Context: an optimization exercise on an open-source flow, tuned for small area. The choices shown serve that exercise and are no tape-out recipe. Where RTL was checked, it was by simulation tests only, not by an equivalence proof against the original. Not every run is shown, and edits may drop behaviour that the tests do not exercise. No functional check of the RTL was part of runs 2, 6 and 7.

`flow/run.sh`:
```
#!/bin/bash
# synth_recipe.tcl (not shown) runs the flow's synth.tcl, then flattens the netlist and writes it again
# the make line also repeats each setting of config.mk as NAME=value (left out here)
make -C /OpenROAD-flow-scripts/flow DESIGN_CONFIG=/design/flow/config.mk WORK_HOME=/design/flow/orfs CLKGATE_MAP_FILE= SYNTH_SCRIPT=/design/flow/synth_recipe.tcl finish
```
`flow/config.mk`:
```
export PLATFORM = sky130hd
export DESIGN_NAME = scrolling_avalon_interface
export DESIGN_NICKNAME = scrolling_avalon_interface
export VERILOG_FILES = /design/flow/design.v
export SDC_FILE = /design/flow/constraint.sdc
export NUM_CORES = 4
export LEC_CHECK = 0
export CAP_MARGIN = 20
export CORE_MARGIN = 2
export CORE_UTILIZATION = 40
export SLEW_MARGIN = 20
```
`flow/constraint.sdc`:
```
create_clock -name core_clock -period 10.0 [get_ports {clock}]
set_input_delay 2.0000 -clock core_clock [delete_from_list [all_inputs] [get_ports {clock}]]
set_output_delay 2.0000 -clock core_clock [all_outputs]
set_load 0.01 [all_outputs]
```
`flow/design.v`:
```
module scrolling (clock, resetn, byteenable, speed_in, val_out);
	input clock, resetn;
	input [31:0] speed_in;
	output reg [31:0] val_out;
	input [3:0] byteenable;
	reg [31:0] count;
	reg [31:0] speed, prev_speed;
	reg [3:0] hex7, hex6, hex5, hex4, hex3, hex2, hex1, hex0;
	wire [31:0] new_speed;
	assign new_speed[7:0]   = byteenable[0] ? speed_in[7:0]   : prev_speed[7:0];
	assign new_speed[15:8]  = byteenable[1] ? speed_in[15:8]  : prev_speed[15:8];
	assign new_speed[23:16] = byteenable[2] ? speed_in[23:16] : prev_speed[23:16];
	assign new_speed[31:24] = byteenable[3] ? speed_in[31:24] : prev_speed[31:24];
	always @(posedge clock or negedge resetn) begin
		if (resetn == 0) begin
			prev_speed <= 50;
			speed <= 101010000 - 1010000*50;
			hex0 <= 4'h5;
			hex1 <= 4'h5;
			hex2 <= 4'hA;
			hex3 <= 4'h0;
			hex4 <= 4'h0;
			hex5 <= 4'h0;
			hex6 <= 4'h0;
			hex7 <= 4'h0;
			count <= 0;
			val_out <= 32'h00000A55;
		end
		else begin
			if (byteenable != 4'b0000) begin
				speed <= 101010000 - 1010000*new_speed;
				prev_speed <= new_speed;
			end
			if (count < speed)begin
				count <= count + 1;
			end
			else begin
				hex0 <= hex7;
				hex1 <= hex0;
				hex2 <= hex1;
				hex3 <= hex2;
				hex4 <= hex3;
				hex5 <= hex4;
				hex6 <= hex5;
				hex7 <= hex6;
				count <= 0;
			end
			val_out[3:0] <= hex0;
			val_out[7:4] <= hex1;
			val_out[11:8] <= hex2;
			val_out[15:12] <= hex3;
			val_out[19:16] <= hex4;
			val_out[23:20] <= hex5;
			val_out[27:24] <= hex6;
			val_out[31:28] <= hex7;
		end
	end
endmodule
module scrolling_avalon_interface (clock, resetn, write, writedata, read, readdata, byteenable, chipselect, val_out);
	input clock, resetn;
	input read, write, chipselect;
	input [3:0] byteenable;
	input [31:0] writedata;
	output [31:0] readdata;
	output [31:0] val_out;
	wire [3:0] local_byteenable;
	wire [31:0] to_reg, from_reg;
	assign to_reg = writedata;
	assign local_byteenable = (chipselect & write) ? byteenable : 4'b0;
	assign readdata = from_reg;
	assign val_out = from_reg;
	scrolling U1 (.clock(clock), .resetn(resetn), .byteenable(local_byteenable), .speed_in(to_reg), .val_out(from_reg));
endmodule
```
**Run 1: track usage over the die**

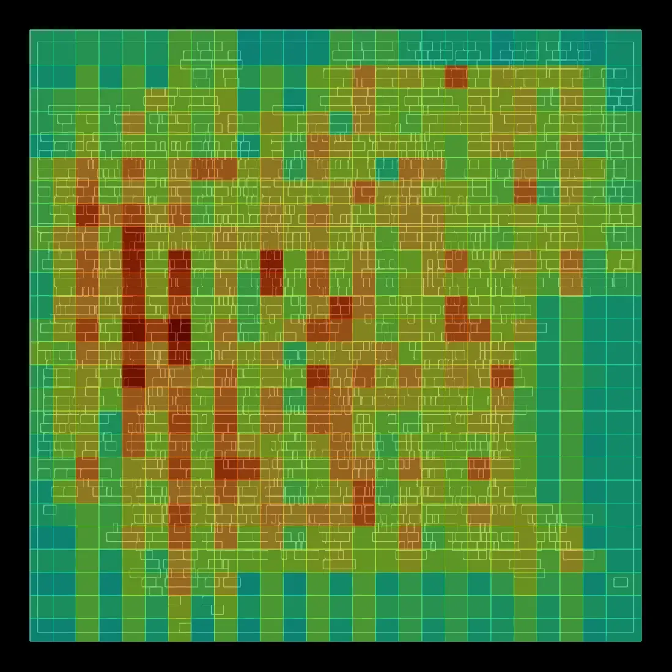
met2 Use GR: 30.4%
GRT met1 Usage: 21.4%

**Run 1: ports around the boundary**

The bar under the picture is 50 µm long. Pins as bars across the die edge, other pins in gray.
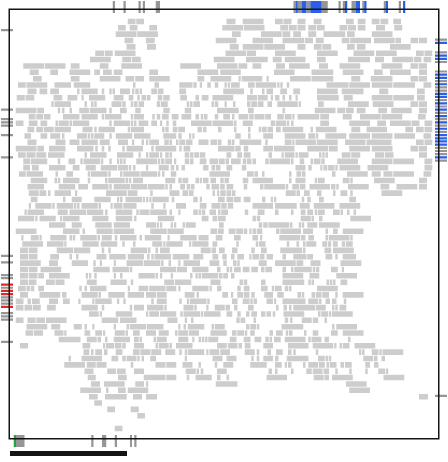
legend:
  red:
    port: byteenable
    pins: 4
    direction: input
    edge: west
  blue:
    port: val_out
    pins: 32
    direction: output
    edge: 18 east, 14 north
  green:
    port: read
    pins: 1
    direction: input
    edge: south

**Run 1: wiring by layer**

The bar under the picture is 50 µm long. Two of the layers only.
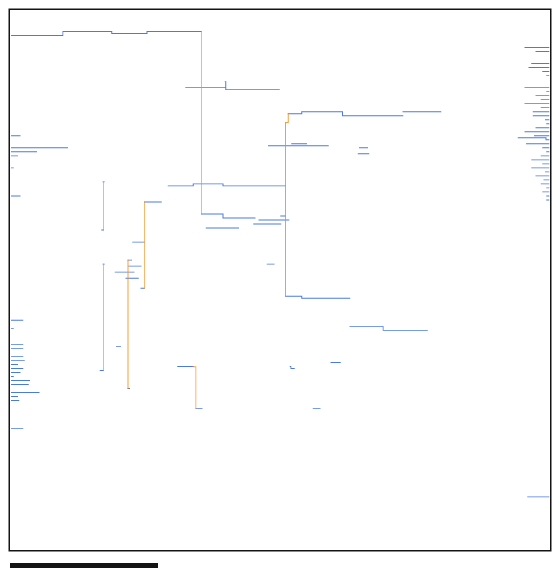
legend:
  orange:
    layer: metal 4
    wire_length: 265 µm
  blue:
    layer: metal 3
    wire_length: 616 µm
detailed-route via count: 8365
global-route usage over all layers: 16.9%
WL final: 26.2 mm

**Run 1: sequential cells colored by netlist name**

Other sequential cells in the stronger gray, the rest of the logic in the fainter gray.
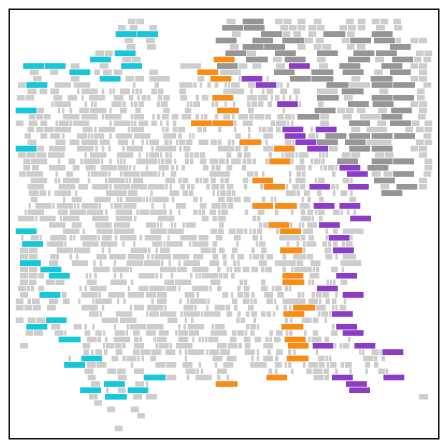
legend:
  purple:
    signal: U1.count
    sequential_cells: 32
    where: a vertical strip on the right
  orange:
    signal: U1.speed
    sequential_cells: 27
  cyan:
    signal: U1.prev_speed
    sequential_cells: 28
final cell utilization of the core: 46.6%

==> reports/qor.yml, run 1 <==
postCtsSetupBuffers: 0
synth_enable_flop_cells: 0
grt_most_used_layer: "met2"
holdWs_ns: 0.374
first_global_vias: 8973
final_cells: 1730
synth_top_cells_by_area: "dfrtp_1 25%, fa_1 18%, ha_1 12%"
worstSkewPairLatency_ns: 0.44
critPathMaxFanout: 15
start_util_pct: 40.6
h-tree-depth: 4
placeable_core_area_um2: 31600
floorplan.rows: 65
status: "complete, no violations"
mostFrequentLayoutCells: "232 x inv_1, 127 x dfrtp_1, 121 x ha_1, 118 x fa_1, 98 x clkdlybuf4s50_1"
dpl.hpwl_mm: 21.0
place.detailed.instances: 1698
antennaDiodeCount: 0
max_cap_violations: 0
fmax_mhz: 108
cts_hold_repair.buffers: 0
drt_pass1_iterations: 4
die_width_um: 183
setup.reg_to_reg.worst_slack_ns: 2.88
timing.hold.worst_endpoint: "U1.val_out[2]"
clkbuf_count: 17
area_growth_syn_to_layout_pct: 14.7
crit_path_end_kind: "register"
hold_path_depth: 0
cts_buffer_depth: 2
biggestCellCategory: "multi-input gates"
r2r_start: "U1.prev_speed[5]"
fin_crit_sh_pct: 92.2
hold_viol_final: 0
post-synth-top-area-cell: "dfrtp_1"
clock_tree_from_tritoncts: "built"
clk_transition_reported_paths_ns: 0.07
synth.cell_area_um2: 12800
top_regs: "U1.count (32), U1.val_out (32), U1.prev_speed (28)"
netlist-cell-type-count: 66
postSynth.topFlopCell: "dfrtp_1"
layout.nets: 1595
period_needed_ns: 9.22
share_of_cell_area_taken_by_multi_input_logic_gates_pct: 53.0
layout-drive-gt1-share_pct: 12.2
antenna_found_initial: 0
ctsRootBufferMaster: "clkbuf_16"
height_of_the_die_um: 183
post-place-ws_ns: 0.309
antenna_left: 0
grt_pass1_wl_mm: 44.8
register_area_um2: 3810
postCtsResizedCells: 0
hold_path.class: "reg2reg"
cts_made_buffers: 17
total_number_of_multi_input_combinational_cells: 802
setup_tns_ns: 0
actual_slew_at_the_worst_max_slew_pin_ns: 1.10
cts_sinks: 151
post_dp_cell_area_um2: 14100
ff2ff_path_depth: 23
number_of_non_clock_buffers: 110
tap-cell-count: 402
timing.critical_path.required_ns: 10.31
layout.sequential_cells: 151
stdcell_area_um2: 14700
crit_path_start_kind: "input port"
cp.arrival_ns: 9.54
drc: 0
grt_start_max_net_pins: 80
timing.max_slew.rel_slack_pct: 25.1
setup-violations-final: 0
area.share.sequential_pct: 25.9
rr_endpoint: "U1.speed[30]"
place.gp.congestion: 0.877
layout.cells.most_common: "inv_1"
[run 1: worst max-delay path by stage]
stage | end | startpoint | slack, ns
after floorplan | U1.speed[31] | chipselect | 1.07
after global placement | U1.speed[30] | chipselect | 0.36
after detailed placement | U1.speed[30] | chipselect | 0.31
after CTS | U1.speed[30] | chipselect | 0.75
after global routing | U1.speed[31] | chipselect | 0.23
final | U1.speed[30] | chipselect | 0.78
[run 1: routing by layer]
metal	part of all wire [%]	up-vias	wire, µm
li1	-	4155	-
met4	1.0	0	265
met2	51	114	13400
met1	46	4079	12000
met3	2.3	17	616
met5	0	-	0
[run 1: synth_stat cells, drive strengths merged (2+ instances only)]
master   number
inv         233
dfrtp       127
ha          121
fa          118
mux2         78
nor2         76
xnor2        56
nand2        52
o21ai        43
a21oi        40
buf          38
xor2         34
dfstp        24
clkbuf       22
nand3        21
a21o         19
and3         15
nand4        13
a211oi        9
and2          9
nor3          8
o21a          8
o31ai         8
nand2b        7
mux2i         6
nor2b         6
nor4          6
o211ai        6
a211o         5
a2111oi       4
nor3b         3
or2           3
or3           3
a221o         2
and4          2
o2111ai       2
o22ai         2
or4           2
[run 1: logic make-up (layout without fill, tap and decap cells)]
| family | after synthesis | in the layout | synth area share, % |
|---|---|---|---|
| AND/OR/NAND/NOR | 228 | 228 | 8.59 |
| flip-flops | 151 | 151 | 29.7 |
| adder cells (fa/ha/maj) | 240 | 240 | 30.3 |
| buffers and inverters | 293 | 375 | 9.69 |
| multiplexers | 84 | 84 | 7.35 |
| XOR/XNOR | 90 | 90 | 6.15 |
| AO/OA/AOI/OAI | 160 | 160 | 8.23 |
[run 1: worst max-delay path, cell delays in order]
cell	delay (ns)
clkdlybuf4s50_1	0.53
nand3_2	0.34
mux2i_1	0.30
inv_1	0.22
ha_1	0.39
fa_1	0.55
inv_1	0.05
fa_1	0.49
inv_1	0.06
fa_1	0.53
inv_1	0.06
fa_1	0.53
inv_1	0.05
fa_1	0.47
ha_1	0.42
and4_1	0.23
a211o_1	0.36
a21o_1	0.25
or4_4	0.42
a21o_1	0.24
a21o_1	0.21
a211oi_2	0.37
o221ai_1	0.20
xnor2_1	0.19
o21ai_1	0.07
==> inputs of run 2 (changes only) <==
==> flow/design.v (replaced) <==
module scrolling (clock, resetn, we, byteenable, speed_in, val_out);
	input clock, resetn, we;
	input [31:0] speed_in;
	input [3:0] byteenable;
	output [31:0] val_out;
	reg [27:0] speed;
	reg [31:0] count;
	reg [2:0] rot;
	reg rotated;
	wire [27:0] m1, m2, m3, m4, t;
	sub_shl #(.W(28), .K(3)) a1 (.a(speed), .b(speed), .y(m1));  
	add_shl #(.W(28), .K(9)) a2 (.a(m1),    .b(speed), .y(m2));  
	sub_shl #(.W(28), .K(2)) a3 (.a(m2),    .b(m2),    .y(m3));  
	add_shl #(.W(28), .K(7)) a4 (.a(m3),    .b(m2),    .y(m4));  
	assign t = 28'd6313125 - m4;
	wire below = count[31:4] < t;
	always @(posedge clock or negedge resetn) begin
		if (!resetn) begin
			speed <= 28'd50;
			count <= 32'd0;
			rot <= 3'd0;
			rotated <= 1'b0;
		end else begin
			if (we & byteenable[0]) speed[7:0]   <= speed_in[7:0];
			if (we & byteenable[1]) speed[15:8]  <= speed_in[15:8];
			if (we & byteenable[2]) speed[23:16] <= speed_in[23:16];
			if (we & byteenable[3]) speed[27:24] <= speed_in[27:24];
			count <= below ? count + 32'd1 : 32'd0;
			rotated <= ~below;
			rot <= rot + {2'b00, rotated};
		end
	end
	genvar k;
	generate for (k = 0; k < 8; k = k + 1) begin : dig
		wire five = (rot == k) | (rot == ((k + 7) % 8));
		wire ten  = (rot == ((k + 6) % 8));
		assign val_out[4*k+3:4*k] = {ten, five, ten, five};
	end endgenerate
endmodule
module add_shl #(parameter W = 28, parameter K = 1) (a, b, y);
	input [W-1:0] a, b;
	output [W-1:0] y;
	wire [W-K-1:0] x = a[W-1:K];
	wire [W-K-1:0] z = b[W-K-1:0];
	wire [W-K:0] c;
	assign c[0] = 1'b0;
	genvar i;
	generate for (i = 0; i < W - K; i = i + 1) begin : fa
		assign y[K+i] = x[i] ^ z[i] ^ c[i];
		assign c[i+1] = (x[i] & z[i]) | (c[i] & (x[i] ^ z[i]));
	end endgenerate
	assign y[K-1:0] = a[K-1:0];
endmodule
module sub_shl #(parameter W = 28, parameter K = 1) (a, b, y);
	input [W-1:0] a, b;
	output [W-1:0] y;
	wire [W-K-1:0] x = a[W-1:K];
	wire [W-K-1:0] z = ~b[W-K-1:0];
	wire [W-K:0] c;
	assign c[0] = 1'b1;
	genvar i;
	generate for (i = 0; i < W - K; i = i + 1) begin : fa
		assign y[K+i] = x[i] ^ z[i] ^ c[i];
		assign c[i+1] = (x[i] & z[i]) | (c[i] & (x[i] ^ z[i]));
	end endgenerate
	assign y[K-1:0] = a[K-1:0];
endmodule
module scrolling_avalon_interface (clock, resetn, write, writedata, read, readdata, byteenable, chipselect, val_out);
	input clock, resetn;
	input read, write, chipselect;
	input [3:0] byteenable;
	input [31:0] writedata;
	output [31:0] readdata;
	output [31:0] val_out;
	wire [31:0] from_reg;
	assign readdata = from_reg;
	assign val_out = from_reg;
	scrolling U1 (.clock(clock), .resetn(resetn), .we(chipselect & write), .byteenable(byteenable),
	              .speed_in(writedata), .val_out(from_reg));
endmodule
**Run 2: wiring by layer**

The bar under the picture is 50 µm long. Two of the layers only.
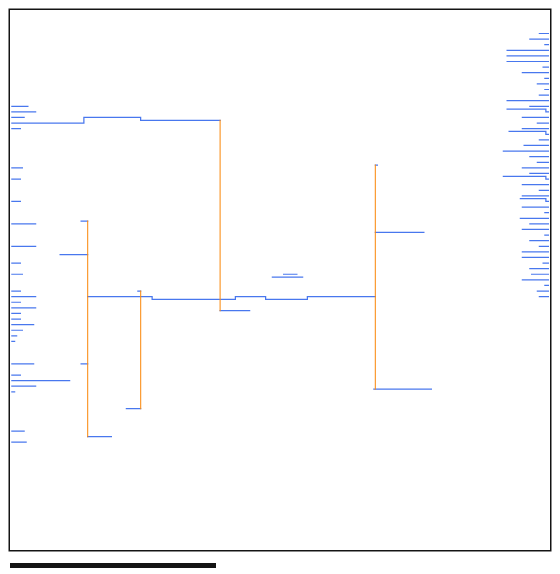
wire length per cell: 12.7 µm
WL final: 12.1 mm
detailed-route via count: 4419
global-route usage over all layers: 15.2%

==> run 2 against run 1 <==
Now fails the layout checks on setup timing. Clock skew decreased by 0.0099 ns. Die area decreased by 49%. Non-clock buffer count increased by 46. Critical path depth increased by 18. Synthesized cell count decreased by 49%. First-iteration DRC count decreased by 59%. Hold slack improved by 0.10 ns. Sequential share of layout area decreased by 6.1 points. Critical endpoint is now U1.count[7]. Highest routed layer unchanged.
==> reports/qor.yml, run 2 <==
antennaDiodeCount: 0  # unchanged
crit_path_start_kind: "register"
hold_path.class: "reg2reg"
post-synth-top-area-cell: "dfrtp_1"
via_per_inst: 4.62
io_pins: 105
syn_inst: 636
place.gp.congestion: 0.799  # -8.9%
cts_buffer_depth: 2  # unchanged
metal2_wl_mm: 6.32  # -53%
postCtsSetupBuffers: 0  # unchanged
actual_slew_at_the_worst_max_slew_pin_ns: 0.798  # -0.298 ns
die_width_um: 131  # -28%
synth_seq_cells: 64
cts_sinks: 64  # -58%
setup.reg_to_reg.worst_slack_ns: -2.07  # -4.95 ns
hold_start: "U1.rotated"
fmax_mhz: 82.9  # -24%
grt_setup_unrepaired: "true"
synth-async-reset-ratio_pct: 100
top_layer_used: "met4"
ff2ff_path_depth: 43  # +87%
cp.arrival_ns: 12.34  # +2.80 ns
first_global_vias: 4806  # -46%
initial_detailed_routing_violation_count: 163
postSynth.topFlopCell: "dfrtp_1"
post_dp_cell_area_um2: 7790  # -45%
h-tree-depth: 3  # -1
synth.top_cell.area_share_pct: 23.6
grt_overflow_total: 0
synth.cell_area_um2: 6470  # -50%
timing.critical_path.slowest_stage_cell: "fa_2"
yosysWarnings: 1
stdcell_area_um2: 8110  # -45%
cts_hold_repair.buffers: 0  # unchanged
timing.max_slew.rel_slack_pct: 46.1  # +21 points
worst_slack_ns: -2.07
path_class: "reg2reg"
timing.clock.skew_ns: 0.00805
hold_viol_final: 0  # unchanged
timing.critical_path.required_ns: 10.27  # -0.04 ns
post-place-ws_ns: -2.14  # -2.45 ns
fin_crit_sh_pct: 121  # +28 points
start_util_pct: 40.9  # +0.23 points
synth_top_cells_by_count: "78 x inv_1, 72 x fa_1, 64 x buf_4, 61 x dfrtp_1, 53 x nor2_1"
worstSkewPairLatency_ns: 0.34  # -0.10 ns
crit_path_end_kind: "register"
dieArea_um2: 17200
height_of_the_die_um: 131  # -28%
ctsRootBufferMaster: "clkbuf_16"
area_growth_syn_to_layout_pct: 25.3
dpl.hpwl_mm: 10.4  # -51%
layout_violations: "setup timing"
grt_pass1_wl_mm: 21.6  # -52%
clock_tree_from_tritoncts: "built"
worst_path_largest_cell_delay_ns: 0.54  # about the same
holdWs_ns: 0.475  # +0.101 ns
floorplan.rows: 46  # -29%
rr_endpoint: "U1.count[7]"
cts_made_buffers: 9  # -8
yosys.cell_count.top_type: "inv_1"
syn_avg_cell_area_um2: 10.2
synth_seq_area_share_pct: 24.8
setup-violations-final: 33  # +33
status: "complete, but fails checks"
registers.top_by_ff_count: "U1.count"
top_regs: "U1.count (32), U1.speed (28), U1.rot (3)"
grt_start_max_net_pins: 65  # -19%
drt_pass1_iterations: 4  # unchanged
layout.nets: 894  # -44%
synth_top_cells_by_area: "dfrtp_1 24%, fa_1 22%, ha_1 8.9%"
netlist-cell-type-count: 43  # -35%
timing.hold.worst_endpoint: "U1.rot[0]"
drc: 0  # unchanged
largest_register_ffs: 32
hold_path_depth: 1  # +1
antenna_found_initial: 0  # unchanged
mostFrequentLayoutCells: "98 x clkdlybuf4s50_1, 76 x inv_1, 61 x dfrtp_1, 56 x buf_4, 52 x nor2_1"
layout-drive-gt1-share_pct: 22.6  # +10 points
period_needed_ns: 12.07  # +2.84 ns
antenna_left: 0  # unchanged
critPathMaxFanout: 33  # +18
synth_enable_flop_cells: 0  # unchanged
worst_path_most_repeated_cell: "fa_2"
detailroute.wirelength.met3_um: 529  # -14%
r2r_start: "U1.speed[3]"
filler_cell_count: 1428
layout.cells.most_common: "clkdlybuf4s50_1"
placeable_core_area_um2: 15800  # -50%
drv_slew: 0
met1Wirelength_mm: 5.10  # -57%
clk_transition_reported_paths_ns: 0.06  # about the same
max_cap_violations: 0  # unchanged
io_buffers: 99
**Run 2: track usage over the die**

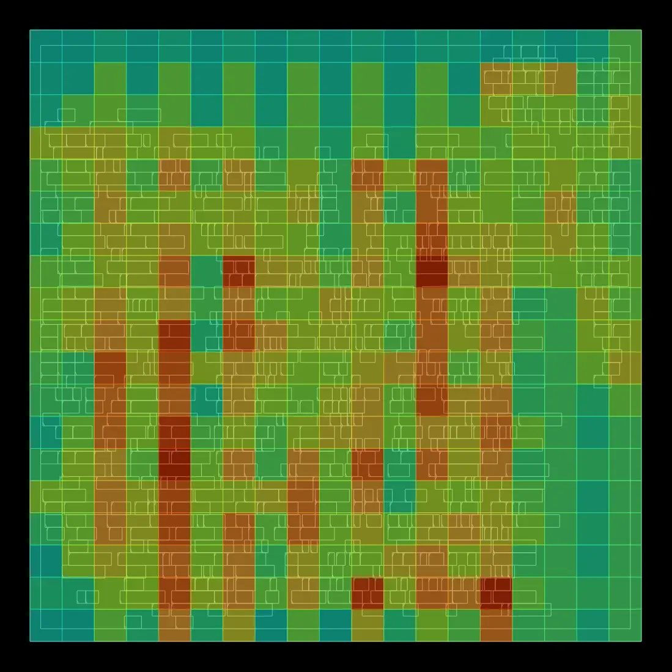
final cell utilization of the core: 51.2%
met2 Use GR: 28.2%
met3 track demand over resource in global routing: 3.24%
layer carrying the most global-route usage: met2

[run 2: how the worst max path moves through the flow]
stage / slack (ns) / start / end
finish: -2.07 / U1.speed[3] / U1.count[7]
global route: -2.53 / U1.speed[3] / U1.count[20]
CTS: -2.12 / U1.speed[3] / U1.count[5]
detailed placement: -2.14 / U1.speed[3] / U1.count[1]
global placement: -1.96 / U1.speed[3] / U1.count[19]
floorplan: -1.92 / U1.speed[1] / U1.count[14]
[run 2: cell families after synthesis]
kind of cell    after synthesis  share of synthesized area (%)
buf+inv                     146                           12.2
simple gates                156                           12.0
compound gates               51                           5.01
flops                        64                           24.8
fa+ha+maj                   118                           31.2
mux                          28                           4.87
xor+xnor                     73                           9.88
[run 2: layout make-up]
cell class                 instances  area (µm²)  area share [%]
multi-input combinational        426        4200            51.8
clock inverter                     6        83.8            1.03
tap                              216         270            3.33
timing repair buffer             156        1430            17.6
sequential                        64        1610            19.8
clock buffer                      10         229            2.82
inverter                          78         293            3.61
[run 2: critical path, delay by kind of cell, from the launching register on]
kind | cells | cell delay [ns]
adder cells (fa/ha/maj) | 28 | 9.54
flip-flops | 1 | 0.37
AND/OR/NAND/NOR | 3 | 0.27
AO/OA/AOI/OAI | 3 | 0.64
XOR/XNOR | 5 | 0.80
buffers and inverters | 4 | 0.36
[run 2: repair_timing]
| action | CTS | global route |
|---|---|---|
| resized for setup | 1 | 1 |
| endpoints found under the setup margin | 33 | 33 |
| pin swaps | 3 | 0 |
| endpoints found under the hold margin | 0 | 0 |
[run 2: through the flow]
| step | instances | util (%) | setup TNS, ns |
|---|---|---|---|
| 2_1_floorplan | 636 | - | -62.30 |
| 3_3_place_gp | 940 | 49.2 | -64.27 |
| 3_5_place_dp | 940 | 49.2 | -69.74 |
| 4_1_cts | 956 | 51.2 | -69.45 |
| 5_1_grt | 956 | 51.2 | -82.36 |
| 6_report | 956 | 51.2 | -67.59 |
[run 2: per-layer routing]
layer / track usage (%) / vias up
li1: - / 2187
met1: 17.4 / 2126
met2: 28.2 / 93
met3: 3.24 / 13
met4: 4.53 / 0
met5: 0 / -
--- run 3 (changed files replaced; the others as in run 2) ---
removed: flow/run.sh
==> flow/design.v <==
module scrolling (clock, resetn, we, byteenable, speed_in, val_out);
	input clock, resetn, we;
	input [31:0] speed_in;
	input [3:0] byteenable;
	output [31:0] val_out;
	reg [27:0] speed;
	reg [31:0] count;
	reg [2:0] rot;
	reg rotated;
	wire below;
	tcalc tc (.s(speed), .ch(count[31:4]), .below(below));
	always @(posedge clock or negedge resetn) begin
		if (!resetn) begin
			speed <= 28'd50;
			count <= 32'd0;
			rot <= 3'd0;
			rotated <= 1'b0;
		end else begin
			if (we & byteenable[0]) speed[7:0]   <= speed_in[7:0];
			if (we & byteenable[1]) speed[15:8]  <= speed_in[15:8];
			if (we & byteenable[2]) speed[23:16] <= speed_in[23:16];
			if (we & byteenable[3]) speed[27:24] <= speed_in[27:24];
			count <= below ? count + 32'd1 : 32'd0;
			rotated <= ~below;
			rot <= rot + {2'b00, rotated};
		end
	end
	genvar k;
	generate for (k = 0; k < 8; k = k + 1) begin : dig
		wire five = (rot == k) | (rot == ((k + 7) % 8));
		wire ten  = (rot == ((k + 6) % 8));
		assign val_out[4*k+3:4*k] = {ten, five, ten, five};
	end endgenerate
endmodule
module tcalc (s, ch, below);
	input [27:0] s, ch;
	output below;
	wire [27:0] ns = ~s;
	wire n1 = ~(ns[1] ^ ns[3]);
	wire n2 = ns[1] | ns[3];
	wire n3 = ~(ns[0] ^ ns[2]);
	wire n4 = ns[0] | ns[2];
	wire n5 = ~(ns[1] ^ ns[3]);
	wire n6 = ns[1] | ns[3];
	wire n7 = ns[2] ^ ns[4] ^ ns[6];
	wire n8 = (ns[2] & ns[4]) | (ns[2] & ns[6]) | (ns[4] & ns[6]);
	wire n9 = ns[0] ^ ns[3] ^ ns[5];
	wire n10 = (ns[0] & ns[3]) | (ns[0] & ns[5]) | (ns[3] & ns[5]);
	wire n11 = ~(ns[1] ^ ns[4]);
	wire n12 = ns[1] | ns[4];
	wire n13 = s[0] ^ ns[2] ^ ns[5];
	wire n14 = (s[0] & ns[2]) | (s[0] & ns[5]) | (ns[2] & ns[5]);
	wire n15 = ~(s[1] ^ ns[3]);
	wire n16 = s[1] | ns[3];
	wire n17 = ns[6] ^ ns[8] ^ ns[10];
	wire n18 = (ns[6] & ns[8]) | (ns[6] & ns[10]) | (ns[8] & ns[10]);
	wire n19 = s[0] ^ s[2] ^ ns[4];
	wire n20 = (s[0] & s[2]) | (s[0] & ns[4]) | (s[2] & ns[4]);
	wire n21 = ns[7] ^ ns[9] ^ ns[11];
	wire n22 = (ns[7] & ns[9]) | (ns[7] & ns[11]) | (ns[9] & ns[11]);
	wire n23 = ~(s[1] ^ s[3]);
	wire n24 = s[1] | s[3];
	wire n25 = ns[5] ^ ns[8] ^ ns[10];
	wire n26 = (ns[5] & ns[8]) | (ns[5] & ns[10]) | (ns[8] & ns[10]);
	wire n27 = s[2] ^ s[4] ^ ns[6];
	wire n28 = (s[2] & s[4]) | (s[2] & ns[6]) | (s[4] & ns[6]);
	wire n29 = ns[9] ^ ns[11] ^ ns[13];
	wire n30 = (ns[9] & ns[11]) | (ns[9] & ns[13]) | (ns[11] & ns[13]);
	wire n31 = ~(s[3] ^ s[5]);
	wire n32 = s[3] | s[5];
	wire n33 = ns[7] ^ ns[10] ^ ns[12];
	wire n34 = (ns[7] & ns[10]) | (ns[7] & ns[12]) | (ns[10] & ns[12]);
	wire n35 = s[4] ^ s[6] ^ ns[8];
	wire n36 = (s[4] & s[6]) | (s[4] & ns[8]) | (s[6] & ns[8]);
	wire n37 = ns[11] ^ ns[13] ^ ns[15];
	wire n38 = (ns[11] & ns[13]) | (ns[11] & ns[15]) | (ns[13] & ns[15]);
	wire n39 = ~(ns[0] ^ s[5]);
	wire n40 = ns[0] | s[5];
	wire n41 = s[7] ^ ns[9] ^ ns[12];
	wire n42 = (s[7] & ns[9]) | (s[7] & ns[12]) | (ns[9] & ns[12]);
	wire n43 = ns[1] ^ s[6] ^ s[8];
	wire n44 = (ns[1] & s[6]) | (ns[1] & s[8]) | (s[6] & s[8]);
	wire n45 = ns[10] ^ ns[13] ^ ns[15];
	wire n46 = (ns[10] & ns[13]) | (ns[10] & ns[15]) | (ns[13] & ns[15]);
	wire n47 = ns[2] ^ s[7] ^ s[9];
	wire n48 = (ns[2] & s[7]) | (ns[2] & s[9]) | (s[7] & s[9]);
	wire n49 = ns[11] ^ ns[14] ^ ns[16];
	wire n50 = (ns[11] & ns[14]) | (ns[11] & ns[16]) | (ns[14] & ns[16]);
	wire n51 = ns[3] ^ s[8] ^ s[10];
	wire n52 = (ns[3] & s[8]) | (ns[3] & s[10]) | (s[8] & s[10]);
	wire n53 = ns[12] ^ ns[15] ^ ns[17];
	wire n54 = (ns[12] & ns[15]) | (ns[12] & ns[17]) | (ns[15] & ns[17]);
	wire n55 = ns[4] ^ s[9] ^ s[11];
	wire n56 = (ns[4] & s[9]) | (ns[4] & s[11]) | (s[9] & s[11]);
	wire n57 = ns[13] ^ ns[16] ^ ns[18];
	wire n58 = (ns[13] & ns[16]) | (ns[13] & ns[18]) | (ns[16] & ns[18]);
	wire n59 = ~(ns[5] ^ s[10]);
	wire n60 = ns[5] | s[10];
	wire n61 = s[12] ^ ns[14] ^ ns[17];
	wire n62 = (s[12] & ns[14]) | (s[12] & ns[17]) | (ns[14] & ns[17]);
	wire n63 = ~(ns[6] ^ s[11]);
	wire n64 = ns[6] | s[11];
	wire n65 = s[13] ^ ns[15] ^ ns[18];
	wire n66 = (s[13] & ns[15]) | (s[13] & ns[18]) | (ns[15] & ns[18]);
	wire n67 = ns[7] ^ s[12] ^ s[14];
	wire n68 = (ns[7] & s[12]) | (ns[7] & s[14]) | (s[12] & s[14]);
	wire n69 = ns[16] ^ ns[19] ^ ns[21];
	wire n70 = (ns[16] & ns[19]) | (ns[16] & ns[21]) | (ns[19] & ns[21]);
	wire n71 = ns[8] ^ s[13] ^ s[15];
	wire n72 = (ns[8] & s[13]) | (ns[8] & s[15]) | (s[13] & s[15]);
	wire n73 = ns[17] ^ ns[20] ^ ns[22];
	wire n74 = (ns[17] & ns[20]) | (ns[17] & ns[22]) | (ns[20] & ns[22]);
	wire n75 = ns[9] ^ s[14] ^ s[16];
	wire n76 = (ns[9] & s[14]) | (ns[9] & s[16]) | (s[14] & s[16]);
	wire n77 = ns[18] ^ ns[21] ^ ns[23];
	wire n78 = (ns[18] & ns[21]) | (ns[18] & ns[23]) | (ns[21] & ns[23]);
	wire n79 = ns[10] ^ s[15] ^ s[17];
	wire n80 = (ns[10] & s[15]) | (ns[10] & s[17]) | (s[15] & s[17]);
	wire n81 = ns[19] ^ ns[22] ^ ns[24];
	wire n82 = (ns[19] & ns[22]) | (ns[19] & ns[24]) | (ns[22] & ns[24]);
	wire n83 = ns[11] ^ s[16] ^ s[18];
	wire n84 = (ns[11] & s[16]) | (ns[11] & s[18]) | (s[16] & s[18]);
	wire n85 = ns[20] ^ ns[23] ^ ns[25];
	wire n86 = (ns[20] & ns[23]) | (ns[20] & ns[25]) | (ns[23] & ns[25]);
	wire n87 = ns[4] ^ n3 ^ n2;
	wire n88 = (ns[4] & n3) | (ns[4] & n2) | (n3 & n2);
	wire n89 = ns[5] ^ n5 ^ n4;
	wire n90 = (ns[5] & n5) | (ns[5] & n4) | (n5 & n4);
	wire n91 = ns[7] ^ n9 ^ n8;
	wire n92 = (ns[7] & n9) | (ns[7] & n8) | (n9 & n8);
	wire n93 = ns[6] ^ ns[8] ^ n11;
	wire n94 = (ns[6] & ns[8]) | (ns[6] & n11) | (ns[8] & n11);
	wire n95 = ns[7] ^ ns[9] ^ n13;
	wire n96 = (ns[7] & ns[9]) | (ns[7] & n13) | (ns[9] & n13);
	wire n97 = n17 ^ n15 ^ n14;
	wire n98 = (n17 & n15) | (n17 & n14) | (n15 & n14);
	wire n99 = n21 ^ n19 ^ n18;
	wire n100 = (n21 & n19) | (n21 & n18) | (n19 & n18);
	wire n101 = ns[12] ^ n25 ^ n23;
	wire n102 = (ns[12] & n25) | (ns[12] & n23) | (n25 & n23);
	wire n103 = n29 ^ n27 ^ n26;
	wire n104 = (n29 & n27) | (n29 & n26) | (n27 & n26);
	wire n105 = ns[14] ^ n33 ^ n31;
	wire n106 = (ns[14] & n33) | (ns[14] & n31) | (n33 & n31);
	wire n107 = n37 ^ n35 ^ n34;
	wire n108 = (n37 & n35) | (n37 & n34) | (n35 & n34);
	wire n109 = ns[14] ^ ns[16] ^ n41;
	wire n110 = (ns[14] & ns[16]) | (ns[14] & n41) | (ns[16] & n41);
	wire n111 = n39 ^ n38 ^ n36;
	wire n112 = (n39 & n38) | (n39 & n36) | (n38 & n36);
	wire n113 = ns[17] ^ n45 ^ n43;
	wire n114 = (ns[17] & n45) | (ns[17] & n43) | (n45 & n43);
	wire n115 = ns[18] ^ n49 ^ n47;
	wire n116 = (ns[18] & n49) | (ns[18] & n47) | (n49 & n47);
	wire n117 = ns[19] ^ n53 ^ n51;
	wire n118 = (ns[19] & n53) | (ns[19] & n51) | (n53 & n51);
	wire n119 = ns[20] ^ n57 ^ n55;
	wire n120 = (ns[20] & n57) | (ns[20] & n55) | (n57 & n55);
	wire n121 = ns[19] ^ ns[21] ^ n61;
	wire n122 = (ns[19] & ns[21]) | (ns[19] & n61) | (ns[21] & n61);
	wire n123 = n59 ^ n58 ^ n56;
	wire n124 = (n59 & n58) | (n59 & n56) | (n58 & n56);
	wire n125 = ns[20] ^ ns[22] ^ n65;
	wire n126 = (ns[20] & ns[22]) | (ns[20] & n65) | (ns[22] & n65);
	wire n127 = n63 ^ n62 ^ n60;
	wire n128 = (n63 & n62) | (n63 & n60) | (n62 & n60);
	wire n129 = ns[23] ^ n69 ^ n67;
	wire n130 = (ns[23] & n69) | (ns[23] & n67) | (n69 & n67);
	wire n131 = ns[24] ^ n73 ^ n71;
	wire n132 = (ns[24] & n73) | (ns[24] & n71) | (n73 & n71);
	wire n133 = ns[25] ^ n77 ^ n75;
	wire n134 = (ns[25] & n77) | (ns[25] & n75) | (n77 & n75);
	wire n135 = ns[26] ^ n81 ^ n79;
	wire n136 = (ns[26] & n81) | (ns[26] & n79) | (n81 & n79);
	wire n137 = ns[27] ^ n85 ^ n83;
	wire n138 = (ns[27] & n85) | (ns[27] & n83) | (n85 & n83);
	wire n139 = n7 ^ n6 ^ n90;
	wire n140 = (n7 & n6) | (n7 & n90) | (n6 & n90);
	wire n141 = n10 ^ n93 ^ n92;
	wire n142 = (n10 & n93) | (n10 & n92) | (n93 & n92);
	wire n143 = n12 ^ n95 ^ n94;
	wire n144 = (n12 & n95) | (n12 & n94) | (n95 & n94);
	wire n145 = n16 ^ n99 ^ n98;
	wire n146 = (n16 & n99) | (n16 & n98) | (n99 & n98);
	wire n147 = n22 ^ n20 ^ n101;
	wire n148 = (n22 & n20) | (n22 & n101) | (n20 & n101);
	wire n149 = n24 ^ n103 ^ n102;
	wire n150 = (n24 & n103) | (n24 & n102) | (n103 & n102);
	wire n151 = n30 ^ n28 ^ n105;
	wire n152 = (n30 & n28) | (n30 & n105) | (n28 & n105);
	wire n153 = n32 ^ n107 ^ n106;
	wire n154 = (n32 & n107) | (n32 & n106) | (n107 & n106);
	wire n155 = n111 ^ n109 ^ n108;
	wire n156 = (n111 & n109) | (n111 & n108) | (n109 & n108);
	wire n157 = n42 ^ n40 ^ n113;
	wire n158 = (n42 & n40) | (n42 & n113) | (n40 & n113);
	wire n159 = n46 ^ n44 ^ n115;
	wire n160 = (n46 & n44) | (n46 & n115) | (n44 & n115);
	wire n161 = n50 ^ n48 ^ n117;
	wire n162 = (n50 & n48) | (n50 & n117) | (n48 & n117);
	wire n163 = n54 ^ n52 ^ n119;
	wire n164 = (n54 & n52) | (n54 & n119) | (n52 & n119);
	wire n165 = n123 ^ n121 ^ n120;
	wire n166 = (n123 & n121) | (n123 & n120) | (n121 & n120);
	wire n167 = n127 ^ n125 ^ n124;
	wire n168 = (n127 & n125) | (n127 & n124) | (n125 & n124);
	wire n169 = n66 ^ n64 ^ n129;
	wire n170 = (n66 & n64) | (n66 & n129) | (n64 & n129);
	wire n171 = n70 ^ n68 ^ n131;
	wire n172 = (n70 & n68) | (n70 & n131) | (n68 & n131);
	wire n173 = n74 ^ n72 ^ n133;
	wire n174 = (n74 & n72) | (n74 & n133) | (n72 & n133);
	wire n175 = n78 ^ n76 ^ n135;
	wire n176 = (n78 & n76) | (n78 & n135) | (n76 & n135);
	wire n177 = n82 ^ n80 ^ n137;
	wire n178 = (n82 & n80) | (n82 & n137) | (n80 & n137);
	wire n179 = n97 ^ n96 ^ n144;
	wire n180 = (n97 & n96) | (n97 & n144) | (n96 & n144);
	wire n181 = n100 ^ n147 ^ n146;
	wire n182 = (n100 & n147) | (n100 & n146) | (n147 & n146);
	wire n183 = n104 ^ n151 ^ n150;
	wire n184 = (n104 & n151) | (n104 & n150) | (n151 & n150);
	wire n185 = n112 ^ n110 ^ n157;
	wire n186 = (n112 & n110) | (n112 & n157) | (n110 & n157);
	wire n187 = n114 ^ n159 ^ n158;
	wire n188 = (n114 & n159) | (n114 & n158) | (n159 & n158);
	wire n189 = n116 ^ n161 ^ n160;
	wire n190 = (n116 & n161) | (n116 & n160) | (n161 & n160);
	wire n191 = n118 ^ n163 ^ n162;
	wire n192 = (n118 & n163) | (n118 & n162) | (n163 & n162);
	wire n193 = n122 ^ n167 ^ n166;
	wire n194 = (n122 & n167) | (n122 & n166) | (n167 & n166);
	wire n195 = n128 ^ n126 ^ n169;
	wire n196 = (n128 & n126) | (n128 & n169) | (n126 & n169);
	wire n197 = n130 ^ n171 ^ n170;
	wire n198 = (n130 & n171) | (n130 & n170) | (n171 & n170);
	wire n199 = n132 ^ n173 ^ n172;
	wire n200 = (n132 & n173) | (n132 & n172) | (n173 & n172);
	wire n201 = n134 ^ n175 ^ n174;
	wire n202 = (n134 & n175) | (n134 & n174) | (n175 & n174);
	wire n203 = n136 ^ n177 ^ n176;
	wire n204 = (n136 & n177) | (n136 & n176) | (n177 & n176);
	wire n205 = n149 ^ n148 ^ n182;
	wire n206 = (n149 & n148) | (n149 & n182) | (n148 & n182);
	wire n207 = n153 ^ n152 ^ n184;
	wire n208 = (n153 & n152) | (n153 & n184) | (n152 & n184);
	wire n209 = n165 ^ n164 ^ n192;
	wire n210 = (n165 & n164) | (n165 & n192) | (n164 & n192);
	wire n211 = n168 ^ n195 ^ n194;
	wire n212 = (n168 & n195) | (n168 & n194) | (n195 & n194);
	wire n213 = n155 ^ n154 ^ n208;
	wire n214 = (n155 & n154) | (n155 & n208) | (n154 & n208);
	wire n215 = n197 ^ n196 ^ n212;
	wire n216 = (n197 & n196) | (n197 & n212) | (n196 & n212);
	wire n217 = n156 ^ n185 ^ n214;
	wire n218 = (n156 & n185) | (n156 & n214) | (n185 & n214);
	wire n219 = n199 ^ n198 ^ n216;
	wire n220 = (n199 & n198) | (n199 & n216) | (n198 & n216);
	wire n221 = n187 ^ n186 ^ n218;
	wire n222 = (n187 & n186) | (n187 & n218) | (n186 & n218);
	wire n223 = n201 ^ n200 ^ n220;
	wire n224 = (n201 & n200) | (n201 & n220) | (n200 & n220);
	wire n225 = n189 ^ n188 ^ n222;
	wire n226 = (n189 & n188) | (n189 & n222) | (n188 & n222);
	wire n227 = n203 ^ n202 ^ n224;
	wire n228 = (n203 & n202) | (n203 & n224) | (n202 & n224);
	wire n229 = n191 ^ n190 ^ n226;
	wire n230 = (n191 & n190) | (n191 & n226) | (n190 & n226);
	wire [27:0] x = {n227,n223,n219,n215,n211,n210,n230,n229,n225,n221,n217,n213,n207,n206,n205,n181,n180,n179,n142,n141,n140,n139,n88,n87,n1,ns[2],ns[1],ns[0]};
	wire [27:0] y = {1'b0,1'b0,1'b0,1'b0,1'b0,n193,n209,1'b0,1'b0,1'b0,1'b0,1'b0,1'b0,n183,1'b0,1'b0,n145,1'b0,n143,1'b0,n91,1'b0,n89,1'b0,1'b0,ns[0],1'b1,1'b0};
	wire [28:0] c; assign c[0]=1'b0;
	wire [27:0] t;
	wire [28:0] d; assign d[0]=1'b0;
	genvar i;
	generate for (i=0;i<28;i=i+1) begin : cpa
		assign t[i] = x[i]^y[i]^c[i];
		assign c[i+1] = (x[i]&y[i])|(x[i]&c[i])|(y[i]&c[i]);
		assign d[i+1] = (t[i]&~ch[i])|(t[i]&d[i])|(~ch[i]&d[i]);
	end endgenerate
	assign below = d[28];
endmodule
module scrolling_avalon_interface (clock, resetn, write, writedata, read, readdata, byteenable, chipselect, val_out);
	input clock, resetn;
	input read, write, chipselect;
	input [3:0] byteenable;
	input [31:0] writedata;
	output [31:0] readdata;
	output [31:0] val_out;
	wire [31:0] from_reg;
	assign readdata = from_reg;
	assign val_out = from_reg;
	scrolling U1 (.clock(clock), .resetn(resetn), .we(chipselect & write), .byteenable(byteenable),
	              .speed_in(writedata), .val_out(from_reg));
endmodule
==> flow/flow/run.sh <==
#!/bin/bash
# Standard layout, with plain buf_1 cells as the port buffers.
set -euo pipefail
bash standard.sh finish "BUFFER_PORTS_ARGS=-buffer_cell sky130_fd_sc_hd__buf_1" > standard.log 2>&1
==> flow/standard.sh <==
#!/bin/bash
# synth_recipe.tcl (not shown) runs the flow's synth.tcl, then flattens the netlist and writes it again
# the make line also repeats each setting of config.mk as NAME=value (left out here)
make -C /OpenROAD-flow-scripts/flow DESIGN_CONFIG=/design/flow/config.mk WORK_HOME=/design/flow/orfs CLKGATE_MAP_FILE= SYNTH_SCRIPT=/design/flow/synth_recipe.tcl "${@:-finish}"
==> flow/config.mk <==
export PLATFORM = sky130hd
export DESIGN_NAME = scrolling_avalon_interface
export DESIGN_NICKNAME = scrolling_avalon_interface
export VERILOG_FILES = /design/flow/design.v
export SDC_FILE = /design/flow/constraint.sdc
export NUM_CORES = 4
export LEC_CHECK = 0
export CAP_MARGIN = 20
export CORE_MARGIN = 2
export CORE_UTILIZATION = 40
export CTS_BUF_LIST = sky130_fd_sc_hd__clkbuf_4 sky130_fd_sc_hd__clkbuf_2
export SLEW_MARGIN = 20
**Run 3: ports around the boundary**

The bar under the picture is 50 µm long. Pins as bars across the die edge, other pins in gray.
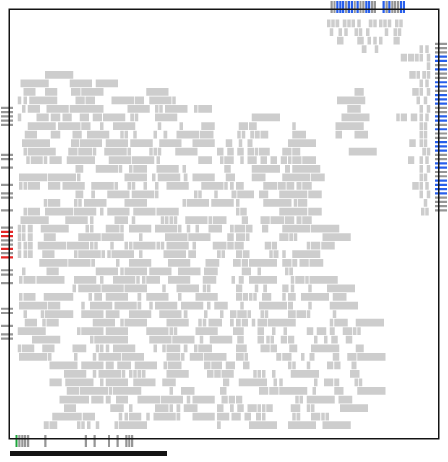
count of input and output buffers: 99
Die Width: 136 µm
height of the die: 136 µm

==> run 3 against run 2 <==
Now clean on timing, DRC and antenna. Critical path depth is 7 lower. Clock-buffer cell count stayed put. Non-clock buffer count is 54 lower. Global-route usage increased by 0.20 points. Sequential cell count unchanged. Critical path type unchanged. Largest cell class unchanged.
==> reports/qor.yml, run 3 <==
status: "complete, no violations"
path_class: "reg2reg"
layout.cells.most_common: "inv_1"
setup-violations-final: 0  # -100%
setup_tns_ns: 0  # +67.59 ns
grt_pass1_wl_mm: 22.0  # +1.8%
postSynth.topFlopCell: "dfrtp_1"
post-synth-top-area-cell: "fa_1"
synth.cell_area_um2: 6990  # +8.1%
drt_pass1_iterations: 4  # unchanged
timing.critical_path.required_ns: 10.31  # +0.04 ns
synth_top_cells_by_area: "fa_1 31%, dfrtp_1 22%, inv_1 7.6%"
dpl.hpwl_mm: 10.3  # -0.69%
drc: 0  # unchanged
ctsRootBufferMaster: "clkbuf_4"
antenna_left: 0  # unchanged
netlist-cell-type-count: 44  # +2.3%
hold_path.class: "reg2reg"
hold_viol_final: 0  # unchanged
placeable_core_area_um2: 17200  # +8.5%
actual_slew_at_the_worst_max_slew_pin_ns: 0.814  # +0.0157 ns
yosys.cell_count.top_type: "inv_1"
grt_most_used_layer: "met2"
place.gp.congestion: 0.843  # +5.6%
cp.arrival_ns: 9.27  # -3.07 ns
postCtsSetupBuffers: 0  # unchanged
synth-async-reset-ratio_pct: 100  # unchanged
grt_overflow_total: 0  # unchanged
antennaDiodeCount: 0  # unchanged
io_pins: 105  # unchanged
detailroute.wirelength.met3_um: 437  # -17%
cts_hold_repair.buffers: 0  # unchanged
area_growth_syn_to_layout_pct: 4.58
track_usage_pct: 15.4  # +0.20 points
registers.top_by_ff_count: "U1.count"
antenna_found_initial: 0  # unchanged
dieArea_um2: 18600  # +7.8%
cts_sinks: 64  # unchanged
syn_avg_cell_area_um2: 10.5  # +2.8%
drv_slew: 0  # unchanged
max_cap_violations: 0  # unchanged
crit_buf_inv: 5  # +1
worst_path_most_repeated_cell: "ha_1"
clk_transition_reported_paths_ns: 0.10  # +0.04 ns
routed_wirelength_mm: 12.8  # +5.5%
grt_start_max_net_pins: 65  # unchanged
start_util_pct: 40.7  # -0.16 points
critPathMaxFanout: 32  # -3.0%
multiInputGateArea_um2: 4340  # +3.3%
fmax_mhz: 112  # +35%
yosysWarnings: 1  # unchanged
cts_made_buffers: 9  # unchanged
top_regs: "U1.count (32), U1.speed (28), U1.rot (3)"
worstSkewPairLatency_ns: 0.45  # +0.11 ns
via_per_inst: 4.52  # -2.3%
period_needed_ns: 8.97  # -3.10 ns
layout.nets: 893  # -0.11%
cts_buffer_depth: 2  # unchanged
crit_path_start_kind: "register"
synth_seq_area_share_pct: 23.0  # -1.9 points
timing.max_slew.rel_slack_pct: 45.7  # -0.35 points
fin_crit_sh_pct: 89.7  # -31 points
timing.critical_path.slowest_stage_cell: "dfrtp_1"
grt_setup_unrepaired: "false"
metal2_wl_mm: 6.03  # -4.7%
filler_cell_count: 1716  # +20%
layout-drive-gt1-share_pct: 9.76  # -13 points
detailed_route_via_count: 4256  # -3.7%
synth_seq_cells: 64  # unchanged
initial_detailed_routing_violation_count: 148  # -9.2%
use_met2_pct: 25.0  # -3.2 points
synth_enable_flop_cells: 0  # unchanged
synth_top_cells_by_count: "142 x inv_1, 107 x fa_1, 65 x buf_4, 61 x dfrtp_1"
met1Wirelength_mm: 6.16  # +21%
register_area_um2: 1610  # unchanged
worst_path_largest_cell_delay_ns: 0.52  # -0.02 ns
mostFrequentLayoutCells: "142 x inv_1, 107 x fa_1, 98 x buf_1, 61 x dfrtp_1"
h-tree-depth: 3  # unchanged
grt_use_met3_pct: 2.31  # -0.93 points
timing.clock.skew_ns: 0.0262  # +0.0182 ns
largest_register_ffs: 32  # unchanged
first_global_vias: 4436  # -7.7%
floorplan.rows: 48  # +4.3%
syn_inst: 669  # +5.2%
path_delay_family: "adder cells"
top_layer_used: "met4"
postCtsResizedCells: 0  # -1
clock_tree_from_tritoncts: "built"
synth.top_cell.area_share_pct: 30.6  # +7.0 points
crit_path_end_kind: "register"
**Run 3: track usage over the die**

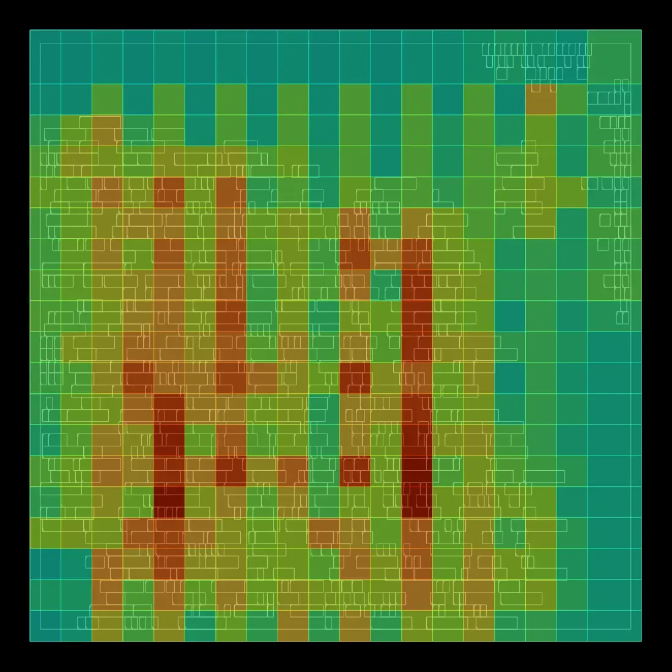
GRT met1 Usage: 21.3%
wire length per cell: 13.6 µm
final cell utilization of the core: 42.6%

-- run 3: changes by cell type in the layout (fill, tap and decap cells not counted), moves of 22 or more --
cell,change
buf_1,+98
clkdlybuf4s50_1,-98
fa_1,+79
inv_1,+66
buf_4,-53
fa_2,-44
nor2_1,-22
-- run 3: worst paths after layout --
path / startpoint / end / slack [ns] / cells after the start
min in group asynchronous: resetn / U1.count[11] / 1.72 / 2
max in group asynchronous: resetn / U1.count[25] / 7.73 / 2
min reg2reg: U1.rotated / U1.rot[0] / 0.49 / 1
min: U1.rotated / U1.rot[0] / 0.49 / 1
max: U1.speed[2] / U1.count[25] / 1.03 / 36
max reg2reg: U1.speed[2] / U1.count[25] / 1.03 / 36
-- run 3: worst register-to-register path: cells and delay by family (launching register included) --
family,cells,cell delay (ns)
DFF,1,0.52
AOI/OAI and AO/OA,4,0.78
buffers and inverters,5,0.76
and+or+nand+nor,3,0.68
adders and majority gates,24,6.09
-- run 3: area by class of cell --
class                      count  share of cell area (%)
sequential                    64                    22.0
inverter                     142                    7.29
clock inverter                 6                    1.15
clock buffer                  10                    1.03
tap                          225                    3.85
multi-input combinational    393                    59.3
timing repair buffer         102                    5.41
-- run 3: cell families after synthesis --
kind of cell | after synthesis | synth area share (%)
buffers and inverters | 212 | 15.0
AND/OR/NAND/NOR | 153 | 12.3
adder cells (fa/ha/maj) | 145 | 37.3
flip-flops | 64 | 23.0
XOR/XNOR | 42 | 5.26
multiplexers | 28 | 4.51
AO/OA/AOI/OAI | 25 | 2.68
-- run 3: through the flow --
step | worst slack, ns | instances | hold WS [ns] | area (µm²)
global placement | 1.00 | 926 | 0.462 | 7150
global route | 0.325 | 942 | 0.522 | 7310
finish | 1.03 | 942 | 0.489 | 7310
floorplan | 1.87 | 669 | 0.456 | 6990
detailed placement | 0.960 | 926 | 0.470 | 7150
CTS | 0.954 | 942 | 0.496 | 7310
==> inputs of run 4 (changes only) <==
==> flow/run.sh (new file) <==
#!/bin/bash
# synth_recipe.tcl (not shown) runs the flow's synth.tcl, then flattens the netlist and writes it again
# the make line also repeats each setting of config.mk as NAME=value (left out here)
make -C /OpenROAD-flow-scripts/flow DESIGN_CONFIG=/design/flow/config.mk WORK_HOME=/design/flow/orfs CLKGATE_MAP_FILE= SYNTH_SCRIPT=/design/flow/synth_recipe.tcl finish
--- a/flow/config.mk
+++ b/flow/config.mk
@@ -10,3 +10,2 @@
 export CORE_UTILIZATION = 40
-export CTS_BUF_LIST = sky130_fd_sc_hd__clkbuf_4 sky130_fd_sc_hd__clkbuf_2
 export SLEW_MARGIN = 20
removed: flow/flow/run.sh
removed: flow/standard.sh
**Run 4: ports around the boundary**

The bar under the picture is 50 µm long. Pins as bars across the die edge, other pins in gray.
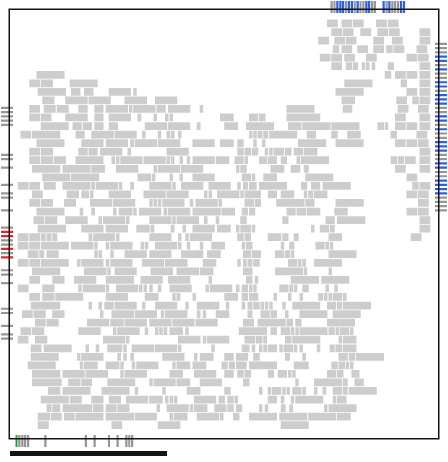
legend:
  blue:
    port: val_out
    pins: 32
    direction: output
    edge: 20 east, 12 north
  green:
    port: read
    pins: 1
    direction: input
    edge: south
  red:
    port: byteenable
    pins: 4
    direction: input
    edge: west

==> run 4 against run 3 <==
Still clean on timing, DRC and antenna. Sequential share of layout area is 2.1 points lower. Die area did not move. Maximum frequency fell by 1.6%. Critical path type unchanged. Highest routed layer unchanged.
==> reports/qor.yml, run 4 <==
ctsRootBufferMaster: "clkbuf_16"
crit_path_end_kind: "register"
initial_detailed_routing_violation_count: 174  # +18%
syn_inst: 669  # unchanged
rr_endpoint: "U1.count[0]"
hold_path_depth: 1  # unchanged
timing.hold.worst_endpoint: "U1.rot[0]"
r2r_start: "U1.speed[2]"
yosysWarnings: 1  # unchanged
largest_register_ffs: 32  # unchanged
synth_seq_cells: 64  # unchanged
postCtsResizedCells: 0  # unchanged
setup.reg_to_reg.worst_slack_ns: 0.88  # -0.15 ns
netlist-cell-type-count: 44  # unchanged
hold_path.class: "reg2reg"
height_of_the_die_um: 136  # unchanged
postCtsSetupBuffers: 0  # unchanged
antenna_left: 0  # unchanged
dieArea_um2: 18600  # unchanged
first_global_vias: 4726  # +6.5%
cts_buffer_depth: 2  # unchanged
clock_tree_from_tritoncts: "built"
top_regs: "U1.count (32), U1.speed (28), U1.rot (3)"
timing.clock.skew_ns: 0.00612  # -0.0201 ns
grt_overflow_total: 0  # unchanged
place.gp.congestion: 0.888  # +5.3%
fin_crit_sh_pct: 91.2  # +1.5 points
period_needed_ns: 9.12  # +0.150 ns
post-synth-top-area-cell: "fa_1"
h-tree-depth: 3  # unchanged
cp.arrival_ns: 9.33  # +0.06 ns
crit_path_start_kind: "register"
ff2ff_path_depth: 35  # -2.8%
mostFrequentLayoutCells: "142 x inv_1, 107 x fa_1, 98 x clkdlybuf4s50_1, 61 x dfrtp_1"
stdcell_area_um2: 8080  # +10%
via_per_inst: 4.70  # +3.9%
grt_pass1_wl_mm: 23.6  # +7.4%
drc: 0  # unchanged
synth.cell_area_um2: 6990  # unchanged
actual_slew_at_the_worst_max_slew_pin_ns: 1.00  # +0.191 ns
layout-drive-gt1-share_pct: 9.78  # +0.014 points
syn_avg_cell_area_um2: 10.5  # unchanged
clk_transition_reported_paths_ns: 0.06  # -0.04 ns
path_class: "reg2reg"
synth_top_cells_by_area: "fa_1 31%, dfrtp_1 22%, inv_1 7.6%"
yosys.cell_count.top_type: "inv_1"
area_growth_syn_to_layout_pct: 15.5
cts_made_buffers: 9  # unchanged
critPathMaxFanout: 32  # unchanged
synth_enable_flop_cells: 0  # unchanged
placeable_core_area_um2: 17200  # unchanged
timing.critical_path.slowest_stage_cell: "nand2_1"
cts_hold_repair.buffers: 0  # unchanged
worst_path_largest_cell_delay_ns: 0.68  # +0.16 ns
status: "complete, no violations"
registers.top_by_ff_count: "U1.count"
cts_sinks: 64  # unchanged
io_buffers: 99  # unchanged
floorplan.rows: 48  # unchanged
dpl.hpwl_mm: 11.3  # +10%
detailed_route_via_count: 4418  # +3.8%
grt_start_max_net_pins: 65  # unchanged
synth-async-reset-ratio_pct: 100  # unchanged
synth_top_cells_by_count: "142 x inv_1, 107 x fa_1, 65 x buf_4, 61 x dfrtp_1"
routed_wirelength_mm: 13.7  # +7.2%
timing.max_slew.rel_slack_pct: 32.9  # -13 points
hold_viol_final: 0  # unchanged
postSynth.topFlopCell: "dfrtp_1"
antennaDiodeCount: 0  # unchanged
timing.critical_path.required_ns: 10.21  # -0.10 ns
grt_setup_unrepaired: "false"
worst_path_most_repeated_cell: "ha_1"
fmax_mhz: 110  # -1.6%
layout.nets: 892  # -0.11%
drv_slew: 0  # unchanged
setup_tns_ns: 0  # unchanged
post_dp_cell_area_um2: 7760  # +8.5%
setup-violations-final: 0  # unchanged
track_usage_pct: 16.4  # +1.0 points
critical_path.startpoint: "U1.speed[2]"
worstSkewPairLatency_ns: 0.34  # -0.11 ns
layout.cells.most_common: "inv_1"
die_width_um: 136  # unchanged
drt_pass1_iterations: 4  # unchanged
antenna_found_initial: 0  # unchanged
synth.top_cell.area_share_pct: 30.6  # unchanged
max_cap_violations: 0  # unchanged
io_pins: 105  # unchanged
start_util_pct: 40.7  # unchanged
hold_start: "U1.rotated"
synth_seq_area_share_pct: 23.0  # unchanged
**Run 4: track usage over the die**

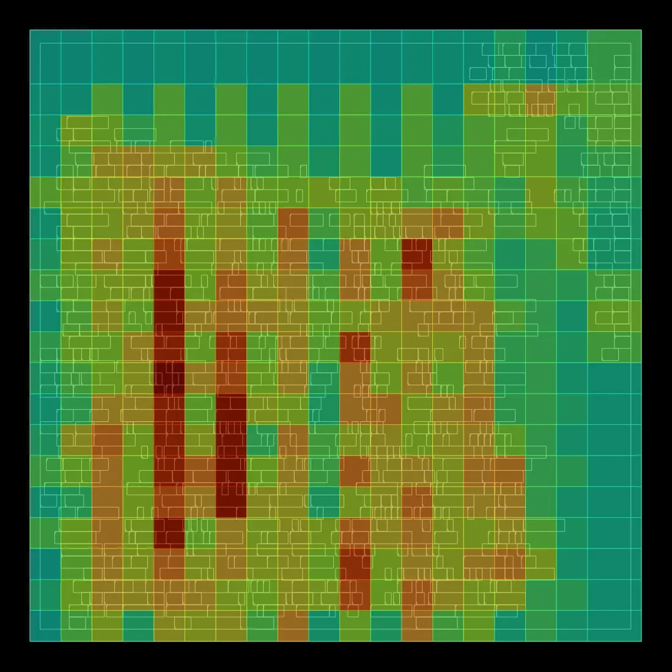
final cell utilization of the core: 47.0%
wire length per cell: 14.6 µm
met3 track demand over resource in global routing: 2.35%
met2 Use GR: 27.6%

## run 4: cell types whose count changed in the layout (fill, tap and decap cells not counted), moves of 2 or more
cell,change
clkbuf_8,+2
clkbuf_4,-10
clkbuf_16,+9
clkdlybuf4s50_1,+98
clkinv_4,+2
buf_1,-98
## run 4: how the worst max path moves through the flow
stage / end / cells after the start
6_report: U1.count[0] / 35
4_1_cts: U1.count[25] / 35
2_1_floorplan: U1.count[11] / 36
3_5_place_dp: U1.count[20] / 35
5_1_grt: U1.count[25] / 35
3_3_place_gp: U1.count[4] / 35
## run 4: per-layer routing
metal  vias to the layer above  global-route usage, %  wire (µm)
li1                       2071                      -          -
met1                      2218                   21.7       6210
met2                       111                   27.6       6720
met3                        18                   2.35        513
met4                         0                   5.79        273
met5                         -                      0          0
## run 4: layout make-up
type                    count  area [µm²]
clock inverters             5        63.8
repair buffers            101        1000
clock buffers              11         253
multi-input cells         393        4340
flip-flops and latches     64        1610
fillers                  1601        9100
inverters                 142         533
well taps                 225         282
## run 4: metrics by stage
stage / util, % / setup WS, ns / std cells / hold WS [ns]
floorplan: - / 1.87 / 669 / 0.456
global placement: 45.2 / 0.923 / 925 / 0.461
detailed placement: 45.2 / 0.723 / 925 / 0.470
CTS: 47.0 / 0.797 / 941 / 0.482
global route: 47.0 / 0.239 / 941 / 0.505
finish: 47.0 / 0.885 / 941 / 0.478
## run 4: critical path: cells and delay by family (launching register included)
kind | cells | cell delay (ns)
xor gates and xnor gates | 4 | 0.80
buffers and inverters | 4 | 0.39
adders and majority gates | 25 | 6.18
and+or+nand+nor | 2 | 1.09
DFF | 1 | 0.51
## run 4: kinds of logic after synthesis
logic type | after synthesis | share of synthesized area (%)
DFF | 64 | 23.0
buffers and inverters | 212 | 15.0
muxes | 28 | 4.51
xor gates and xnor gates | 42 | 5.26
and+or+nand+nor | 153 | 12.3
AOI/OAI and AO/OA | 25 | 2.68
adders and majority gates | 145 | 37.3
==> inputs of run 5 (changes only) <==
==> flow/flow/run.sh (new file) <==
#!/bin/bash
# Standard layout without Yosys's early generic abc pass, with plain buf_1 port buffers.
set -euo pipefail
bash standard.sh finish SYNTH_ARGS=-noabc "BUFFER_PORTS_ARGS=-buffer_cell sky130_fd_sc_hd__buf_1" > standard.log 2>&1
==> flow/standard.sh (new file) <==
#!/bin/bash
# synth_recipe.tcl (not shown) runs the flow's synth.tcl, then flattens the netlist and writes it again
# the make line also repeats each setting of config.mk as NAME=value (left out here)
make -C /OpenROAD-flow-scripts/flow DESIGN_CONFIG=/design/flow/config.mk WORK_HOME=/design/flow/orfs CLKGATE_MAP_FILE= SYNTH_SCRIPT=/design/flow/synth_recipe.tcl "${@:-finish}"
--- a/flow/config.mk
+++ b/flow/config.mk
@@ -10,2 +10,3 @@
 export CORE_UTILIZATION = 40
+export CTS_BUF_LIST = sky130_fd_sc_hd__clkbuf_4 sky130_fd_sc_hd__clkbuf_2
 export SLEW_MARGIN = 20
removed: flow/run.sh
**Run 5: track usage over the die**

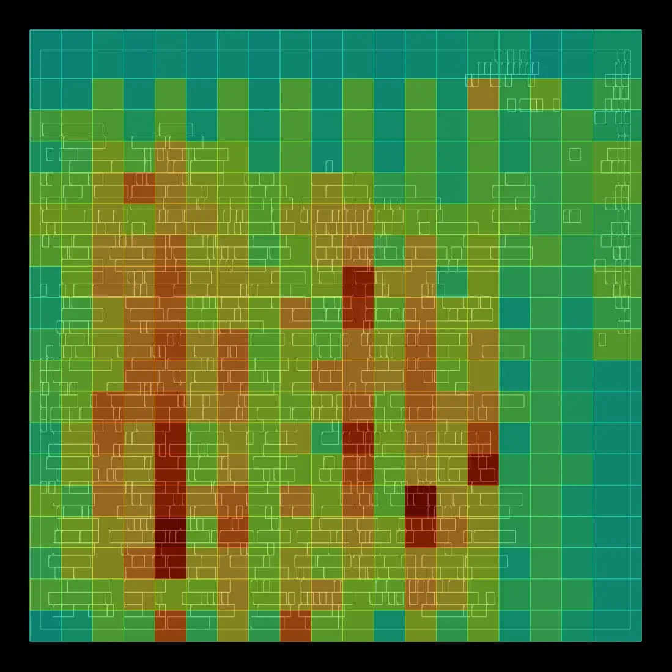
met2 Use GR: 27.2%
met3 track demand over resource in global routing: 2.29%
GRT met1 Usage: 20.0%

==> run 5 against run 4 <==
Core utilization fell by 4.1 points. First-iteration DRC count fell by 13%. Hold slack improved by 0.013 ns. Clock-buffer cell count did not move. Global-route usage fell by 0.79 points. Synthesized cell count fell by 6.3%. Critical path depth fell by 2. Worst setup slack improved by 0.23 ns. Die area fell by 1.9%. Highest routed layer unchanged.
==> reports/qor.yml, run 5 <==
multiInputGateArea_um2: 4280  # -1.4%
layout.nets: 850  # -4.7%
post-synth-top-area-cell: "fa_1"
fin_crit_sh_pct: 88.9  # -2.3 points
syn_inst: 627  # -6.3%
synth_top_cells_by_count: "121 x inv_1, 108 x fa_1, 65 x buf_4, 61 x dfrtp_1"
layout.cells.most_common: "inv_1"
antennaDiodeCount: 0  # unchanged
synth.cell_area_um2: 6860  # -1.9%
worst_path_most_repeated_cell: "ha_1"
max_cap_violations: 0  # unchanged
height_of_the_die_um: 135  # -0.94%
drt_pass1_iterations: 4  # unchanged
grt_start_max_net_pins: 65  # unchanged
via_per_inst: 4.75  # +1.2%
path_delay_family: "adder cells"
setup_tns_ns: 0  # unchanged
die_width_um: 135  # -0.94%
antenna_found_initial: 0  # unchanged
period_needed_ns: 8.89  # -0.230 ns
dpl.hpwl_mm: 10.7  # -5.2%
dieArea_um2: 18200  # -1.9%
antenna_left: 0  # unchanged
timing.critical_path.required_ns: 10.32  # +0.11 ns
place.gp.congestion: 0.878  # -1.2%
postCtsResizedCells: 0  # unchanged
worst_path_largest_cell_delay_ns: 0.71  # +0.03 ns
cts_sinks: 64  # unchanged
crit_path_end_kind: "register"
actual_slew_at_the_worst_max_slew_pin_ns: 0.821  # -0.184 ns
hold_path.class: "reg2reg"
yosys.cell_count.top_type: "inv_1"
grt_setup_unrepaired: "false"
register_area_um2: 1610  # unchanged
grt_pass1_wl_mm: 22.4  # -5.2%
synth_seq_area_share_pct: 23.4  # +0.45 points
initial_detailed_routing_violation_count: 152  # -13%
cp.arrival_ns: 9.21  # -0.12 ns
setup-violations-final: 0  # unchanged
worstSkewPairLatency_ns: 0.44  # +0.10 ns
start_util_pct: 41.2  # +0.49 points
synth_top_cells_by_area: "fa_1 32%, dfrtp_1 22%, buf_4 7.1%"
critPathMaxFanout: 23  # -28%
timing.critical_path.slowest_stage_cell: "dfrtp_1"
synth_seq_cells: 64  # unchanged
cts_made_buffers: 9  # unchanged
netlist-cell-type-count: 57  # +30%
cts_buffer_depth: 2  # unchanged
track_usage_pct: 15.6  # -0.79 points
registers.top_by_ff_count: "U1.count"
clk_transition_reported_paths_ns: 0.10  # +0.04 ns
fmax_mhz: 113  # +2.6%
clock_tree_from_tritoncts: "built"
crit_buf_inv: 2  # -2
area_growth_syn_to_layout_pct: 4.23
drc: 0  # unchanged
grt_overflow_total: 0  # unchanged
timing.clock.skew_ns: 0.0128  # +0.00673 ns
cts_hold_repair.buffers: 0  # unchanged
filler_cell_count: 1602  # +0.062%
io_pins: 105  # unchanged
postCtsSetupBuffers: 0  # unchanged
synth_enable_flop_cells: 0  # unchanged
io_buffers: 99  # unchanged
final_core_util_pct: 42.9  # -4.1 points
timing.max_slew.rel_slack_pct: 45.2  # +12 points
ctsRootBufferMaster: "clkbuf_4"
hold_viol_final: 0  # unchanged
syn_avg_cell_area_um2: 10.9  # +4.6%
first_global_vias: 4587  # -2.9%
postSynth.topFlopCell: "dfrtp_1"
placeable_core_area_um2: 16600  # -3.1%
largest_register_ffs: 32  # unchanged
top_regs: "U1.count (32), U1.speed (28), U1.rot (3)"
h-tree-depth: 3  # unchanged
layout-drive-gt1-share_pct: 10.8  # +1.1 points
floorplan.rows: 47  # -2.1%
synth.top_cell.area_share_pct: 31.5  # +0.90 points
drv_slew: 0  # unchanged
yosysWarnings: 1  # unchanged
detailed_route_via_count: 4246  # -3.9%
crit_path_start_kind: "register"
synth-async-reset-ratio_pct: 100  # unchanged
wl_per_cell_um: 14.5  # -0.65%
status: "complete, no violations"
mostFrequentLayoutCells: "121 x inv_1, 108 x fa_1, 98 x buf_1, 61 x dfrtp_1"
path_class: "reg2reg"
routed_wirelength_mm: 13.0  # -5.6%
**Run 5: ports around the boundary**

The bar under the picture is 50 µm long. Pins as bars across the die edge, other pins in gray.
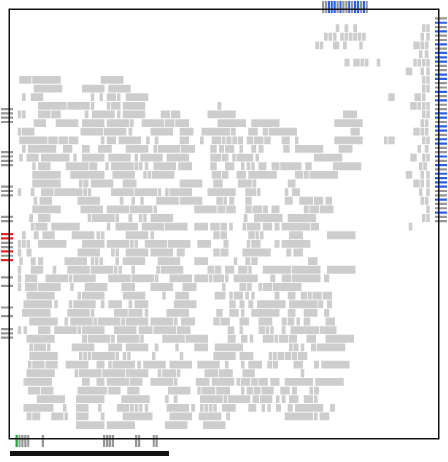
legend:
  green:
    port: read
    pins: 1
    direction: input
    edge: south
  red:
    port: byteenable
    pins: 4
    direction: input
    edge: west
  blue:
    port: val_out
    pins: 32
    direction: output
    edge: 24 east, 8 north
all pins by edge: 48 east, 27 west, 16 north, 14 south

[run 5: cell count changes after synthesis, sizes merged, moves of 7 or more]
cell	delta
nor3	+26
xnor2	+7
inv	-21
nor2	-14
nor3b	-11
nand2	-18
xor2	-10
[run 5: cells by family after synthesis]
family / Yosys count / synth area share [%]
buf+inv: 193 / 14.3
simple gates: 127 / 11.0
compound gates: 31 / 3.61
mux: 28 / 4.60
flops: 64 / 23.4
xor+xnor: 39 / 4.98
fa+ha+maj: 145 / 38.2
[run 5: path summary, 6_finish.rpt]
check	slack (ns)	cells past startpoint	to	start
max reg2reg	1.11	33	U1.count[6]	U1.speed[2]
min	0.49	1	U1.rot[0]	U1.rotated
min in group asynchronous	1.71	2	U1.speed[7]	resetn
max in group asynchronous	7.74	2	U1.count[14]	resetn
max	1.11	33	U1.count[6]	U1.speed[2]
min reg2reg	0.49	1	U1.rot[0]	U1.rotated
[run 5: final cells by class]
| cell class | instances | area share [%] |
|---|---|---|
| multi-input cells | 370 | 59.9 |
| flip-flops and latches | 64 | 22.5 |
| inverters | 121 | 6.36 |
| repair buffers | 103 | 5.64 |
| well taps | 220 | 3.85 |
| clock buffers | 11 | 1.16 |
| clock inverters | 5 | 0.665 |
[run 5: through the flow]
stage / cell area, µm² / hold WS, ns / std cells / setup slack [ns]
6_report: 7150 / 0.491 / 894 / 1.11
2_1_floorplan: 6860 / 0.441 / 627 / 1.81
3_5_place_dp: 7020 / 0.472 / 878 / 1.02
5_1_grt: 7150 / 0.532 / 894 / 0.629
3_3_place_gp: 7020 / 0.464 / 878 / 1.09
4_1_cts: 7150 / 0.495 / 894 / 1.01
[run 5: metal layers]
| metal | GRT usage, % | part of all wire (%) | wire (µm) | vias up |
|---|---|---|---|---|
| li1 | - | - | - | 1992 |
| met1 | 20.0 | 44 | 5750 | 2122 |
| met2 | 27.2 | 51 | 6560 | 116 |
| met3 | 2.29 | 3.5 | 450 | 16 |
| met4 | 5.20 | 1.5 | 199 | 0 |
| met5 | 0 | 0 | 0 | - |
## Run 6: files that changed since run 5, shown whole
==> flow/design.v <==
module scrolling (clock, resetn, we, byteenable, speed_in, val_out);
	input clock, resetn, we;
	input [31:0] speed_in;
	input [3:0] byteenable;
	output [31:0] val_out;
	reg [27:0] speed;
	reg [31:0] count;
	reg [2:0] rot;
	reg rotated;
	wire below;
	tcalc tc (.s(speed), .ch(count[31:4]), .below(below));
	always @(posedge clock or negedge resetn) begin
		if (!resetn) begin
			speed <= 28'd50;
			count <= 32'd0;
			rot <= 3'd0;
			rotated <= 1'b0;
		end else begin
			if (we & byteenable[0]) speed[7:0]   <= speed_in[7:0];
			if (we & byteenable[1]) speed[15:8]  <= speed_in[15:8];
			if (we & byteenable[2]) speed[23:16] <= speed_in[23:16];
			if (we & byteenable[3]) speed[27:24] <= speed_in[27:24];
			count <= below ? count + 32'd1 : 32'd0;
			rotated <= ~below;
			rot <= rot + {2'b00, rotated};
		end
	end
	genvar k;
	generate for (k = 0; k < 8; k = k + 1) begin : dig
		wire five = (rot == k) | (rot == ((k + 7) % 8));
		wire ten  = (rot == ((k + 6) % 8));
		assign val_out[4*k+3:4*k] = {ten, five, ten, five};
	end endgenerate
endmodule
module tcalc (s, ch, below);
	input [27:0] s, ch;
	output below;
	wire [18:0] ns = ~s[18:0];
	wire w1;
	xn xn1 (.a(s[13]), .b(s[11]), .y(w1));
	wire w2;
	orr orr1 (.a(s[13]), .b(s[11]), .y(w2));
	wire w3, w4;
	ha ha1 (.a(s[14]), .b(s[12]), .s(w3), .y(w4));
	wire w5;
	xn xn2 (.a(s[15]), .b(s[13]), .y(w5));
	wire w6;
	orr orr2 (.a(s[15]), .b(s[13]), .y(w6));
	wire w7;
	xn xn3 (.a(s[16]), .b(s[14]), .y(w7));
	wire w8;
	orr orr3 (.a(s[16]), .b(s[14]), .y(w8));
	wire w9, w10;
	ha ha2 (.a(s[12]), .b(s[9]), .s(w9), .y(w10));
	wire w11;
	xn xn4 (.a(s[17]), .b(s[15]), .y(w11));
	wire w12;
	orr orr4 (.a(s[17]), .b(s[15]), .y(w12));
	wire w13, w14;
	fa fa1 (.a(s[13]), .b(s[10]), .c(ns[8]), .s(w13), .y(w14));
	wire w15;
	xn xn5 (.a(s[18]), .b(s[16]), .y(w15));
	wire w16;
	orr orr5 (.a(s[18]), .b(s[16]), .y(w16));
	wire w17, w18;
	fa fa2 (.a(s[14]), .b(s[11]), .c(ns[9]), .s(w17), .y(w18));
	wire w19;
	xn xn6 (.a(s[19]), .b(s[17]), .y(w19));
	wire w20;
	orr orr6 (.a(s[19]), .b(s[17]), .y(w20));
	wire w21, w22;
	fa fa3 (.a(s[15]), .b(s[12]), .c(ns[10]), .s(w21), .y(w22));
	wire w23;
	xn xn7 (.a(s[20]), .b(s[18]), .y(w23));
	wire w24;
	orr orr7 (.a(s[20]), .b(s[18]), .y(w24));
	wire w25, w26;
	fa fa4 (.a(s[16]), .b(s[13]), .c(ns[11]), .s(w25), .y(w26));
	wire w27, w28;
	fa fa5 (.a(s[21]), .b(s[19]), .c(s[17]), .s(w27), .y(w28));
	wire w29, w30;
	ha ha3 (.a(s[14]), .b(ns[12]), .s(w29), .y(w30));
	wire w31, w32;
	fa fa6 (.a(s[22]), .b(s[20]), .c(s[18]), .s(w31), .y(w32));
	wire w33, w34;
	ha ha4 (.a(s[15]), .b(ns[13]), .s(w33), .y(w34));
	wire w35;
	xn xn8 (.a(s[23]), .b(s[21]), .y(w35));
	wire w36;
	orr orr8 (.a(s[23]), .b(s[21]), .y(w36));
	wire w37, w38;
	fa fa7 (.a(s[19]), .b(s[16]), .c(ns[14]), .s(w37), .y(w38));
	wire w39;
	xn xn9 (.a(s[24]), .b(s[22]), .y(w39));
	wire w40;
	orr orr9 (.a(s[24]), .b(s[22]), .y(w40));
	wire w41, w42;
	fa fa8 (.a(s[20]), .b(s[17]), .c(ns[15]), .s(w41), .y(w42));
	wire w43;
	xn xn10 (.a(s[25]), .b(s[23]), .y(w43));
	wire w44;
	orr orr10 (.a(s[25]), .b(s[23]), .y(w44));
	wire w45, w46;
	fa fa9 (.a(s[21]), .b(s[18]), .c(ns[16]), .s(w45), .y(w46));
	wire w47;
	xn xn11 (.a(s[26]), .b(s[24]), .y(w47));
	wire w48;
	orr orr11 (.a(s[26]), .b(s[24]), .y(w48));
	wire w49, w50;
	fa fa10 (.a(s[22]), .b(s[19]), .c(ns[17]), .s(w49), .y(w50));
	wire w51;
	xn xn12 (.a(s[27]), .b(s[25]), .y(w51));
	wire w52;
	orr orr12 (.a(s[27]), .b(s[25]), .y(w52));
	wire w53, w54;
	fa fa11 (.a(s[23]), .b(s[20]), .c(ns[18]), .s(w53), .y(w54));
	wire w55, w56;
	fa fa12 (.a(s[9]), .b(s[7]), .c(s[5]), .s(w55), .y(w56));
	wire w57;
	xn xn13 (.a(s[10]), .b(s[8]), .y(w57));
	wire w58;
	orr orr13 (.a(s[10]), .b(s[8]), .y(w58));
	wire w59, w60;
	ha ha5 (.a(s[6]), .b(s[3]), .s(w59), .y(w60));
	wire w61, w62;
	fa fa13 (.a(s[11]), .b(s[9]), .c(s[7]), .s(w61), .y(w62));
	wire w63, w64;
	fa fa14 (.a(s[4]), .b(ns[2]), .c(ns[0]), .s(w63), .y(w64));
	wire w65, w66;
	fa fa15 (.a(~s[12]), .b(s[10]), .c(s[8]), .s(w65), .y(w66));
	wire w67, w68;
	fa fa16 (.a(s[5]), .b(ns[3]), .c(ns[1]), .s(w67), .y(w68));
	wire w69, w70;
	fa fa17 (.a(s[12]), .b(w1), .c(s[9]), .s(w69), .y(w70));
	wire w71, w72;
	fa fa18 (.a(s[6]), .b(ns[4]), .c(ns[2]), .s(w71), .y(w72));
	wire w73, w74;
	fa fa19 (.a(w2), .b(w3), .c(s[10]), .s(w73), .y(w74));
	wire w75, w76;
	fa fa20 (.a(s[7]), .b(ns[5]), .c(ns[3]), .s(w75), .y(w76));
	wire w77, w78;
	fa fa21 (.a(w4), .b(w5), .c(s[11]), .s(w77), .y(w78));
	wire w79, w80;
	fa fa22 (.a(s[8]), .b(ns[6]), .c(ns[4]), .s(w79), .y(w80));
	wire w81, w82;
	fa fa23 (.a(w6), .b(w7), .c(w9), .s(w81), .y(w82));
	wire w83, w84;
	fa fa24 (.a(ns[7]), .b(ns[5]), .c(s[0]), .s(w83), .y(w84));
	wire w85, w86;
	fa fa25 (.a(w8), .b(w10), .c(w11), .s(w85), .y(w86));
	wire w87, w88;
	fa fa26 (.a(w13), .b(ns[6]), .c(s[1]), .s(w87), .y(w88));
	wire w89, w90;
	fa fa27 (.a(w12), .b(w14), .c(w15), .s(w89), .y(w90));
	wire w91, w92;
	fa fa28 (.a(w17), .b(ns[7]), .c(s[2]), .s(w91), .y(w92));
	wire w93, w94;
	fa fa29 (.a(w16), .b(w18), .c(w19), .s(w93), .y(w94));
	wire w95, w96;
	fa fa30 (.a(w21), .b(ns[8]), .c(s[3]), .s(w95), .y(w96));
	wire w97, w98;
	fa fa31 (.a(w20), .b(w22), .c(w23), .s(w97), .y(w98));
	wire w99, w100;
	fa fa32 (.a(w25), .b(ns[9]), .c(s[4]), .s(w99), .y(w100));
	wire w101, w102;
	fa fa33 (.a(w24), .b(w26), .c(w27), .s(w101), .y(w102));
	wire w103, w104;
	fa fa34 (.a(w29), .b(ns[10]), .c(s[5]), .s(w103), .y(w104));
	wire w105, w106;
	fa fa35 (.a(w28), .b(w30), .c(w31), .s(w105), .y(w106));
	wire w107, w108;
	fa fa36 (.a(w33), .b(ns[11]), .c(s[6]), .s(w107), .y(w108));
	wire w109, w110;
	fa fa37 (.a(w32), .b(w34), .c(w35), .s(w109), .y(w110));
	wire w111, w112;
	fa fa38 (.a(w37), .b(ns[12]), .c(s[7]), .s(w111), .y(w112));
	wire w113, w114;
	fa fa39 (.a(w36), .b(w38), .c(w39), .s(w113), .y(w114));
	wire w115, w116;
	fa fa40 (.a(w41), .b(ns[13]), .c(s[8]), .s(w115), .y(w116));
	wire w117, w118;
	fa fa41 (.a(w40), .b(w42), .c(w43), .s(w117), .y(w118));
	wire w119, w120;
	fa fa42 (.a(w45), .b(ns[14]), .c(s[9]), .s(w119), .y(w120));
	wire w121, w122;
	fa fa43 (.a(w44), .b(w46), .c(w47), .s(w121), .y(w122));
	wire w123, w124;
	fa fa44 (.a(w49), .b(ns[15]), .c(s[10]), .s(w123), .y(w124));
	wire w125, w126;
	fa fa45 (.a(w48), .b(w50), .c(w51), .s(w125), .y(w126));
	wire w127, w128;
	fa fa46 (.a(w53), .b(ns[16]), .c(s[11]), .s(w127), .y(w128));
	wire w129, w130;
	ha ha6 (.a(s[5]), .b(s[3]), .s(w129), .y(w130));
	wire w131;
	xn xn14 (.a(s[6]), .b(s[4]), .y(w131));
	wire w132;
	orr orr14 (.a(s[6]), .b(s[4]), .y(w132));
	wire w133, w134;
	fa fa47 (.a(s[7]), .b(s[5]), .c(s[3]), .s(w133), .y(w134));
	wire w135, w136;
	fa fa48 (.a(~s[8]), .b(s[6]), .c(s[4]), .s(w135), .y(w136));
	wire w137, w138;
	fa fa49 (.a(s[8]), .b(w55), .c(s[2]), .s(w137), .y(w138));
	wire w139, w140;
	fa fa50 (.a(w56), .b(w57), .c(w59), .s(w139), .y(w140));
	wire w141, w142;
	fa fa51 (.a(w58), .b(w60), .c(w61), .s(w141), .y(w142));
	wire w143, w144;
	fa fa52 (.a(w62), .b(w64), .c(w65), .s(w143), .y(w144));
	wire w145, w146;
	fa fa53 (.a(w66), .b(w68), .c(w69), .s(w145), .y(w146));
	wire w147, w148;
	fa fa54 (.a(w70), .b(w72), .c(w73), .s(w147), .y(w148));
	wire w149, w150;
	fa fa55 (.a(w74), .b(w76), .c(w77), .s(w149), .y(w150));
	wire w151, w152;
	fa fa56 (.a(w78), .b(w80), .c(w81), .s(w151), .y(w152));
	wire w153, w154;
	fa fa57 (.a(w82), .b(w84), .c(w85), .s(w153), .y(w154));
	wire w155, w156;
	fa fa58 (.a(w86), .b(w88), .c(w89), .s(w155), .y(w156));
	wire w157, w158;
	fa fa59 (.a(w90), .b(w92), .c(w93), .s(w157), .y(w158));
	wire w159, w160;
	fa fa60 (.a(w94), .b(w96), .c(w97), .s(w159), .y(w160));
	wire w161, w162;
	fa fa61 (.a(w98), .b(w100), .c(w101), .s(w161), .y(w162));
	wire w163, w164;
	fa fa62 (.a(w102), .b(w104), .c(w105), .s(w163), .y(w164));
	wire w165, w166;
	fa fa63 (.a(w106), .b(w108), .c(w109), .s(w165), .y(w166));
	wire w167, w168;
	fa fa64 (.a(w110), .b(w112), .c(w113), .s(w167), .y(w168));
	wire w169, w170;
	fa fa65 (.a(w114), .b(w116), .c(w117), .s(w169), .y(w170));
	wire w171, w172;
	fa fa66 (.a(w118), .b(w120), .c(w121), .s(w171), .y(w172));
	wire w173, w174;
	fa fa67 (.a(w122), .b(w124), .c(w125), .s(w173), .y(w174));
	wire w175, w176;
	fa fa68 (.a(~s[4]), .b(s[2]), .c(s[0]), .s(w175), .y(w176));
	wire w177, w178;
	fa fa69 (.a(s[4]), .b(w129), .c(s[1]), .s(w177), .y(w178));
	wire w179, w180;
	fa fa70 (.a(w130), .b(w131), .c(s[2]), .s(w179), .y(w180));
	wire w181, w182;
	fa fa71 (.a(w132), .b(w133), .c(s[0]), .s(w181), .y(w182));
	wire w183, w184;
	fa fa72 (.a(w134), .b(w135), .c(s[1]), .s(w183), .y(w184));
	wire w185, w186;
	fa fa73 (.a(w136), .b(w137), .c(ns[0]), .s(w185), .y(w186));
	wire w187, w188;
	fa fa74 (.a(w138), .b(w139), .c(ns[1]), .s(w187), .y(w188));
	wire w189, w190;
	fa fa75 (.a(w140), .b(w141), .c(w63), .s(w189), .y(w190));
	wire w191, w192;
	fa fa76 (.a(w142), .b(w143), .c(w67), .s(w191), .y(w192));
	wire w193, w194;
	fa fa77 (.a(w144), .b(w145), .c(w71), .s(w193), .y(w194));
	wire w195, w196;
	fa fa78 (.a(w146), .b(w147), .c(w75), .s(w195), .y(w196));
	wire w197, w198;
	fa fa79 (.a(w148), .b(w149), .c(w79), .s(w197), .y(w198));
	wire w199, w200;
	fa fa80 (.a(w150), .b(w151), .c(w83), .s(w199), .y(w200));
	wire w201, w202;
	fa fa81 (.a(w152), .b(w153), .c(w87), .s(w201), .y(w202));
	wire w203, w204;
	fa fa82 (.a(w154), .b(w155), .c(w91), .s(w203), .y(w204));
	wire w205, w206;
	fa fa83 (.a(w156), .b(w157), .c(w95), .s(w205), .y(w206));
	wire w207, w208;
	fa fa84 (.a(w158), .b(w159), .c(w99), .s(w207), .y(w208));
	wire w209, w210;
	fa fa85 (.a(w160), .b(w161), .c(w103), .s(w209), .y(w210));
	wire w211, w212;
	fa fa86 (.a(w162), .b(w163), .c(w107), .s(w211), .y(w212));
	wire w213, w214;
	fa fa87 (.a(w164), .b(w165), .c(w111), .s(w213), .y(w214));
	wire w215, w216;
	fa fa88 (.a(w166), .b(w167), .c(w115), .s(w215), .y(w216));
	wire w217, w218;
	fa fa89 (.a(w168), .b(w169), .c(w119), .s(w217), .y(w218));
	wire w219, w220;
	fa fa90 (.a(w170), .b(w171), .c(w123), .s(w219), .y(w220));
	wire w221, w222;
	fa fa91 (.a(w172), .b(w173), .c(w127), .s(w221), .y(w222));
	wire w223, w224;
	fa fa92 (.a(w194), .b(w195), .c(ch[14]), .s(w223), .y(w224));
	wire w225, w226;
	fa fa93 (.a(w196), .b(w197), .c(ch[15]), .s(w225), .y(w226));
	wire w227, w228;
	fa fa94 (.a(w198), .b(w199), .c(ch[16]), .s(w227), .y(w228));
	wire w229, w230;
	fa fa95 (.a(w200), .b(w201), .c(ch[17]), .s(w229), .y(w230));
	wire w231, w232;
	fa fa96 (.a(w202), .b(w203), .c(ch[18]), .s(w231), .y(w232));
	wire w233, w234;
	fa fa97 (.a(w204), .b(w205), .c(ch[19]), .s(w233), .y(w234));
	wire w235, w236;
	fa fa98 (.a(w206), .b(w207), .c(ch[20]), .s(w235), .y(w236));
	wire w237, w238;
	fa fa99 (.a(w208), .b(w209), .c(ch[21]), .s(w237), .y(w238));
	wire w239, w240;
	fa fa100 (.a(w210), .b(w211), .c(ch[22]), .s(w239), .y(w240));
	wire w241, w242;
	fa fa101 (.a(w212), .b(w213), .c(ch[23]), .s(w241), .y(w242));
	wire w243, w244;
	fa fa102 (.a(w214), .b(w215), .c(ch[24]), .s(w243), .y(w244));
	wire w245, w246;
	fa fa103 (.a(w216), .b(w217), .c(ch[25]), .s(w245), .y(w246));
	wire w247, w248;
	fa fa104 (.a(w218), .b(w219), .c(ch[26]), .s(w247), .y(w248));
	wire w249, w250;
	fa fa105 (.a(w220), .b(w221), .c(ch[27]), .s(w249), .y(w250));
	wire [27:0] x = {w220, w218, w216, w214, w212, w210, w208, w206, w204, w202, w200, w198, w196, w194, w192, w190, w188, w186, w184, w182, w180, w178, w176, s[3], ~s[3], s[2], 1'b1, s[0]};
	wire [27:0] y = {w221, w219, w217, w215, w213, w211, w209, w207, w205, w203, w201, w199, w197, w195, w193, w191, w189, w187, w185, w183, w181, w179, w177, w175, s[1], s[0], s[1], 1'b0};
	wire [13:0] tn;
	wire cc, cf;
	rca #(.N(14)) lo (.x(x[13:0]), .y(y[13:0]), .ci(1'b0), .s(tn), .co(cc));
	wire [14:0] cl;
	assign cl[0] = 1'b1;
	genvar i;
	generate for (i = 0; i < 14; i = i + 1) begin : cmp
		assign cl[i+1] = (tn[i] & ch[i]) | (cl[i] & (tn[i] | ch[i]));
	end endgenerate
	assign cf = cl[14];
	wire [13:0] u = {w249, w247, w245, w243, w241, w239, w237, w235, w233, w231, w229, w227, w225, w223};
	wire [14:0] v = {w250, w248, w246, w244, w242, w240, w238, w236, w234, w232, w230, w228, w226, w224, 1'b0};
	wire [14:0] ce, cg;
	assign ce[0] = cc;
	assign cg[1] = (u[0] & cc) | (u[0] & cf) | (cc & cf);
	assign cg[0] = 1'b0;
	generate for (i = 0; i < 14; i = i + 1) begin : hi
		assign ce[i+1] = (x[14+i] & y[14+i]) | (ce[i] & (x[14+i] | y[14+i]));
		if (i > 0) begin : g
			assign cg[i+1] = (u[i] & v[i]) | (cg[i] & (u[i] | v[i]));
		end
	end endgenerate
	assign below = ce[14] ? (v[14] ^ cg[14]) : ~(v[14] | cg[14]);
endmodule
module rca #(parameter N = 4) (x, y, ci, s, co);
	input [N-1:0] x, y;
	input ci;
	output [N-1:0] s;
	output co;
	wire [N:0] c;
	assign c[0] = ci;
	genvar i;
	generate for (i = 0; i < N; i = i + 1) begin : b
		fa f (.a(x[i]), .b(y[i]), .c(c[i]), .s(s[i]), .y(c[i+1]));
	end endgenerate
	assign co = c[N];
endmodule
module fa (a, b, c, s, y);
	input a, b, c;
	output s, y;
	assign s = a ^ b ^ c;
	assign y = (a & b) | (c & (a ^ b));
endmodule
module ha (a, b, s, y);
	input a, b;
	output s, y;
	assign s = a ^ b;
	assign y = a & b;
endmodule
module xn (a, b, y);
	input a, b;
	output y;
	assign y = ~(a ^ b);
endmodule
module orr (a, b, y);
	input a, b;
	output y;
	assign y = a | b;
endmodule
module scrolling_avalon_interface (clock, resetn, write, writedata, read, readdata, byteenable, chipselect, val_out);
	input clock, resetn;
	input read, write, chipselect;
	input [3:0] byteenable;
	input [31:0] writedata;
	output [31:0] readdata;
	output [31:0] val_out;
	wire [31:0] from_reg;
	assign readdata = from_reg;
	assign val_out = from_reg;
	scrolling U1 (.clock(clock), .resetn(resetn), .we(chipselect & write), .byteenable(byteenable),
	              .speed_in(writedata), .val_out(from_reg));
endmodule
==> flow/flow/run.sh <==
#!/bin/bash
# Standard layout, with plain buf_1 cells as the port buffers.
set -euo pipefail
bash standard.sh finish "BUFFER_PORTS_ARGS=-buffer_cell sky130_fd_sc_hd__buf_1" > standard.log 2>&1
==> flow/config.mk <==
export PLATFORM = sky130hd
export DESIGN_NAME = scrolling_avalon_interface
export DESIGN_NICKNAME = scrolling_avalon_interface
export VERILOG_FILES = /design/flow/design.v
export SDC_FILE = /design/flow/constraint.sdc
export NUM_CORES = 4
export LEC_CHECK = 0
export CAP_MARGIN = 20
export CORE_MARGIN = 2
export CORE_UTILIZATION = 40
export CTS_BUF_LIST = sky130_fd_sc_hd__clkbuf_8 sky130_fd_sc_hd__clkbuf_4
export SLEW_MARGIN = 20
export SYNTH_HIERARCHICAL = 1
export SYNTH_MINIMUM_KEEP_SIZE = 0
**Run 6: ports around the boundary**

The bar under the picture is 50 µm long. Pins as bars across the die edge, other pins in gray.
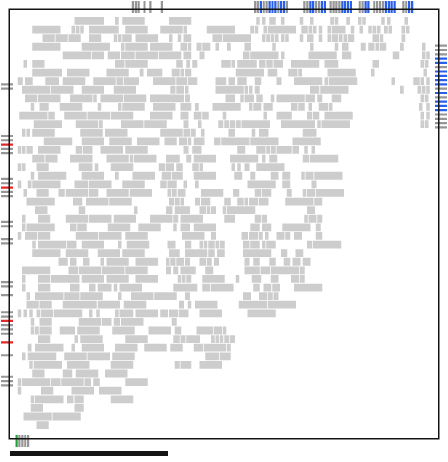
Die Width: 135 µm
height of the die: 135 µm

==> run 6 against run 5 <==
First-iteration DRC count rose by 26%. Clock skew rose by 0.0032 ns. Clock-buffer cell count fell by 2. Synthesized cell count fell by 2.4%. Critical endpoint is now U1.count[18]. Sequential share of layout area fell by 0.45 points. Final area rose by 2.0%. Core utilization fell by 0.18 points. Cell count fell by 1.6%. Maximum frequency rose by 4.8%.
==> reports/qor.yml, run 6 <==
status: "complete, no violations"
mostFrequentLayoutCells: "119 x fa_1, 98 x buf_1, 61 x dfrtp_1, 36 x nand2_1, 28 x mux2_1"
cts_made_buffers: 9  # unchanged
drc: 0  # unchanged
post-synth-top-area-cell: "fa_1"
ctsRootBufferMaster: "clkbuf_8"
top_regs: "U1.count (32), U1.speed (28), U1.rot (3)"
timing.clock.skew_ns: 0.0161  # +0.00325 ns
detailroute.wirelength.met3_um: 495  # +10%
met1Wirelength_mm: 6.45  # +12%
layout.nets: 820  # -3.5%
io_buffers: 99  # unchanged
worst_path_most_repeated_cell: "fa_1"
critPathMaxFanout: 28  # +22%
track_usage_pct: 16.8  # +1.1 points
place.gp.congestion: 0.847  # -3.5%
dpl.hpwl_mm: 11.9  # +11%
timing.critical_path.required_ns: 10.32  # about the same
fmax_mhz: 118  # +4.8%
hold_viol_final: 0  # unchanged
placeable_core_area_um2: 17100  # +2.5%
metal2_wl_mm: 7.37  # +12%
layout-drive-gt1-share_pct: 5.04  # -5.8 points
grt_pass1_wl_mm: 24.1  # +7.9%
timing.hold.worst_endpoint: "U1.count[0]"
yosys.cell_count.top_type: "fa_1"
grt_setup_unrepaired: "false"
crit_path_start_kind: "register"
grt_util_met1_pct: 22.0  # +1.9 points
synth_seq_cells: 64  # unchanged
max_cap_violations: 0  # unchanged
syn_inst: 612  # -2.4%
antenna_left: 0  # unchanged
postSynth.topFlopCell: "dfrtp_1"
synth.top_cell.area_share_pct: 34.5  # +3.0 points
hold_path_depth: 1  # unchanged
detailed_route_via_count: 4690  # +10%
chain_of_cells_forming_the_critical_path: "fa_1 -> fa_1 -> fa_1 -> fa_1 -> fa_1 -> fa_1 -> fa_1 -> fa_1 -> fa_1 -> fa_1 -> fa_1 -> fa_1 -> fa_1 -> maj3_2 -> or3_1 -> a31oi_2 -> a41oi_1 -> nand3_1 -> o211ai_2 -> mux2_4 -> inv_1 -> or4_1 -> nand2_1"
first_global_vias: 4786  # +4.3%
wl_per_cell_um: 16.6  # +15%
routed_wirelength_mm: 14.6  # +13%
actual_slew_at_the_worst_max_slew_pin_ns: 0.912  # +0.0910 ns
r2r_start: "U1.speed[1]"
cts_hold_repair.buffers: 0  # unchanged
timing.critical_path.slowest_stage_cell: "or4_1"
setup-violations-final: 0  # unchanged
dieArea_um2: 18300  # +0.69%
grt_overflow_total: 0  # unchanged
path_class: "reg2reg"
antennaDiodeCount: 0  # unchanged
via_per_inst: 5.33  # +12%
period_needed_ns: 8.48  # -0.406 ns
largest_register_ffs: 32  # unchanged
layout.cells.most_common: "fa_1"
yosysWarnings: 7  # +6
hold_start: "U1.count[0]"
area_growth_syn_to_layout_pct: 5.62
fin_crit_sh_pct: 84.8  # -4.1 points
rr_endpoint: "U1.count[18]"
drv_slew: 0  # unchanged
timing.max_slew.rel_slack_pct: 39.1  # -6.1 points
crit_path_end_kind: "register"
top_layer_used: "met4"
synth_enable_flop_cells: 0  # unchanged
synth_top_cells_by_area: "fa_1 34%, dfrtp_1 22%, buf_4 7.0%"
floorplan.rows: 48  # +2.1%
ff2ff_path_depth: 23  # -30%
synth-async-reset-ratio_pct: 100  # unchanged
worst_path_largest_cell_delay_ns: 0.63  # -0.08 ns
clk_transition_reported_paths_ns: 0.09  # about the same
start_util_pct: 40.5  # -0.71 points
worstSkewPairLatency_ns: 0.37  # -0.07 ns
postCtsSetupBuffers: 0  # unchanged
grt_use_met3_pct: 2.69  # +0.40 points
cp.arrival_ns: 8.80  # -0.41 ns
setup_tns_ns: 0  # unchanged
postCtsResizedCells: 0  # unchanged
synth_seq_area_share_pct: 23.2  # -0.17 points
use_met2_pct: 28.7  # +1.5 points
synth_top_cells_by_count: "119 x fa_1, 64 x buf_4, 61 x dfrtp_1, 36 x nand2_1, 28 x mux2_1"
io_pins: 105  # unchanged
grt_start_max_net_pins: 65  # unchanged
drt_pass1_iterations: 4  # unchanged
path_delay_family: "adder cells"
clock_tree_from_tritoncts: "built"
h-tree-depth: 3  # unchanged
crit_buf_inv: 1  # -1
antenna_found_initial: 0  # unchanged
cts_sinks: 64  # unchanged
synth.cell_area_um2: 6910  # +0.71%
setup.reg_to_reg.worst_slack_ns: 1.52  # +0.41 ns
grt_most_used_layer: "met2"
registers.top_by_ff_count: "U1.count"
syn_avg_cell_area_um2: 11.3  # +3.2%
initial_detailed_routing_violation_count: 191  # +26%
cts_buffer_depth: 2  # unchanged
netlist-cell-type-count: 60  # +5.3%
**Run 6: sequential cells colored by netlist name**

Other sequential cells in the stronger gray, the rest of the logic in the fainter gray.
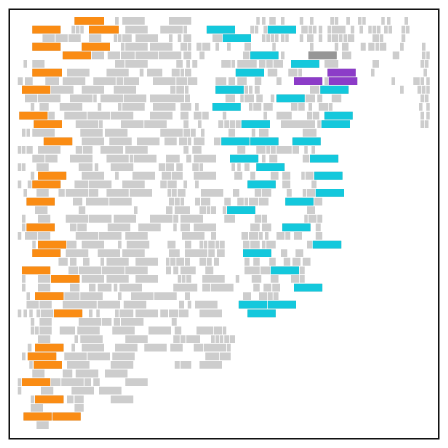
final cell utilization of the core: 42.8%
proportion of cell area occupied by registers: 22.0%

## run 6: cell count changes after synthesis, moves of 21 or more
cell	delta
nor3_1	-24
ha_1	-22
nand2_1	+21
mux2_1	+28
a21oi_1	+21
inv_1	-97
mux2_2	-28
## run 6: how the worst max path moves through the flow
stage	from	endpoint	slack, ns	cells after the start
3_3_place_gp	U1.speed[1]	U1.count[18]	1.68	23
4_1_cts	U1.speed[1]	U1.count[18]	1.47	23
2_1_floorplan	U1.speed[1]	U1.count[18]	2.16	24
3_5_place_dp	U1.speed[1]	U1.count[18]	1.48	23
6_report	U1.speed[1]	U1.count[18]	1.52	23
5_1_grt	U1.speed[1]	U1.count[18]	1.19	25
## run 6: final cells by class
cell class / instances / area, µm²
Fill cell: 1683 / 9760
Inverter: 24 / 90.1
Sequential cell: 64 / 1610
Tap cell: 225 / 282
Multi-Input combinational cell: 451 / 4690
Clock inverter: 7 / 125
Clock buffer: 9 / 124
Timing Repair Buffer: 100 / 380
## run 6: modules after synthesis (local to each module, per instance), excerpt
| module | copies in the design | area (µm²) |
|---|---|---|
| fa | 119 | 20.0 |
| ha | 6 | 12.5 |
| orr | 13 | 6.26 |
| scrolling | 1 | 3190 |
| scrolling_avalon_interface | 1 | 246 |
| tcalc | 1 | 806 |
| xn | 14 | 8.76 |
## run 6: metrics by stage
stage / setup WS, ns / cells / hold WS [ns] / instance area [µm²]
finish: 1.52 / 880 / 0.479 / 7290
global route: 1.19 / 880 / 0.503 / 7290
floorplan: 2.16 / 613 / 0.438 / 6910
CTS: 1.47 / 880 / 0.482 / 7290
detailed placement: 1.48 / 864 / 0.462 / 7040
global placement: 1.68 / 864 / 0.445 / 7040
## run 6: cell families after synthesis
kind of cell | Yosys count | synth area share, %
AO/OA/AOI/OAI | 97 | 9.71
multiplexers | 30 | 4.93
adder cells (fa/ha/maj) | 132 | 36.8
AND/OR/NAND/NOR | 161 | 12.8
flip-flops | 64 | 23.2
other | 2 | 0.109
XOR/XNOR | 28 | 3.55
buffers and inverters | 98 | 8.93
==> inputs of run 7 (changes only) <==
--- a/flow/design.v
+++ b/flow/design.v
@@ -289,44 +289,40 @@
 	wire w223, w224;
-	fa fa92 (.a(w194), .b(w195), .c(ch[14]), .s(w223), .y(w224));
+	fa fa92 (.a(w198), .b(w199), .c(ch[16]), .s(w223), .y(w224));
 	wire w225, w226;
-	fa fa93 (.a(w196), .b(w197), .c(ch[15]), .s(w225), .y(w226));
+	fa fa93 (.a(w200), .b(w201), .c(ch[17]), .s(w225), .y(w226));
 	wire w227, w228;
-	fa fa94 (.a(w198), .b(w199), .c(ch[16]), .s(w227), .y(w228));
+	fa fa94 (.a(w202), .b(w203), .c(ch[18]), .s(w227), .y(w228));
 	wire w229, w230;
-	fa fa95 (.a(w200), .b(w201), .c(ch[17]), .s(w229), .y(w230));
+	fa fa95 (.a(w204), .b(w205), .c(ch[19]), .s(w229), .y(w230));
 	wire w231, w232;
-	fa fa96 (.a(w202), .b(w203), .c(ch[18]), .s(w231), .y(w232));
+	fa fa96 (.a(w206), .b(w207), .c(ch[20]), .s(w231), .y(w232));
 	wire w233, w234;
-	fa fa97 (.a(w204), .b(w205), .c(ch[19]), .s(w233), .y(w234));
+	fa fa97 (.a(w208), .b(w209), .c(ch[21]), .s(w233), .y(w234));
 	wire w235, w236;
-	fa fa98 (.a(w206), .b(w207), .c(ch[20]), .s(w235), .y(w236));
+	fa fa98 (.a(w210), .b(w211), .c(ch[22]), .s(w235), .y(w236));
 	wire w237, w238;
-	fa fa99 (.a(w208), .b(w209), .c(ch[21]), .s(w237), .y(w238));
+	fa fa99 (.a(w212), .b(w213), .c(ch[23]), .s(w237), .y(w238));
 	wire w239, w240;
-	fa fa100 (.a(w210), .b(w211), .c(ch[22]), .s(w239), .y(w240));
+	fa fa100 (.a(w214), .b(w215), .c(ch[24]), .s(w239), .y(w240));
 	wire w241, w242;
-	fa fa101 (.a(w212), .b(w213), .c(ch[23]), .s(w241), .y(w242));
+	fa fa101 (.a(w216), .b(w217), .c(ch[25]), .s(w241), .y(w242));
 	wire w243, w244;
-	fa fa102 (.a(w214), .b(w215), .c(ch[24]), .s(w243), .y(w244));
+	fa fa102 (.a(w218), .b(w219), .c(ch[26]), .s(w243), .y(w244));
 	wire w245, w246;
-	fa fa103 (.a(w216), .b(w217), .c(ch[25]), .s(w245), .y(w246));
-	wire w247, w248;
-	fa fa104 (.a(w218), .b(w219), .c(ch[26]), .s(w247), .y(w248));
-	wire w249, w250;
-	fa fa105 (.a(w220), .b(w221), .c(ch[27]), .s(w249), .y(w250));
+	fa fa103 (.a(w220), .b(w221), .c(ch[27]), .s(w245), .y(w246));
 	wire [27:0] x = {w220, w218, w216, w214, w212, w210, w208, w206, w204, w202, w200, w198, w196, w194, w192, w190, w188, w186, w184, w182, w180, w178, w176, s[3], ~s[3], s[2], 1'b1, s[0]};
 	wire [27:0] y = {w221, w219, w217, w215, w213, w211, w209, w207, w205, w203, w201, w199, w197, w195, w193, w191, w189, w187, w185, w183, w181, w179, w177, w175, s[1], s[0], s[1], 1'b0};
-	wire [13:0] tn;
+	wire [15:0] tn;
 	wire cc, cf;
-	rca #(.N(14)) lo (.x(x[13:0]), .y(y[13:0]), .ci(1'b0), .s(tn), .co(cc));
-	wire [14:0] cl;
+	rca #(.N(16)) lo (.x(x[15:0]), .y(y[15:0]), .ci(1'b0), .s(tn), .co(cc));
+	wire [16:0] cl;
 	assign cl[0] = 1'b1;
 	genvar i;
-	generate for (i = 0; i < 14; i = i + 1) begin : cmp
+	generate for (i = 0; i < 16; i = i + 1) begin : cmp
 		assign cl[i+1] = (tn[i] & ch[i]) | (cl[i] & (tn[i] | ch[i]));
 	end endgenerate
-	assign cf = cl[14];
-	wire [13:0] u = {w249, w247, w245, w243, w241, w239, w237, w235, w233, w231, w229, w227, w225, w223};
-	wire [14:0] v = {w250, w248, w246, w244, w242, w240, w238, w236, w234, w232, w230, w228, w226, w224, 1'b0};
-	wire [14:0] ce, cg;
+	assign cf = cl[16];
+	wire [11:0] u = {w245, w243, w241, w239, w237, w235, w233, w231, w229, w227, w225, w223};
+	wire [12:0] v = {w246, w244, w242, w240, w238, w236, w234, w232, w230, w228, w226, w224, 1'b0};
+	wire [12:0] ce, cg;
 	assign ce[0] = cc;
@@ -334,4 +330,4 @@
 	assign cg[0] = 1'b0;
-	generate for (i = 0; i < 14; i = i + 1) begin : hi
-		assign ce[i+1] = (x[14+i] & y[14+i]) | (ce[i] & (x[14+i] | y[14+i]));
+	generate for (i = 0; i < 12; i = i + 1) begin : hi
+		assign ce[i+1] = (x[16+i] & y[16+i]) | (ce[i] & (x[16+i] | y[16+i]));
 		if (i > 0) begin : g
@@ -340,3 +336,3 @@
 	end endgenerate
-	assign below = ce[14] ? (v[14] ^ cg[14]) : ~(v[14] | cg[14]);
+	assign below = ce[12] ? (v[12] ^ cg[12]) : ~(v[12] | cg[12]);
 endmodule
**Run 7: track usage over the die**

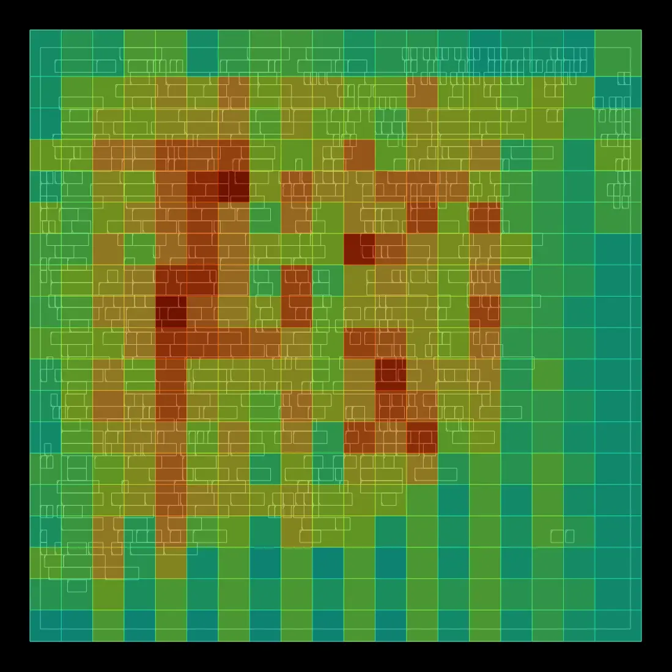
met2 Use GR: 28.6%
wire length per cell: 16.4 µm
final cell utilization of the core: 43.2%
met3 track demand over resource in global routing: 3.21%
GRT met1 Usage: 20.9%

==> run 7 against run 6 <==
Clock skew is 0.0011 ns higher. Highest routed layer unchanged. Clock-buffer cell count is 1 higher. First-iteration DRC count is 24% higher. Register-to-register slack worse by 0.98 ns. Still clean on timing, DRC and antenna. Via count is 5.2% lower. Global-route usage is 0.31 points lower. Worst setup slack worse by 0.98 ns. Critical path depth is 6 higher. Maximum frequency is 10% lower. Largest cell class unchanged.
==> reports/qor.yml, run 7 <==
status: "complete, no violations"
cts_buffer_depth: 2  # unchanged
setup.reg_to_reg.worst_slack_ns: 0.54  # -0.98 ns
setup-violations-final: 0  # unchanged
drt_pass1_iterations: 4  # unchanged
start_util_pct: 41.0  # +0.55 points
via_per_inst: 5.21  # -2.2%
syn_inst: 588  # -3.9%
ff2ff_path_depth: 29  # +26%
cts_made_buffers: 9  # unchanged
placeable_core_area_um2: 16600  # -2.8%
post-place-ws_ns: 0.588  # -0.895 ns
multiInputGateArea_um2: 4590  # -2.1%
first_global_vias: 4698  # -1.8%
path_delay_family: "adder cells"
post-synth-top-area-cell: "fa_1"
yosysWarnings: 7  # unchanged
rr_endpoint: "U1.count[18]"
die_width_um: 134  # -0.71%
synth-async-reset-ratio_pct: 100  # unchanged
grt_overflow_total: 0  # unchanged
h-tree-depth: 3  # unchanged
postSynth.topFlopCell: "dfrtp_1"
dieArea_um2: 18100  # -1.4%
ctsRootBufferMaster: "clkbuf_8"
fin_crit_sh_pct: 94.6  # +9.8 points
antenna_left: 0  # unchanged
largest_register_ffs: 32  # unchanged
crit_path_start_kind: "register"
place.gp.congestion: 0.850  # +0.37%
worst_slack_ns: 0.537  # -0.983 ns
crit_path_end_kind: "register"
timing.max_slew.rel_slack_pct: 45.3  # +6.2 points
layout.cells.most_common: "fa_1"
synth_enable_flop_cells: 0  # unchanged
actual_slew_at_the_worst_max_slew_pin_ns: 0.820  # -0.0922 ns
max_cap_violations: 0  # unchanged
io_pins: 105  # unchanged
cts_hold_repair.buffers: 0  # unchanged
timing.critical_path.required_ns: 10.30  # -0.02 ns
drc: 0  # unchanged
critical_path.startpoint: "U1.speed[1]"
worst_path_largest_cell_delay_ns: 0.53  # -0.10 ns
critPathMaxFanout: 7  # -75%
mostFrequentLayoutCells: "119 x fa_1, 98 x buf_1, 61 x dfrtp_1, 28 x mux2_1, 26 x nand2_1"
timing.hold.worst_endpoint: "U1.rot[0]"
hold_start: "U1.rotated"
worstSkewPairLatency_ns: 0.37  # about the same
height_of_the_die_um: 134  # -0.71%
antenna_found_initial: 0  # unchanged
layout.nets: 798  # -2.7%
synth_top_cells_by_area: "fa_1 35%, dfrtp_1 22%, buf_4 7.1%"
register_area_um2: 1610  # unchanged
synth.cell_area_um2: 6810  # -1.4%
postCtsSetupBuffers: 0  # unchanged
timing.clock.skew_ns: 0.0172  # +0.00113 ns
synth.top_cell.area_share_pct: 35.0  # +0.51 points
filler_cell_count: 1596  # -5.2%
grt_setup_unrepaired: "false"
**Run 7: wiring by layer**

The bar under the picture is 50 µm long. Two of the layers only.
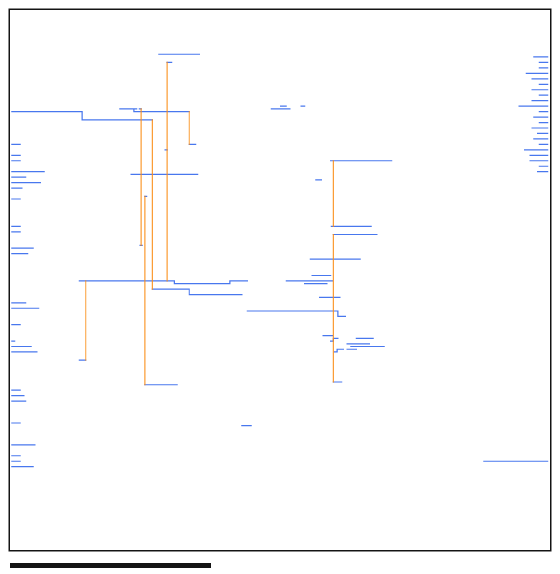
WL final: 14.0 mm
detailed-route via count: 4446
global-route usage over all layers: 16.4%

-- run 7: layout make-up --
type	count	area share, %
clock buffer	10	1.92
tap	220	3.84
inverter	24	1.26
multi-input combinational	427	64.1
clock inverter	6	0.961
sequential	64	22.4
timing repair buffer	102	5.52
-- run 7: metal layers --
metal | routed length [µm] | GRT usage, % | share of wire [%]
met1 | 5980 | 20.9 | 43
met2 | 7250 | 28.6 | 52
met3 | 486 | 3.21 | 3.5
met4 | 258 | 4.74 | 1.8
met5 | 0 | 0 | 0
-- run 7: Yosys stat by module (local to each module, per instance), excerpt --
module	times used	flops+latches	area, µm²	cells inside
xn	14	0	8.76	1
orr	13	0	6.26	1
scrolling	1	64	3190	292
tcalc	1	0	706	111
fa	119	0	20.0	1
scrolling_avalon_interface	1	0	246	33
ha	6	0	12.5	1
-- run 7: how the worst max path moves through the flow --
stage / end / slack, ns / cells after the start
after global placement: U1.count[18] / 0.72 / 29
after CTS: U1.count[18] / 0.55 / 29
after floorplan: U1.count[18] / 0.85 / 30
after detailed placement: U1.count[18] / 0.59 / 29
after global routing: U1.count[18] / 0.18 / 29
final: U1.count[18] / 0.54 / 29
-- run 7: logic make-up after synthesis --
| logic type | count (synthesis) | share of synthesized area [%] |
|---|---|---|
| multiplexers | 29 | 4.78 |
| other | 2 | 0.110 |
| buffers and inverters | 98 | 9.06 |
| adder cells (fa/ha/maj) | 134 | 37.6 |
| flip-flops | 64 | 23.6 |
| AND/OR/NAND/NOR | 147 | 12.3 |
| AO/OA/AOI/OAI | 86 | 8.94 |
| XOR/XNOR | 28 | 3.60 |
-- run 7: metrics by stage --
| step | hold WS, ns | cell area (µm²) | cells |
|---|---|---|---|
| 6_report | 0.468 | 7160 | 853 |
| 2_1_floorplan | 0.438 | 6810 | 589 |
| 3_3_place_gp | 0.444 | 6950 | 837 |
| 3_5_place_dp | 0.455 | 6950 | 837 |
| 4_1_cts | 0.474 | 7160 | 853 |
| 5_1_grt | 0.488 | 7160 | 853 |
==> inputs of run 8 (changes only) <==
--- a/flow/design.v
+++ b/flow/design.v
@@ -11,2 +11,12 @@
 	tcalc tc (.s(speed), .ch(count[31:4]), .below(below));
+	wire [32:0] cy;
+	wire [31:0] inc;
+	assign cy[0] = 1'b1;
+	genvar i;
+	generate for (i = 0; i < 32; i = i + 1) begin : ct
+		assign inc[i] = count[i] ^ cy[i];
+		assign cy[i+1] = count[i] & cy[i];
+	end endgenerate
+	always @(posedge clock)
+		count <= (below & resetn) ? inc : 32'd0;
 	always @(posedge clock or negedge resetn) begin
@@ -14,3 +24,2 @@
 			speed <= 28'd50;
-			count <= 32'd0;
 			rot <= 3'd0;
@@ -22,3 +31,2 @@
 			if (we & byteenable[3]) speed[27:24] <= speed_in[27:24];
-			count <= below ? count + 32'd1 : 32'd0;
 			rotated <= ~below;
--- a/flow/config.mk
+++ b/flow/config.mk
@@ -10,3 +10,3 @@
 export CORE_UTILIZATION = 40
-export CTS_BUF_LIST = sky130_fd_sc_hd__clkbuf_8 sky130_fd_sc_hd__clkbuf_4
+export CTS_BUF_LIST = sky130_fd_sc_hd__clkbuf_4
 export SLEW_MARGIN = 20
**Run 8: wiring by layer**

The bar under the picture is 50 µm long. Two of the layers only.
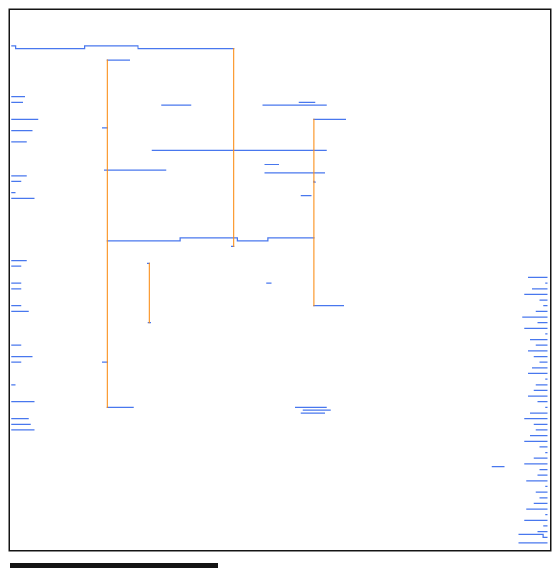
legend:
  blue:
    layer: metal 3
    wire_length: 482 µm
  orange:
    layer: metal 4
    wire_length: 190 µm
wire length per cell: 14.8 µm
detailed-route via count: 3784
global-route usage over all layers: 14.6%
WL final: 11.5 mm

==> run 8 against run 7 <==
Core utilization shrank 0.82 points. Clock-buffer cell count is 2 higher. Maximum frequency increased by 6.0%. Register-to-register slack improved by 0.54 ns. Wire length shrank 18%. Highest routed layer unchanged. Worst setup slack improved by 0.54 ns. Still clean on timing, DRC and antenna. Final area fell by 7.0%. Cell count shrank 8.9%. Non-clock buffer count down 1. Sequential cell count unchanged.
==> reports/qor.yml, run 8 <==
status: "complete, no violations"
mostFrequentLayoutCells: "119 x fa_1, 98 x buf_1, 39 x ha_1, 32 x dfxtp_1, 32 x and3_1"
synth_enable_flop_cells: 0  # unchanged
area_growth_syn_to_layout_pct: 4.77
start_util_pct: 40.4  # -0.61 points
registers.top_by_ff_count: "U1.count"
fin_crit_sh_pct: 89.3  # -5.4 points
postCtsResizedCells: 0
largest_register_ffs: 32  # unchanged
die_width_um: 130  # -3.3%
antenna_left: 0  # unchanged
worstSkewPairLatency_ns: 0.44  # +0.07 ns
synth.top_cell.area_share_pct: 37.5  # +2.5 points
grt_pass1_wl_mm: 18.8
dpl.hpwl_mm: 9.72
place.gp.congestion: 0.820  # -3.5%
postCtsSetupBuffers: 0  # unchanged
io_pins: 105  # unchanged
cts_sinks: 64
timing.max_slew.rel_slack_pct: 56.1  # +11 points
synth.cell_area_um2: 6350  # -6.7%
cts_made_buffers: 9  # unchanged
floorplan.rows: 46
h-tree-depth: 3  # unchanged
height_of_the_die_um: 130  # -3.3%
grt_setup_unrepaired: "false"
path_class: "reg2reg"
post-place-ws_ns: 0.983  # +0.395 ns
syn_inst: 516  # -12%
cts_hold_repair.buffers: 0  # unchanged
worst_path_largest_cell_delay_ns: 0.51  # -0.02 ns
drt_pass1_iterations: 4  # unchanged
synth_seq_area_share_pct: 22.7
synth_top_cells_by_count: "119 x fa_1, 64 x buf_4, 39 x ha_1, 32 x and3_1, 32 x dfxtp_1"
initial_detailed_routing_violation_count: 123
critPathMaxFanout: 32  # +25
dieArea_um2: 16900  # -6.5%
antenna_found_initial: 0  # unchanged
placeable_core_area_um2: 15700  # -5.3%
netlist-cell-type-count: 41
grt_overflow_total: 0  # unchanged
place.detailed.instances: 761  # -9.1%
setup-violations-final: 0  # unchanged
timing.clock.skew_ns: 0.0159  # -0.00129 ns
drc: 0  # unchanged
period_needed_ns: 8.93
layout.cells.most_common: "fa_1"
syn_avg_cell_area_um2: 12.3
worst_path_most_repeated_cell: "fa_1"
yosysWarnings: 7  # unchanged
clk_transition_reported_paths_ns: 0.11
actual_slew_at_the_worst_max_slew_pin_ns: 0.658  # -0.162 ns
synth_top_cells_by_area: "fa_1 38%, dfrtp_1 11%, dfxtp_1 10%"
synth_seq_cells: 64
grt_start_max_net_pins: 64
drv_slew: 0
fmax_mhz: 112
first_global_vias: 3941  # -16%
multiInputGateArea_um2: 4310  # -6.0%
synth-async-reset-ratio_pct: 50.0  # -50 points
max_cap_violations: 0  # unchanged
cp.arrival_ns: 9.31
io_buffers: 99
hold_viol_final: 0
top_regs: "U1.count (32), U1.speed (28), U1.rot (3)"
yosys.cell_count.top_type: "fa_1"
crit_path_start_kind: "register"
postSynth.topFlopCell: "dfxtp_1"
timing.critical_path.slowest_stage_cell: "fa_1"
crit_path_end_kind: "register"
post-synth-top-area-cell: "fa_1"
via_per_inst: 4.87  # -6.6%
worst_slack_ns: 1.07  # +0.536 ns
timing.critical_path.required_ns: 10.39  # +0.09 ns
cts_buffer_depth: 2  # unchanged
clock_tree_from_tritoncts: "built"
setup_tns_ns: 0
antennaDiodeCount: 0
layout.nets: 755  # -5.4%
final_cells: 777  # -8.9%
ctsRootBufferMaster: "clkbuf_4"
filler_cell_count: 1472  # -7.8%
setup.reg_to_reg.worst_slack_ns: 1.07  # +0.54 ns
hold_path.class: "reg2reg"
layout-drive-gt1-share_pct: 10.3
**Run 8: sequential cells colored by netlist name**

Other sequential cells in the stronger gray, the rest of the logic in the fainter gray.
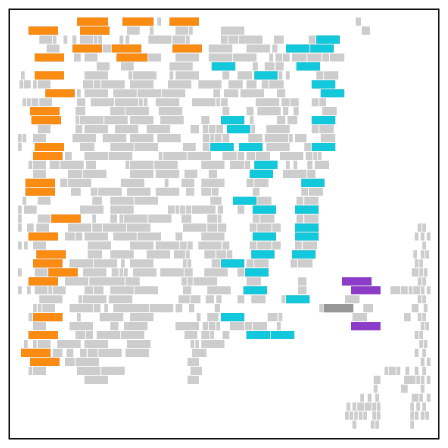
legend:
  orange:
    signal: U1.speed
    sequential_cells: 28
  purple:
    signal: U1.rot
    sequential_cells: 3
  cyan:
    signal: U1.count
    sequential_cells: 32
register area: 1450 µm²
final cell utilization of the core: 42.4%

==> run 8: cell types whose count changed in the layout (fill, tap and decap cells not counted), sizes merged, moves of 14 or more <==
cell,delta
or4,-14
and3,+28
ha,+29
dfrtp,-32
dfxtp,+32
==> run 8: routing by layer <==
layer / wire length, µm / track usage, % / vias to the layer above
li1: - / - / 1760
met1: 4970 / 17.6 / 1902
met2: 5880 / 26.1 / 109
met3: 481 / 2.42 / 13
met4: 190 / 5.82 / 0
met5: 0 / 0 / -
==> run 8: logic make-up (layout without fill, tap and decap cells) <==
family,Yosys count,count (layout),synth area share [%]
AND/OR/NAND/NOR,88,88,7.74
multiplexers,31,31,5.44
buffers and inverters,95,139,9.45
adder cells (fa/ha/maj),165,165,46.4
XOR/XNOR,17,17,2.34
AO/OA/AOI/OAI,54,54,5.79
other,2,3,0.118
flip-flops,64,64,22.7
==> run 8: per-module statistics from Yosys (local to each module, per instance), excerpt <==
module	cells	flops+latches	area [µm²]
xn	1	0	8.76
orr	1	0	6.26
tcalc	107	0	653
scrolling_avalon_interface	33	0	246
fa	1	0	20.0
scrolling	224	64	2790
ha	1	0	12.5
==> run 8: layout make-up <==
cell class              count  share of cell area [%]
clock inverters             4                    1.03
flip-flops and latches     64                    21.7
clock buffers              12                    1.35
well taps                 216                    4.06
inverters                  22                    1.24
multi-input cells         358                    64.8
repair buffers            101                    5.83
==> run 8: worst paths after layout <==
kind                        startpoint      endpoint  depth (start not counted)
setup / recovery           U1.speed[1]  U1.count[31]                         27
hold / removal             U1.count[0]   U1.count[0]                          1
setup reg to reg           U1.speed[1]  U1.count[31]                         27
hold reg to reg            U1.count[0]   U1.count[0]                          1
max in group asynchronous       resetn  U1.speed[22]                          2
min in group asynchronous       resetn   U1.speed[0]                          2
==> run 8: through the flow <==
step | instance area [µm²] | hold slack [ns]
finish | 6660 | 0.437
global route | 6660 | 0.488
CTS | 6660 | 0.445
detailed placement | 6500 | 0.428
global placement | 6500 | 0.426
floorplan | 6360 | 0.398
==> run 8: worst max-delay path: cells and delay by family (launching register included) <==
family                     cells  cell delay [ns]
AOI/OAI and AO/OA              2             0.42
adders and majority gates     16             6.32
buffers and inverters          1             0.30
DFF                            1             0.46
muxes                          2             0.22
and+or+nand+nor                6             1.14
==> inputs of run 9 (changes only) <==
--- a/flow/design.v
+++ b/flow/design.v
@@ -19,4 +19,2 @@
 	end endgenerate
-	always @(posedge clock)
-		count <= (below & resetn) ? inc : 32'd0;
 	always @(posedge clock or negedge resetn) begin
@@ -24,2 +22,3 @@
 			speed <= 28'd50;
+			count <= 32'd0;
 			rot <= 3'd0;
@@ -31,2 +30,3 @@
 			if (we & byteenable[3]) speed[27:24] <= speed_in[27:24];
+			count <= below ? inc : 32'd0;
 			rotated <= ~below;
**Run 9: sequential cells colored by netlist name**

Other sequential cells in the stronger gray, the rest of the logic in the fainter gray.
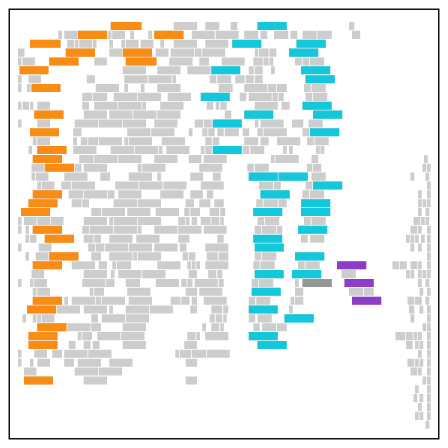
legend:
  purple:
    signal: U1.rot
    sequential_cells: 3
  orange:
    signal: U1.speed
    sequential_cells: 28
  cyan:
    signal: U1.count
    sequential_cells: 32
not colored: 1
final cell utilization of the core: 42.5%
register area: 1610 µm²

==> run 9 against run 8 <==
Area after synthesis grew 2.2%. Global-route usage shrank 0.49 points. Sequential share of layout area grew 2.0 points.
==> reports/qor.yml, run 9 <==
synth_seq_area_share_pct: 24.7  # +2.0 points
post-place-ws_ns: 1.00  # +0.0171 ns
drt_pass1_iterations: 4  # unchanged
filler_cell_count: 1477  # +0.34%
cts_buffer_depth: 2  # unchanged
wl_per_cell_um: 14.7  # -0.71%
largest_register_ffs: 32  # unchanged
antenna_left: 0  # unchanged
crit_path_end_kind: "register"
use_met2_pct: 24.2  # -1.9 points
via_per_inst: 4.88  # +0.21%
cts_sinks: 64  # unchanged
detailed_route_via_count: 3787  # +0.079%
clk_transition_reported_paths_ns: 0.11  # about the same
top_regs: "U1.count (32), U1.speed (28), U1.rot (3)"
worst_slack_ns: 1.11  # +0.0380 ns
timing.clock.skew_ns: 0.0241  # +0.00814 ns
synth_seq_cells: 64  # unchanged
yosysWarnings: 7  # unchanged
drc: 0  # unchanged
status: "complete, no violations"
drv_slew: 0  # unchanged
timing.critical_path.required_ns: 10.38  # about the same
grt_pass1_wl_mm: 19.4  # +3.4%
layout.cells.most_common: "fa_1"
layout.nets: 754  # -0.13%
place.detailed.instances: 760  # -0.13%
syn_inst: 512  # -0.78%
syn_avg_cell_area_um2: 12.7  # +3.0%
period_needed_ns: 8.89  # -0.0380 ns
io_buffers: 99  # unchanged
actual_slew_at_the_worst_max_slew_pin_ns: 0.795  # +0.137 ns
crit_path_start_kind: "register"
layout-drive-gt1-share_pct: 10.2  # -0.16 points
io_pins: 105  # unchanged
critPathMaxFanout: 31  # -3.1%
postCtsSetupBuffers: 0  # unchanged
clock_tree_from_tritoncts: "built"
fmax_mhz: 113  # +0.43%
post_dp_cell_area_um2: 6650  # +2.3%
synth.cell_area_um2: 6490  # +2.2%
start_util_pct: 40.9  # +0.44 points
grt_most_used_layer: "met2"
grt_start_max_net_pins: 65  # +1.6%
postCtsResizedCells: 0  # unchanged
path_class: "reg2reg"
antennaDiodeCount: 0  # unchanged
post-synth-top-area-cell: "fa_1"
setup-violations-final: 0  # unchanged
top_layer_used: "met4"
holdWs_ns: 0.436  # -0.00150 ns
netlist-cell-type-count: 40  # -2.4%
synth_enable_flop_cells: 0  # unchanged
placeable_core_area_um2: 15900  # +1.1%
timing.max_slew.rel_slack_pct: 47.0  # -9.2 points
fin_crit_sh_pct: 88.9  # -0.38 points
die_width_um: 131  # +1.1%
track_usage_pct: 14.1  # -0.49 points
h-tree-depth: 3  # unchanged
**Run 9: full-chip view from the flow's report step**

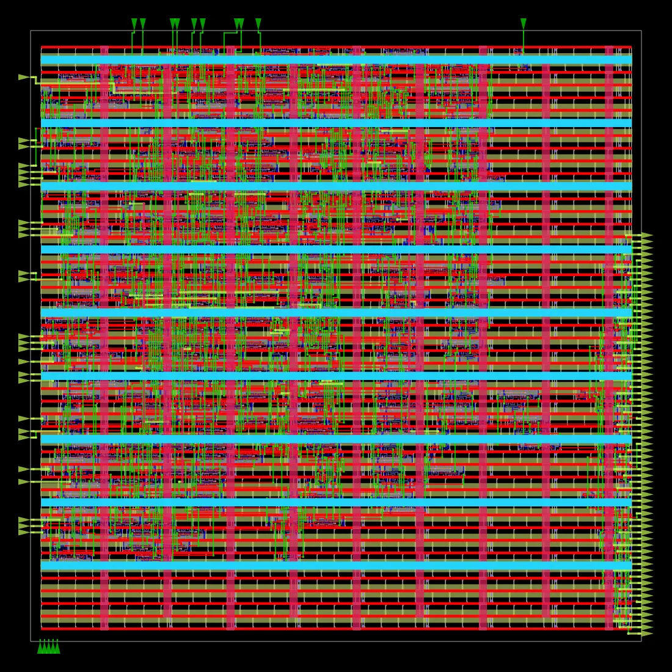
Finished Cell Area: 6760 µm²
area of the die: 17300 µm²
WL final: 11.4 mm

[run 9: cell count changes after synthesis]
cell      before  now
clkbuf_1       6    3
dfxtp_1       32    0
dfrtp_1       29   61
nor3_1         0    1
and3_1        32    2
and2_1         6   36
nor3_2         1    0
nand2_1       11   10
[run 9: path summary, 6_finish.rpt]
check | end | slack, ns | cells after the start
worst max-delay path | U1.count[0] | 1.11 | 27
worst min-delay path | U1.count[0] | 0.44 | 1
worst max register to register | U1.count[0] | 1.11 | 27
worst min register to register | U1.count[0] | 0.44 | 1
max in group asynchronous | U1.speed[16] | 7.75 | 2
min in group asynchronous | U1.count[12] | 1.72 | 2
[run 9: logic make-up after synthesis]
| family | Yosys count | share of synthesized area (%) |
|---|---|---|
| buf+inv | 92 | 9.08 |
| simple gates | 87 | 7.44 |
| fa+ha+maj | 165 | 45.4 |
| other cells | 2 | 0.116 |
| mux | 31 | 5.32 |
| flops | 64 | 24.7 |
| xor+xnor | 17 | 2.29 |
| compound gates | 54 | 5.67 |
[run 9: worst max-delay path, cell delays in order (launching register included)]
cell and delay, ns:
dfstp_2 0.46, fa_1 0.42, fa_1 0.39, fa_1 0.39, fa_1 0.39, fa_1 0.40, fa_1 0.39, fa_1 0.38
fa_1 0.38, fa_1 0.39, fa_1 0.40, fa_1 0.40, fa_1 0.39, fa_1 0.39, fa_1 0.40, fa_1 0.52
nand2_1 0.07, and3_1 0.17, or3_1 0.32, or3_1 0.36, a31oi_1 0.25, o21ai_0 0.16, ha_1 0.31, mux2i_1 0.07
mux2i_1 0.15, buf_4 0.28, inv_1 0.11, nor2_1 0.10
[run 9: final cells by class]
type,count,area (µm²),share of cell area (%)
timing repair buffer,101,388,5.74
sequential,64,1610,23.8
clock buffer,11,82.6,1.22
tap,216,270,4.00
inverter,22,82.6,1.22
clock inverter,5,26.3,0.389
multi-input combinational,357,4300,63.7
[run 9: per-module statistics from Yosys, one instance, submodules excluded, excerpt]
module / area, µm² / cells inside / flip-flops and latches
fa: 20.0 / 1 / 0
scrolling_avalon_interface: 246 / 33 / 0
orr: 6.26 / 1 / 0
ha: 12.5 / 1 / 0
xn: 8.76 / 1 / 0
scrolling: 2930 / 220 / 64
tcalc: 653 / 107 / 0

[what the ideal ports hide]
The flow's constraints put no driver on any port. The routed layouts listed below were extracted and timed again, unchanged, in two steps. Step 1 (the two cells are an assumption about what drives the block):
set clk [get_ports {clock}]
set_driving_cell -lib_cell sky130_fd_sc_hd__clkbuf_16 $clk
set_driving_cell -lib_cell sky130_fd_sc_hd__buf_2 [delete_from_list [all_inputs] $clk]
Step 2 times the ports against the registers' clock, not the clock port: input delays grow and output delays shrink by t, the midpoint of the rising clock arrivals with the driver on. a / b / c = ideal / step 1 / step 2; a / b = the first two.
| run | shift t [ns] | setup slack, ns | worst hold slack (ns) | worst register clock-pin slew, ns | worst slew at a driven data input, ns |
|---|---|---|---|---|---|
| run 1 | 0.477 | 0.777 / 0.800 / 0.323 | 0.374 / 0.374 / 0.374 | 0.08 / 0.08 | 0.05 |
| run 2 | 0.374 | -2.068 / -2.068 / -2.068 | 0.475 / 0.475 / 0.475 | 0.06 / 0.06 | 0.04 |
| run 3 | 0.472 | 1.034 / 1.034 / 1.034 | 0.489 / 0.489 / 0.489 | 0.13 / 0.13 | 0.04 |
| run 4 | 0.377 | 0.885 / 0.885 / 0.885 | 0.478 / 0.478 / 0.478 | 0.06 / 0.06 | 0.05 |
| run 5 | 0.468 | 1.115 / 1.115 / 1.115 | 0.491 / 0.491 / 0.491 | 0.11 / 0.11 | 0.04 |
| run 6 | 0.397 | 1.520 / 1.520 / 1.520 | 0.479 / 0.479 / 0.479 | 0.09 / 0.09 | 0.05 |
| run 7 | 0.401 | 0.537 / 0.537 / 0.537 | 0.468 / 0.468 / 0.468 | 0.09 / 0.09 | 0.04 |
| run 8 | 0.466 | 1.073 / 1.073 / 1.073 | 0.437 / 0.437 / 0.437 | 0.11 / 0.11 | 0.04 |
| run 9 | 0.461 | 1.111 / 1.111 / 1.111 | 0.436 / 0.436 / 0.436 | 0.12 / 0.12 | 0.03 |
For run 1, which loses most, drivers alone change the setup slack by +0.023 ns; drivers and shift together by -0.454 ns.
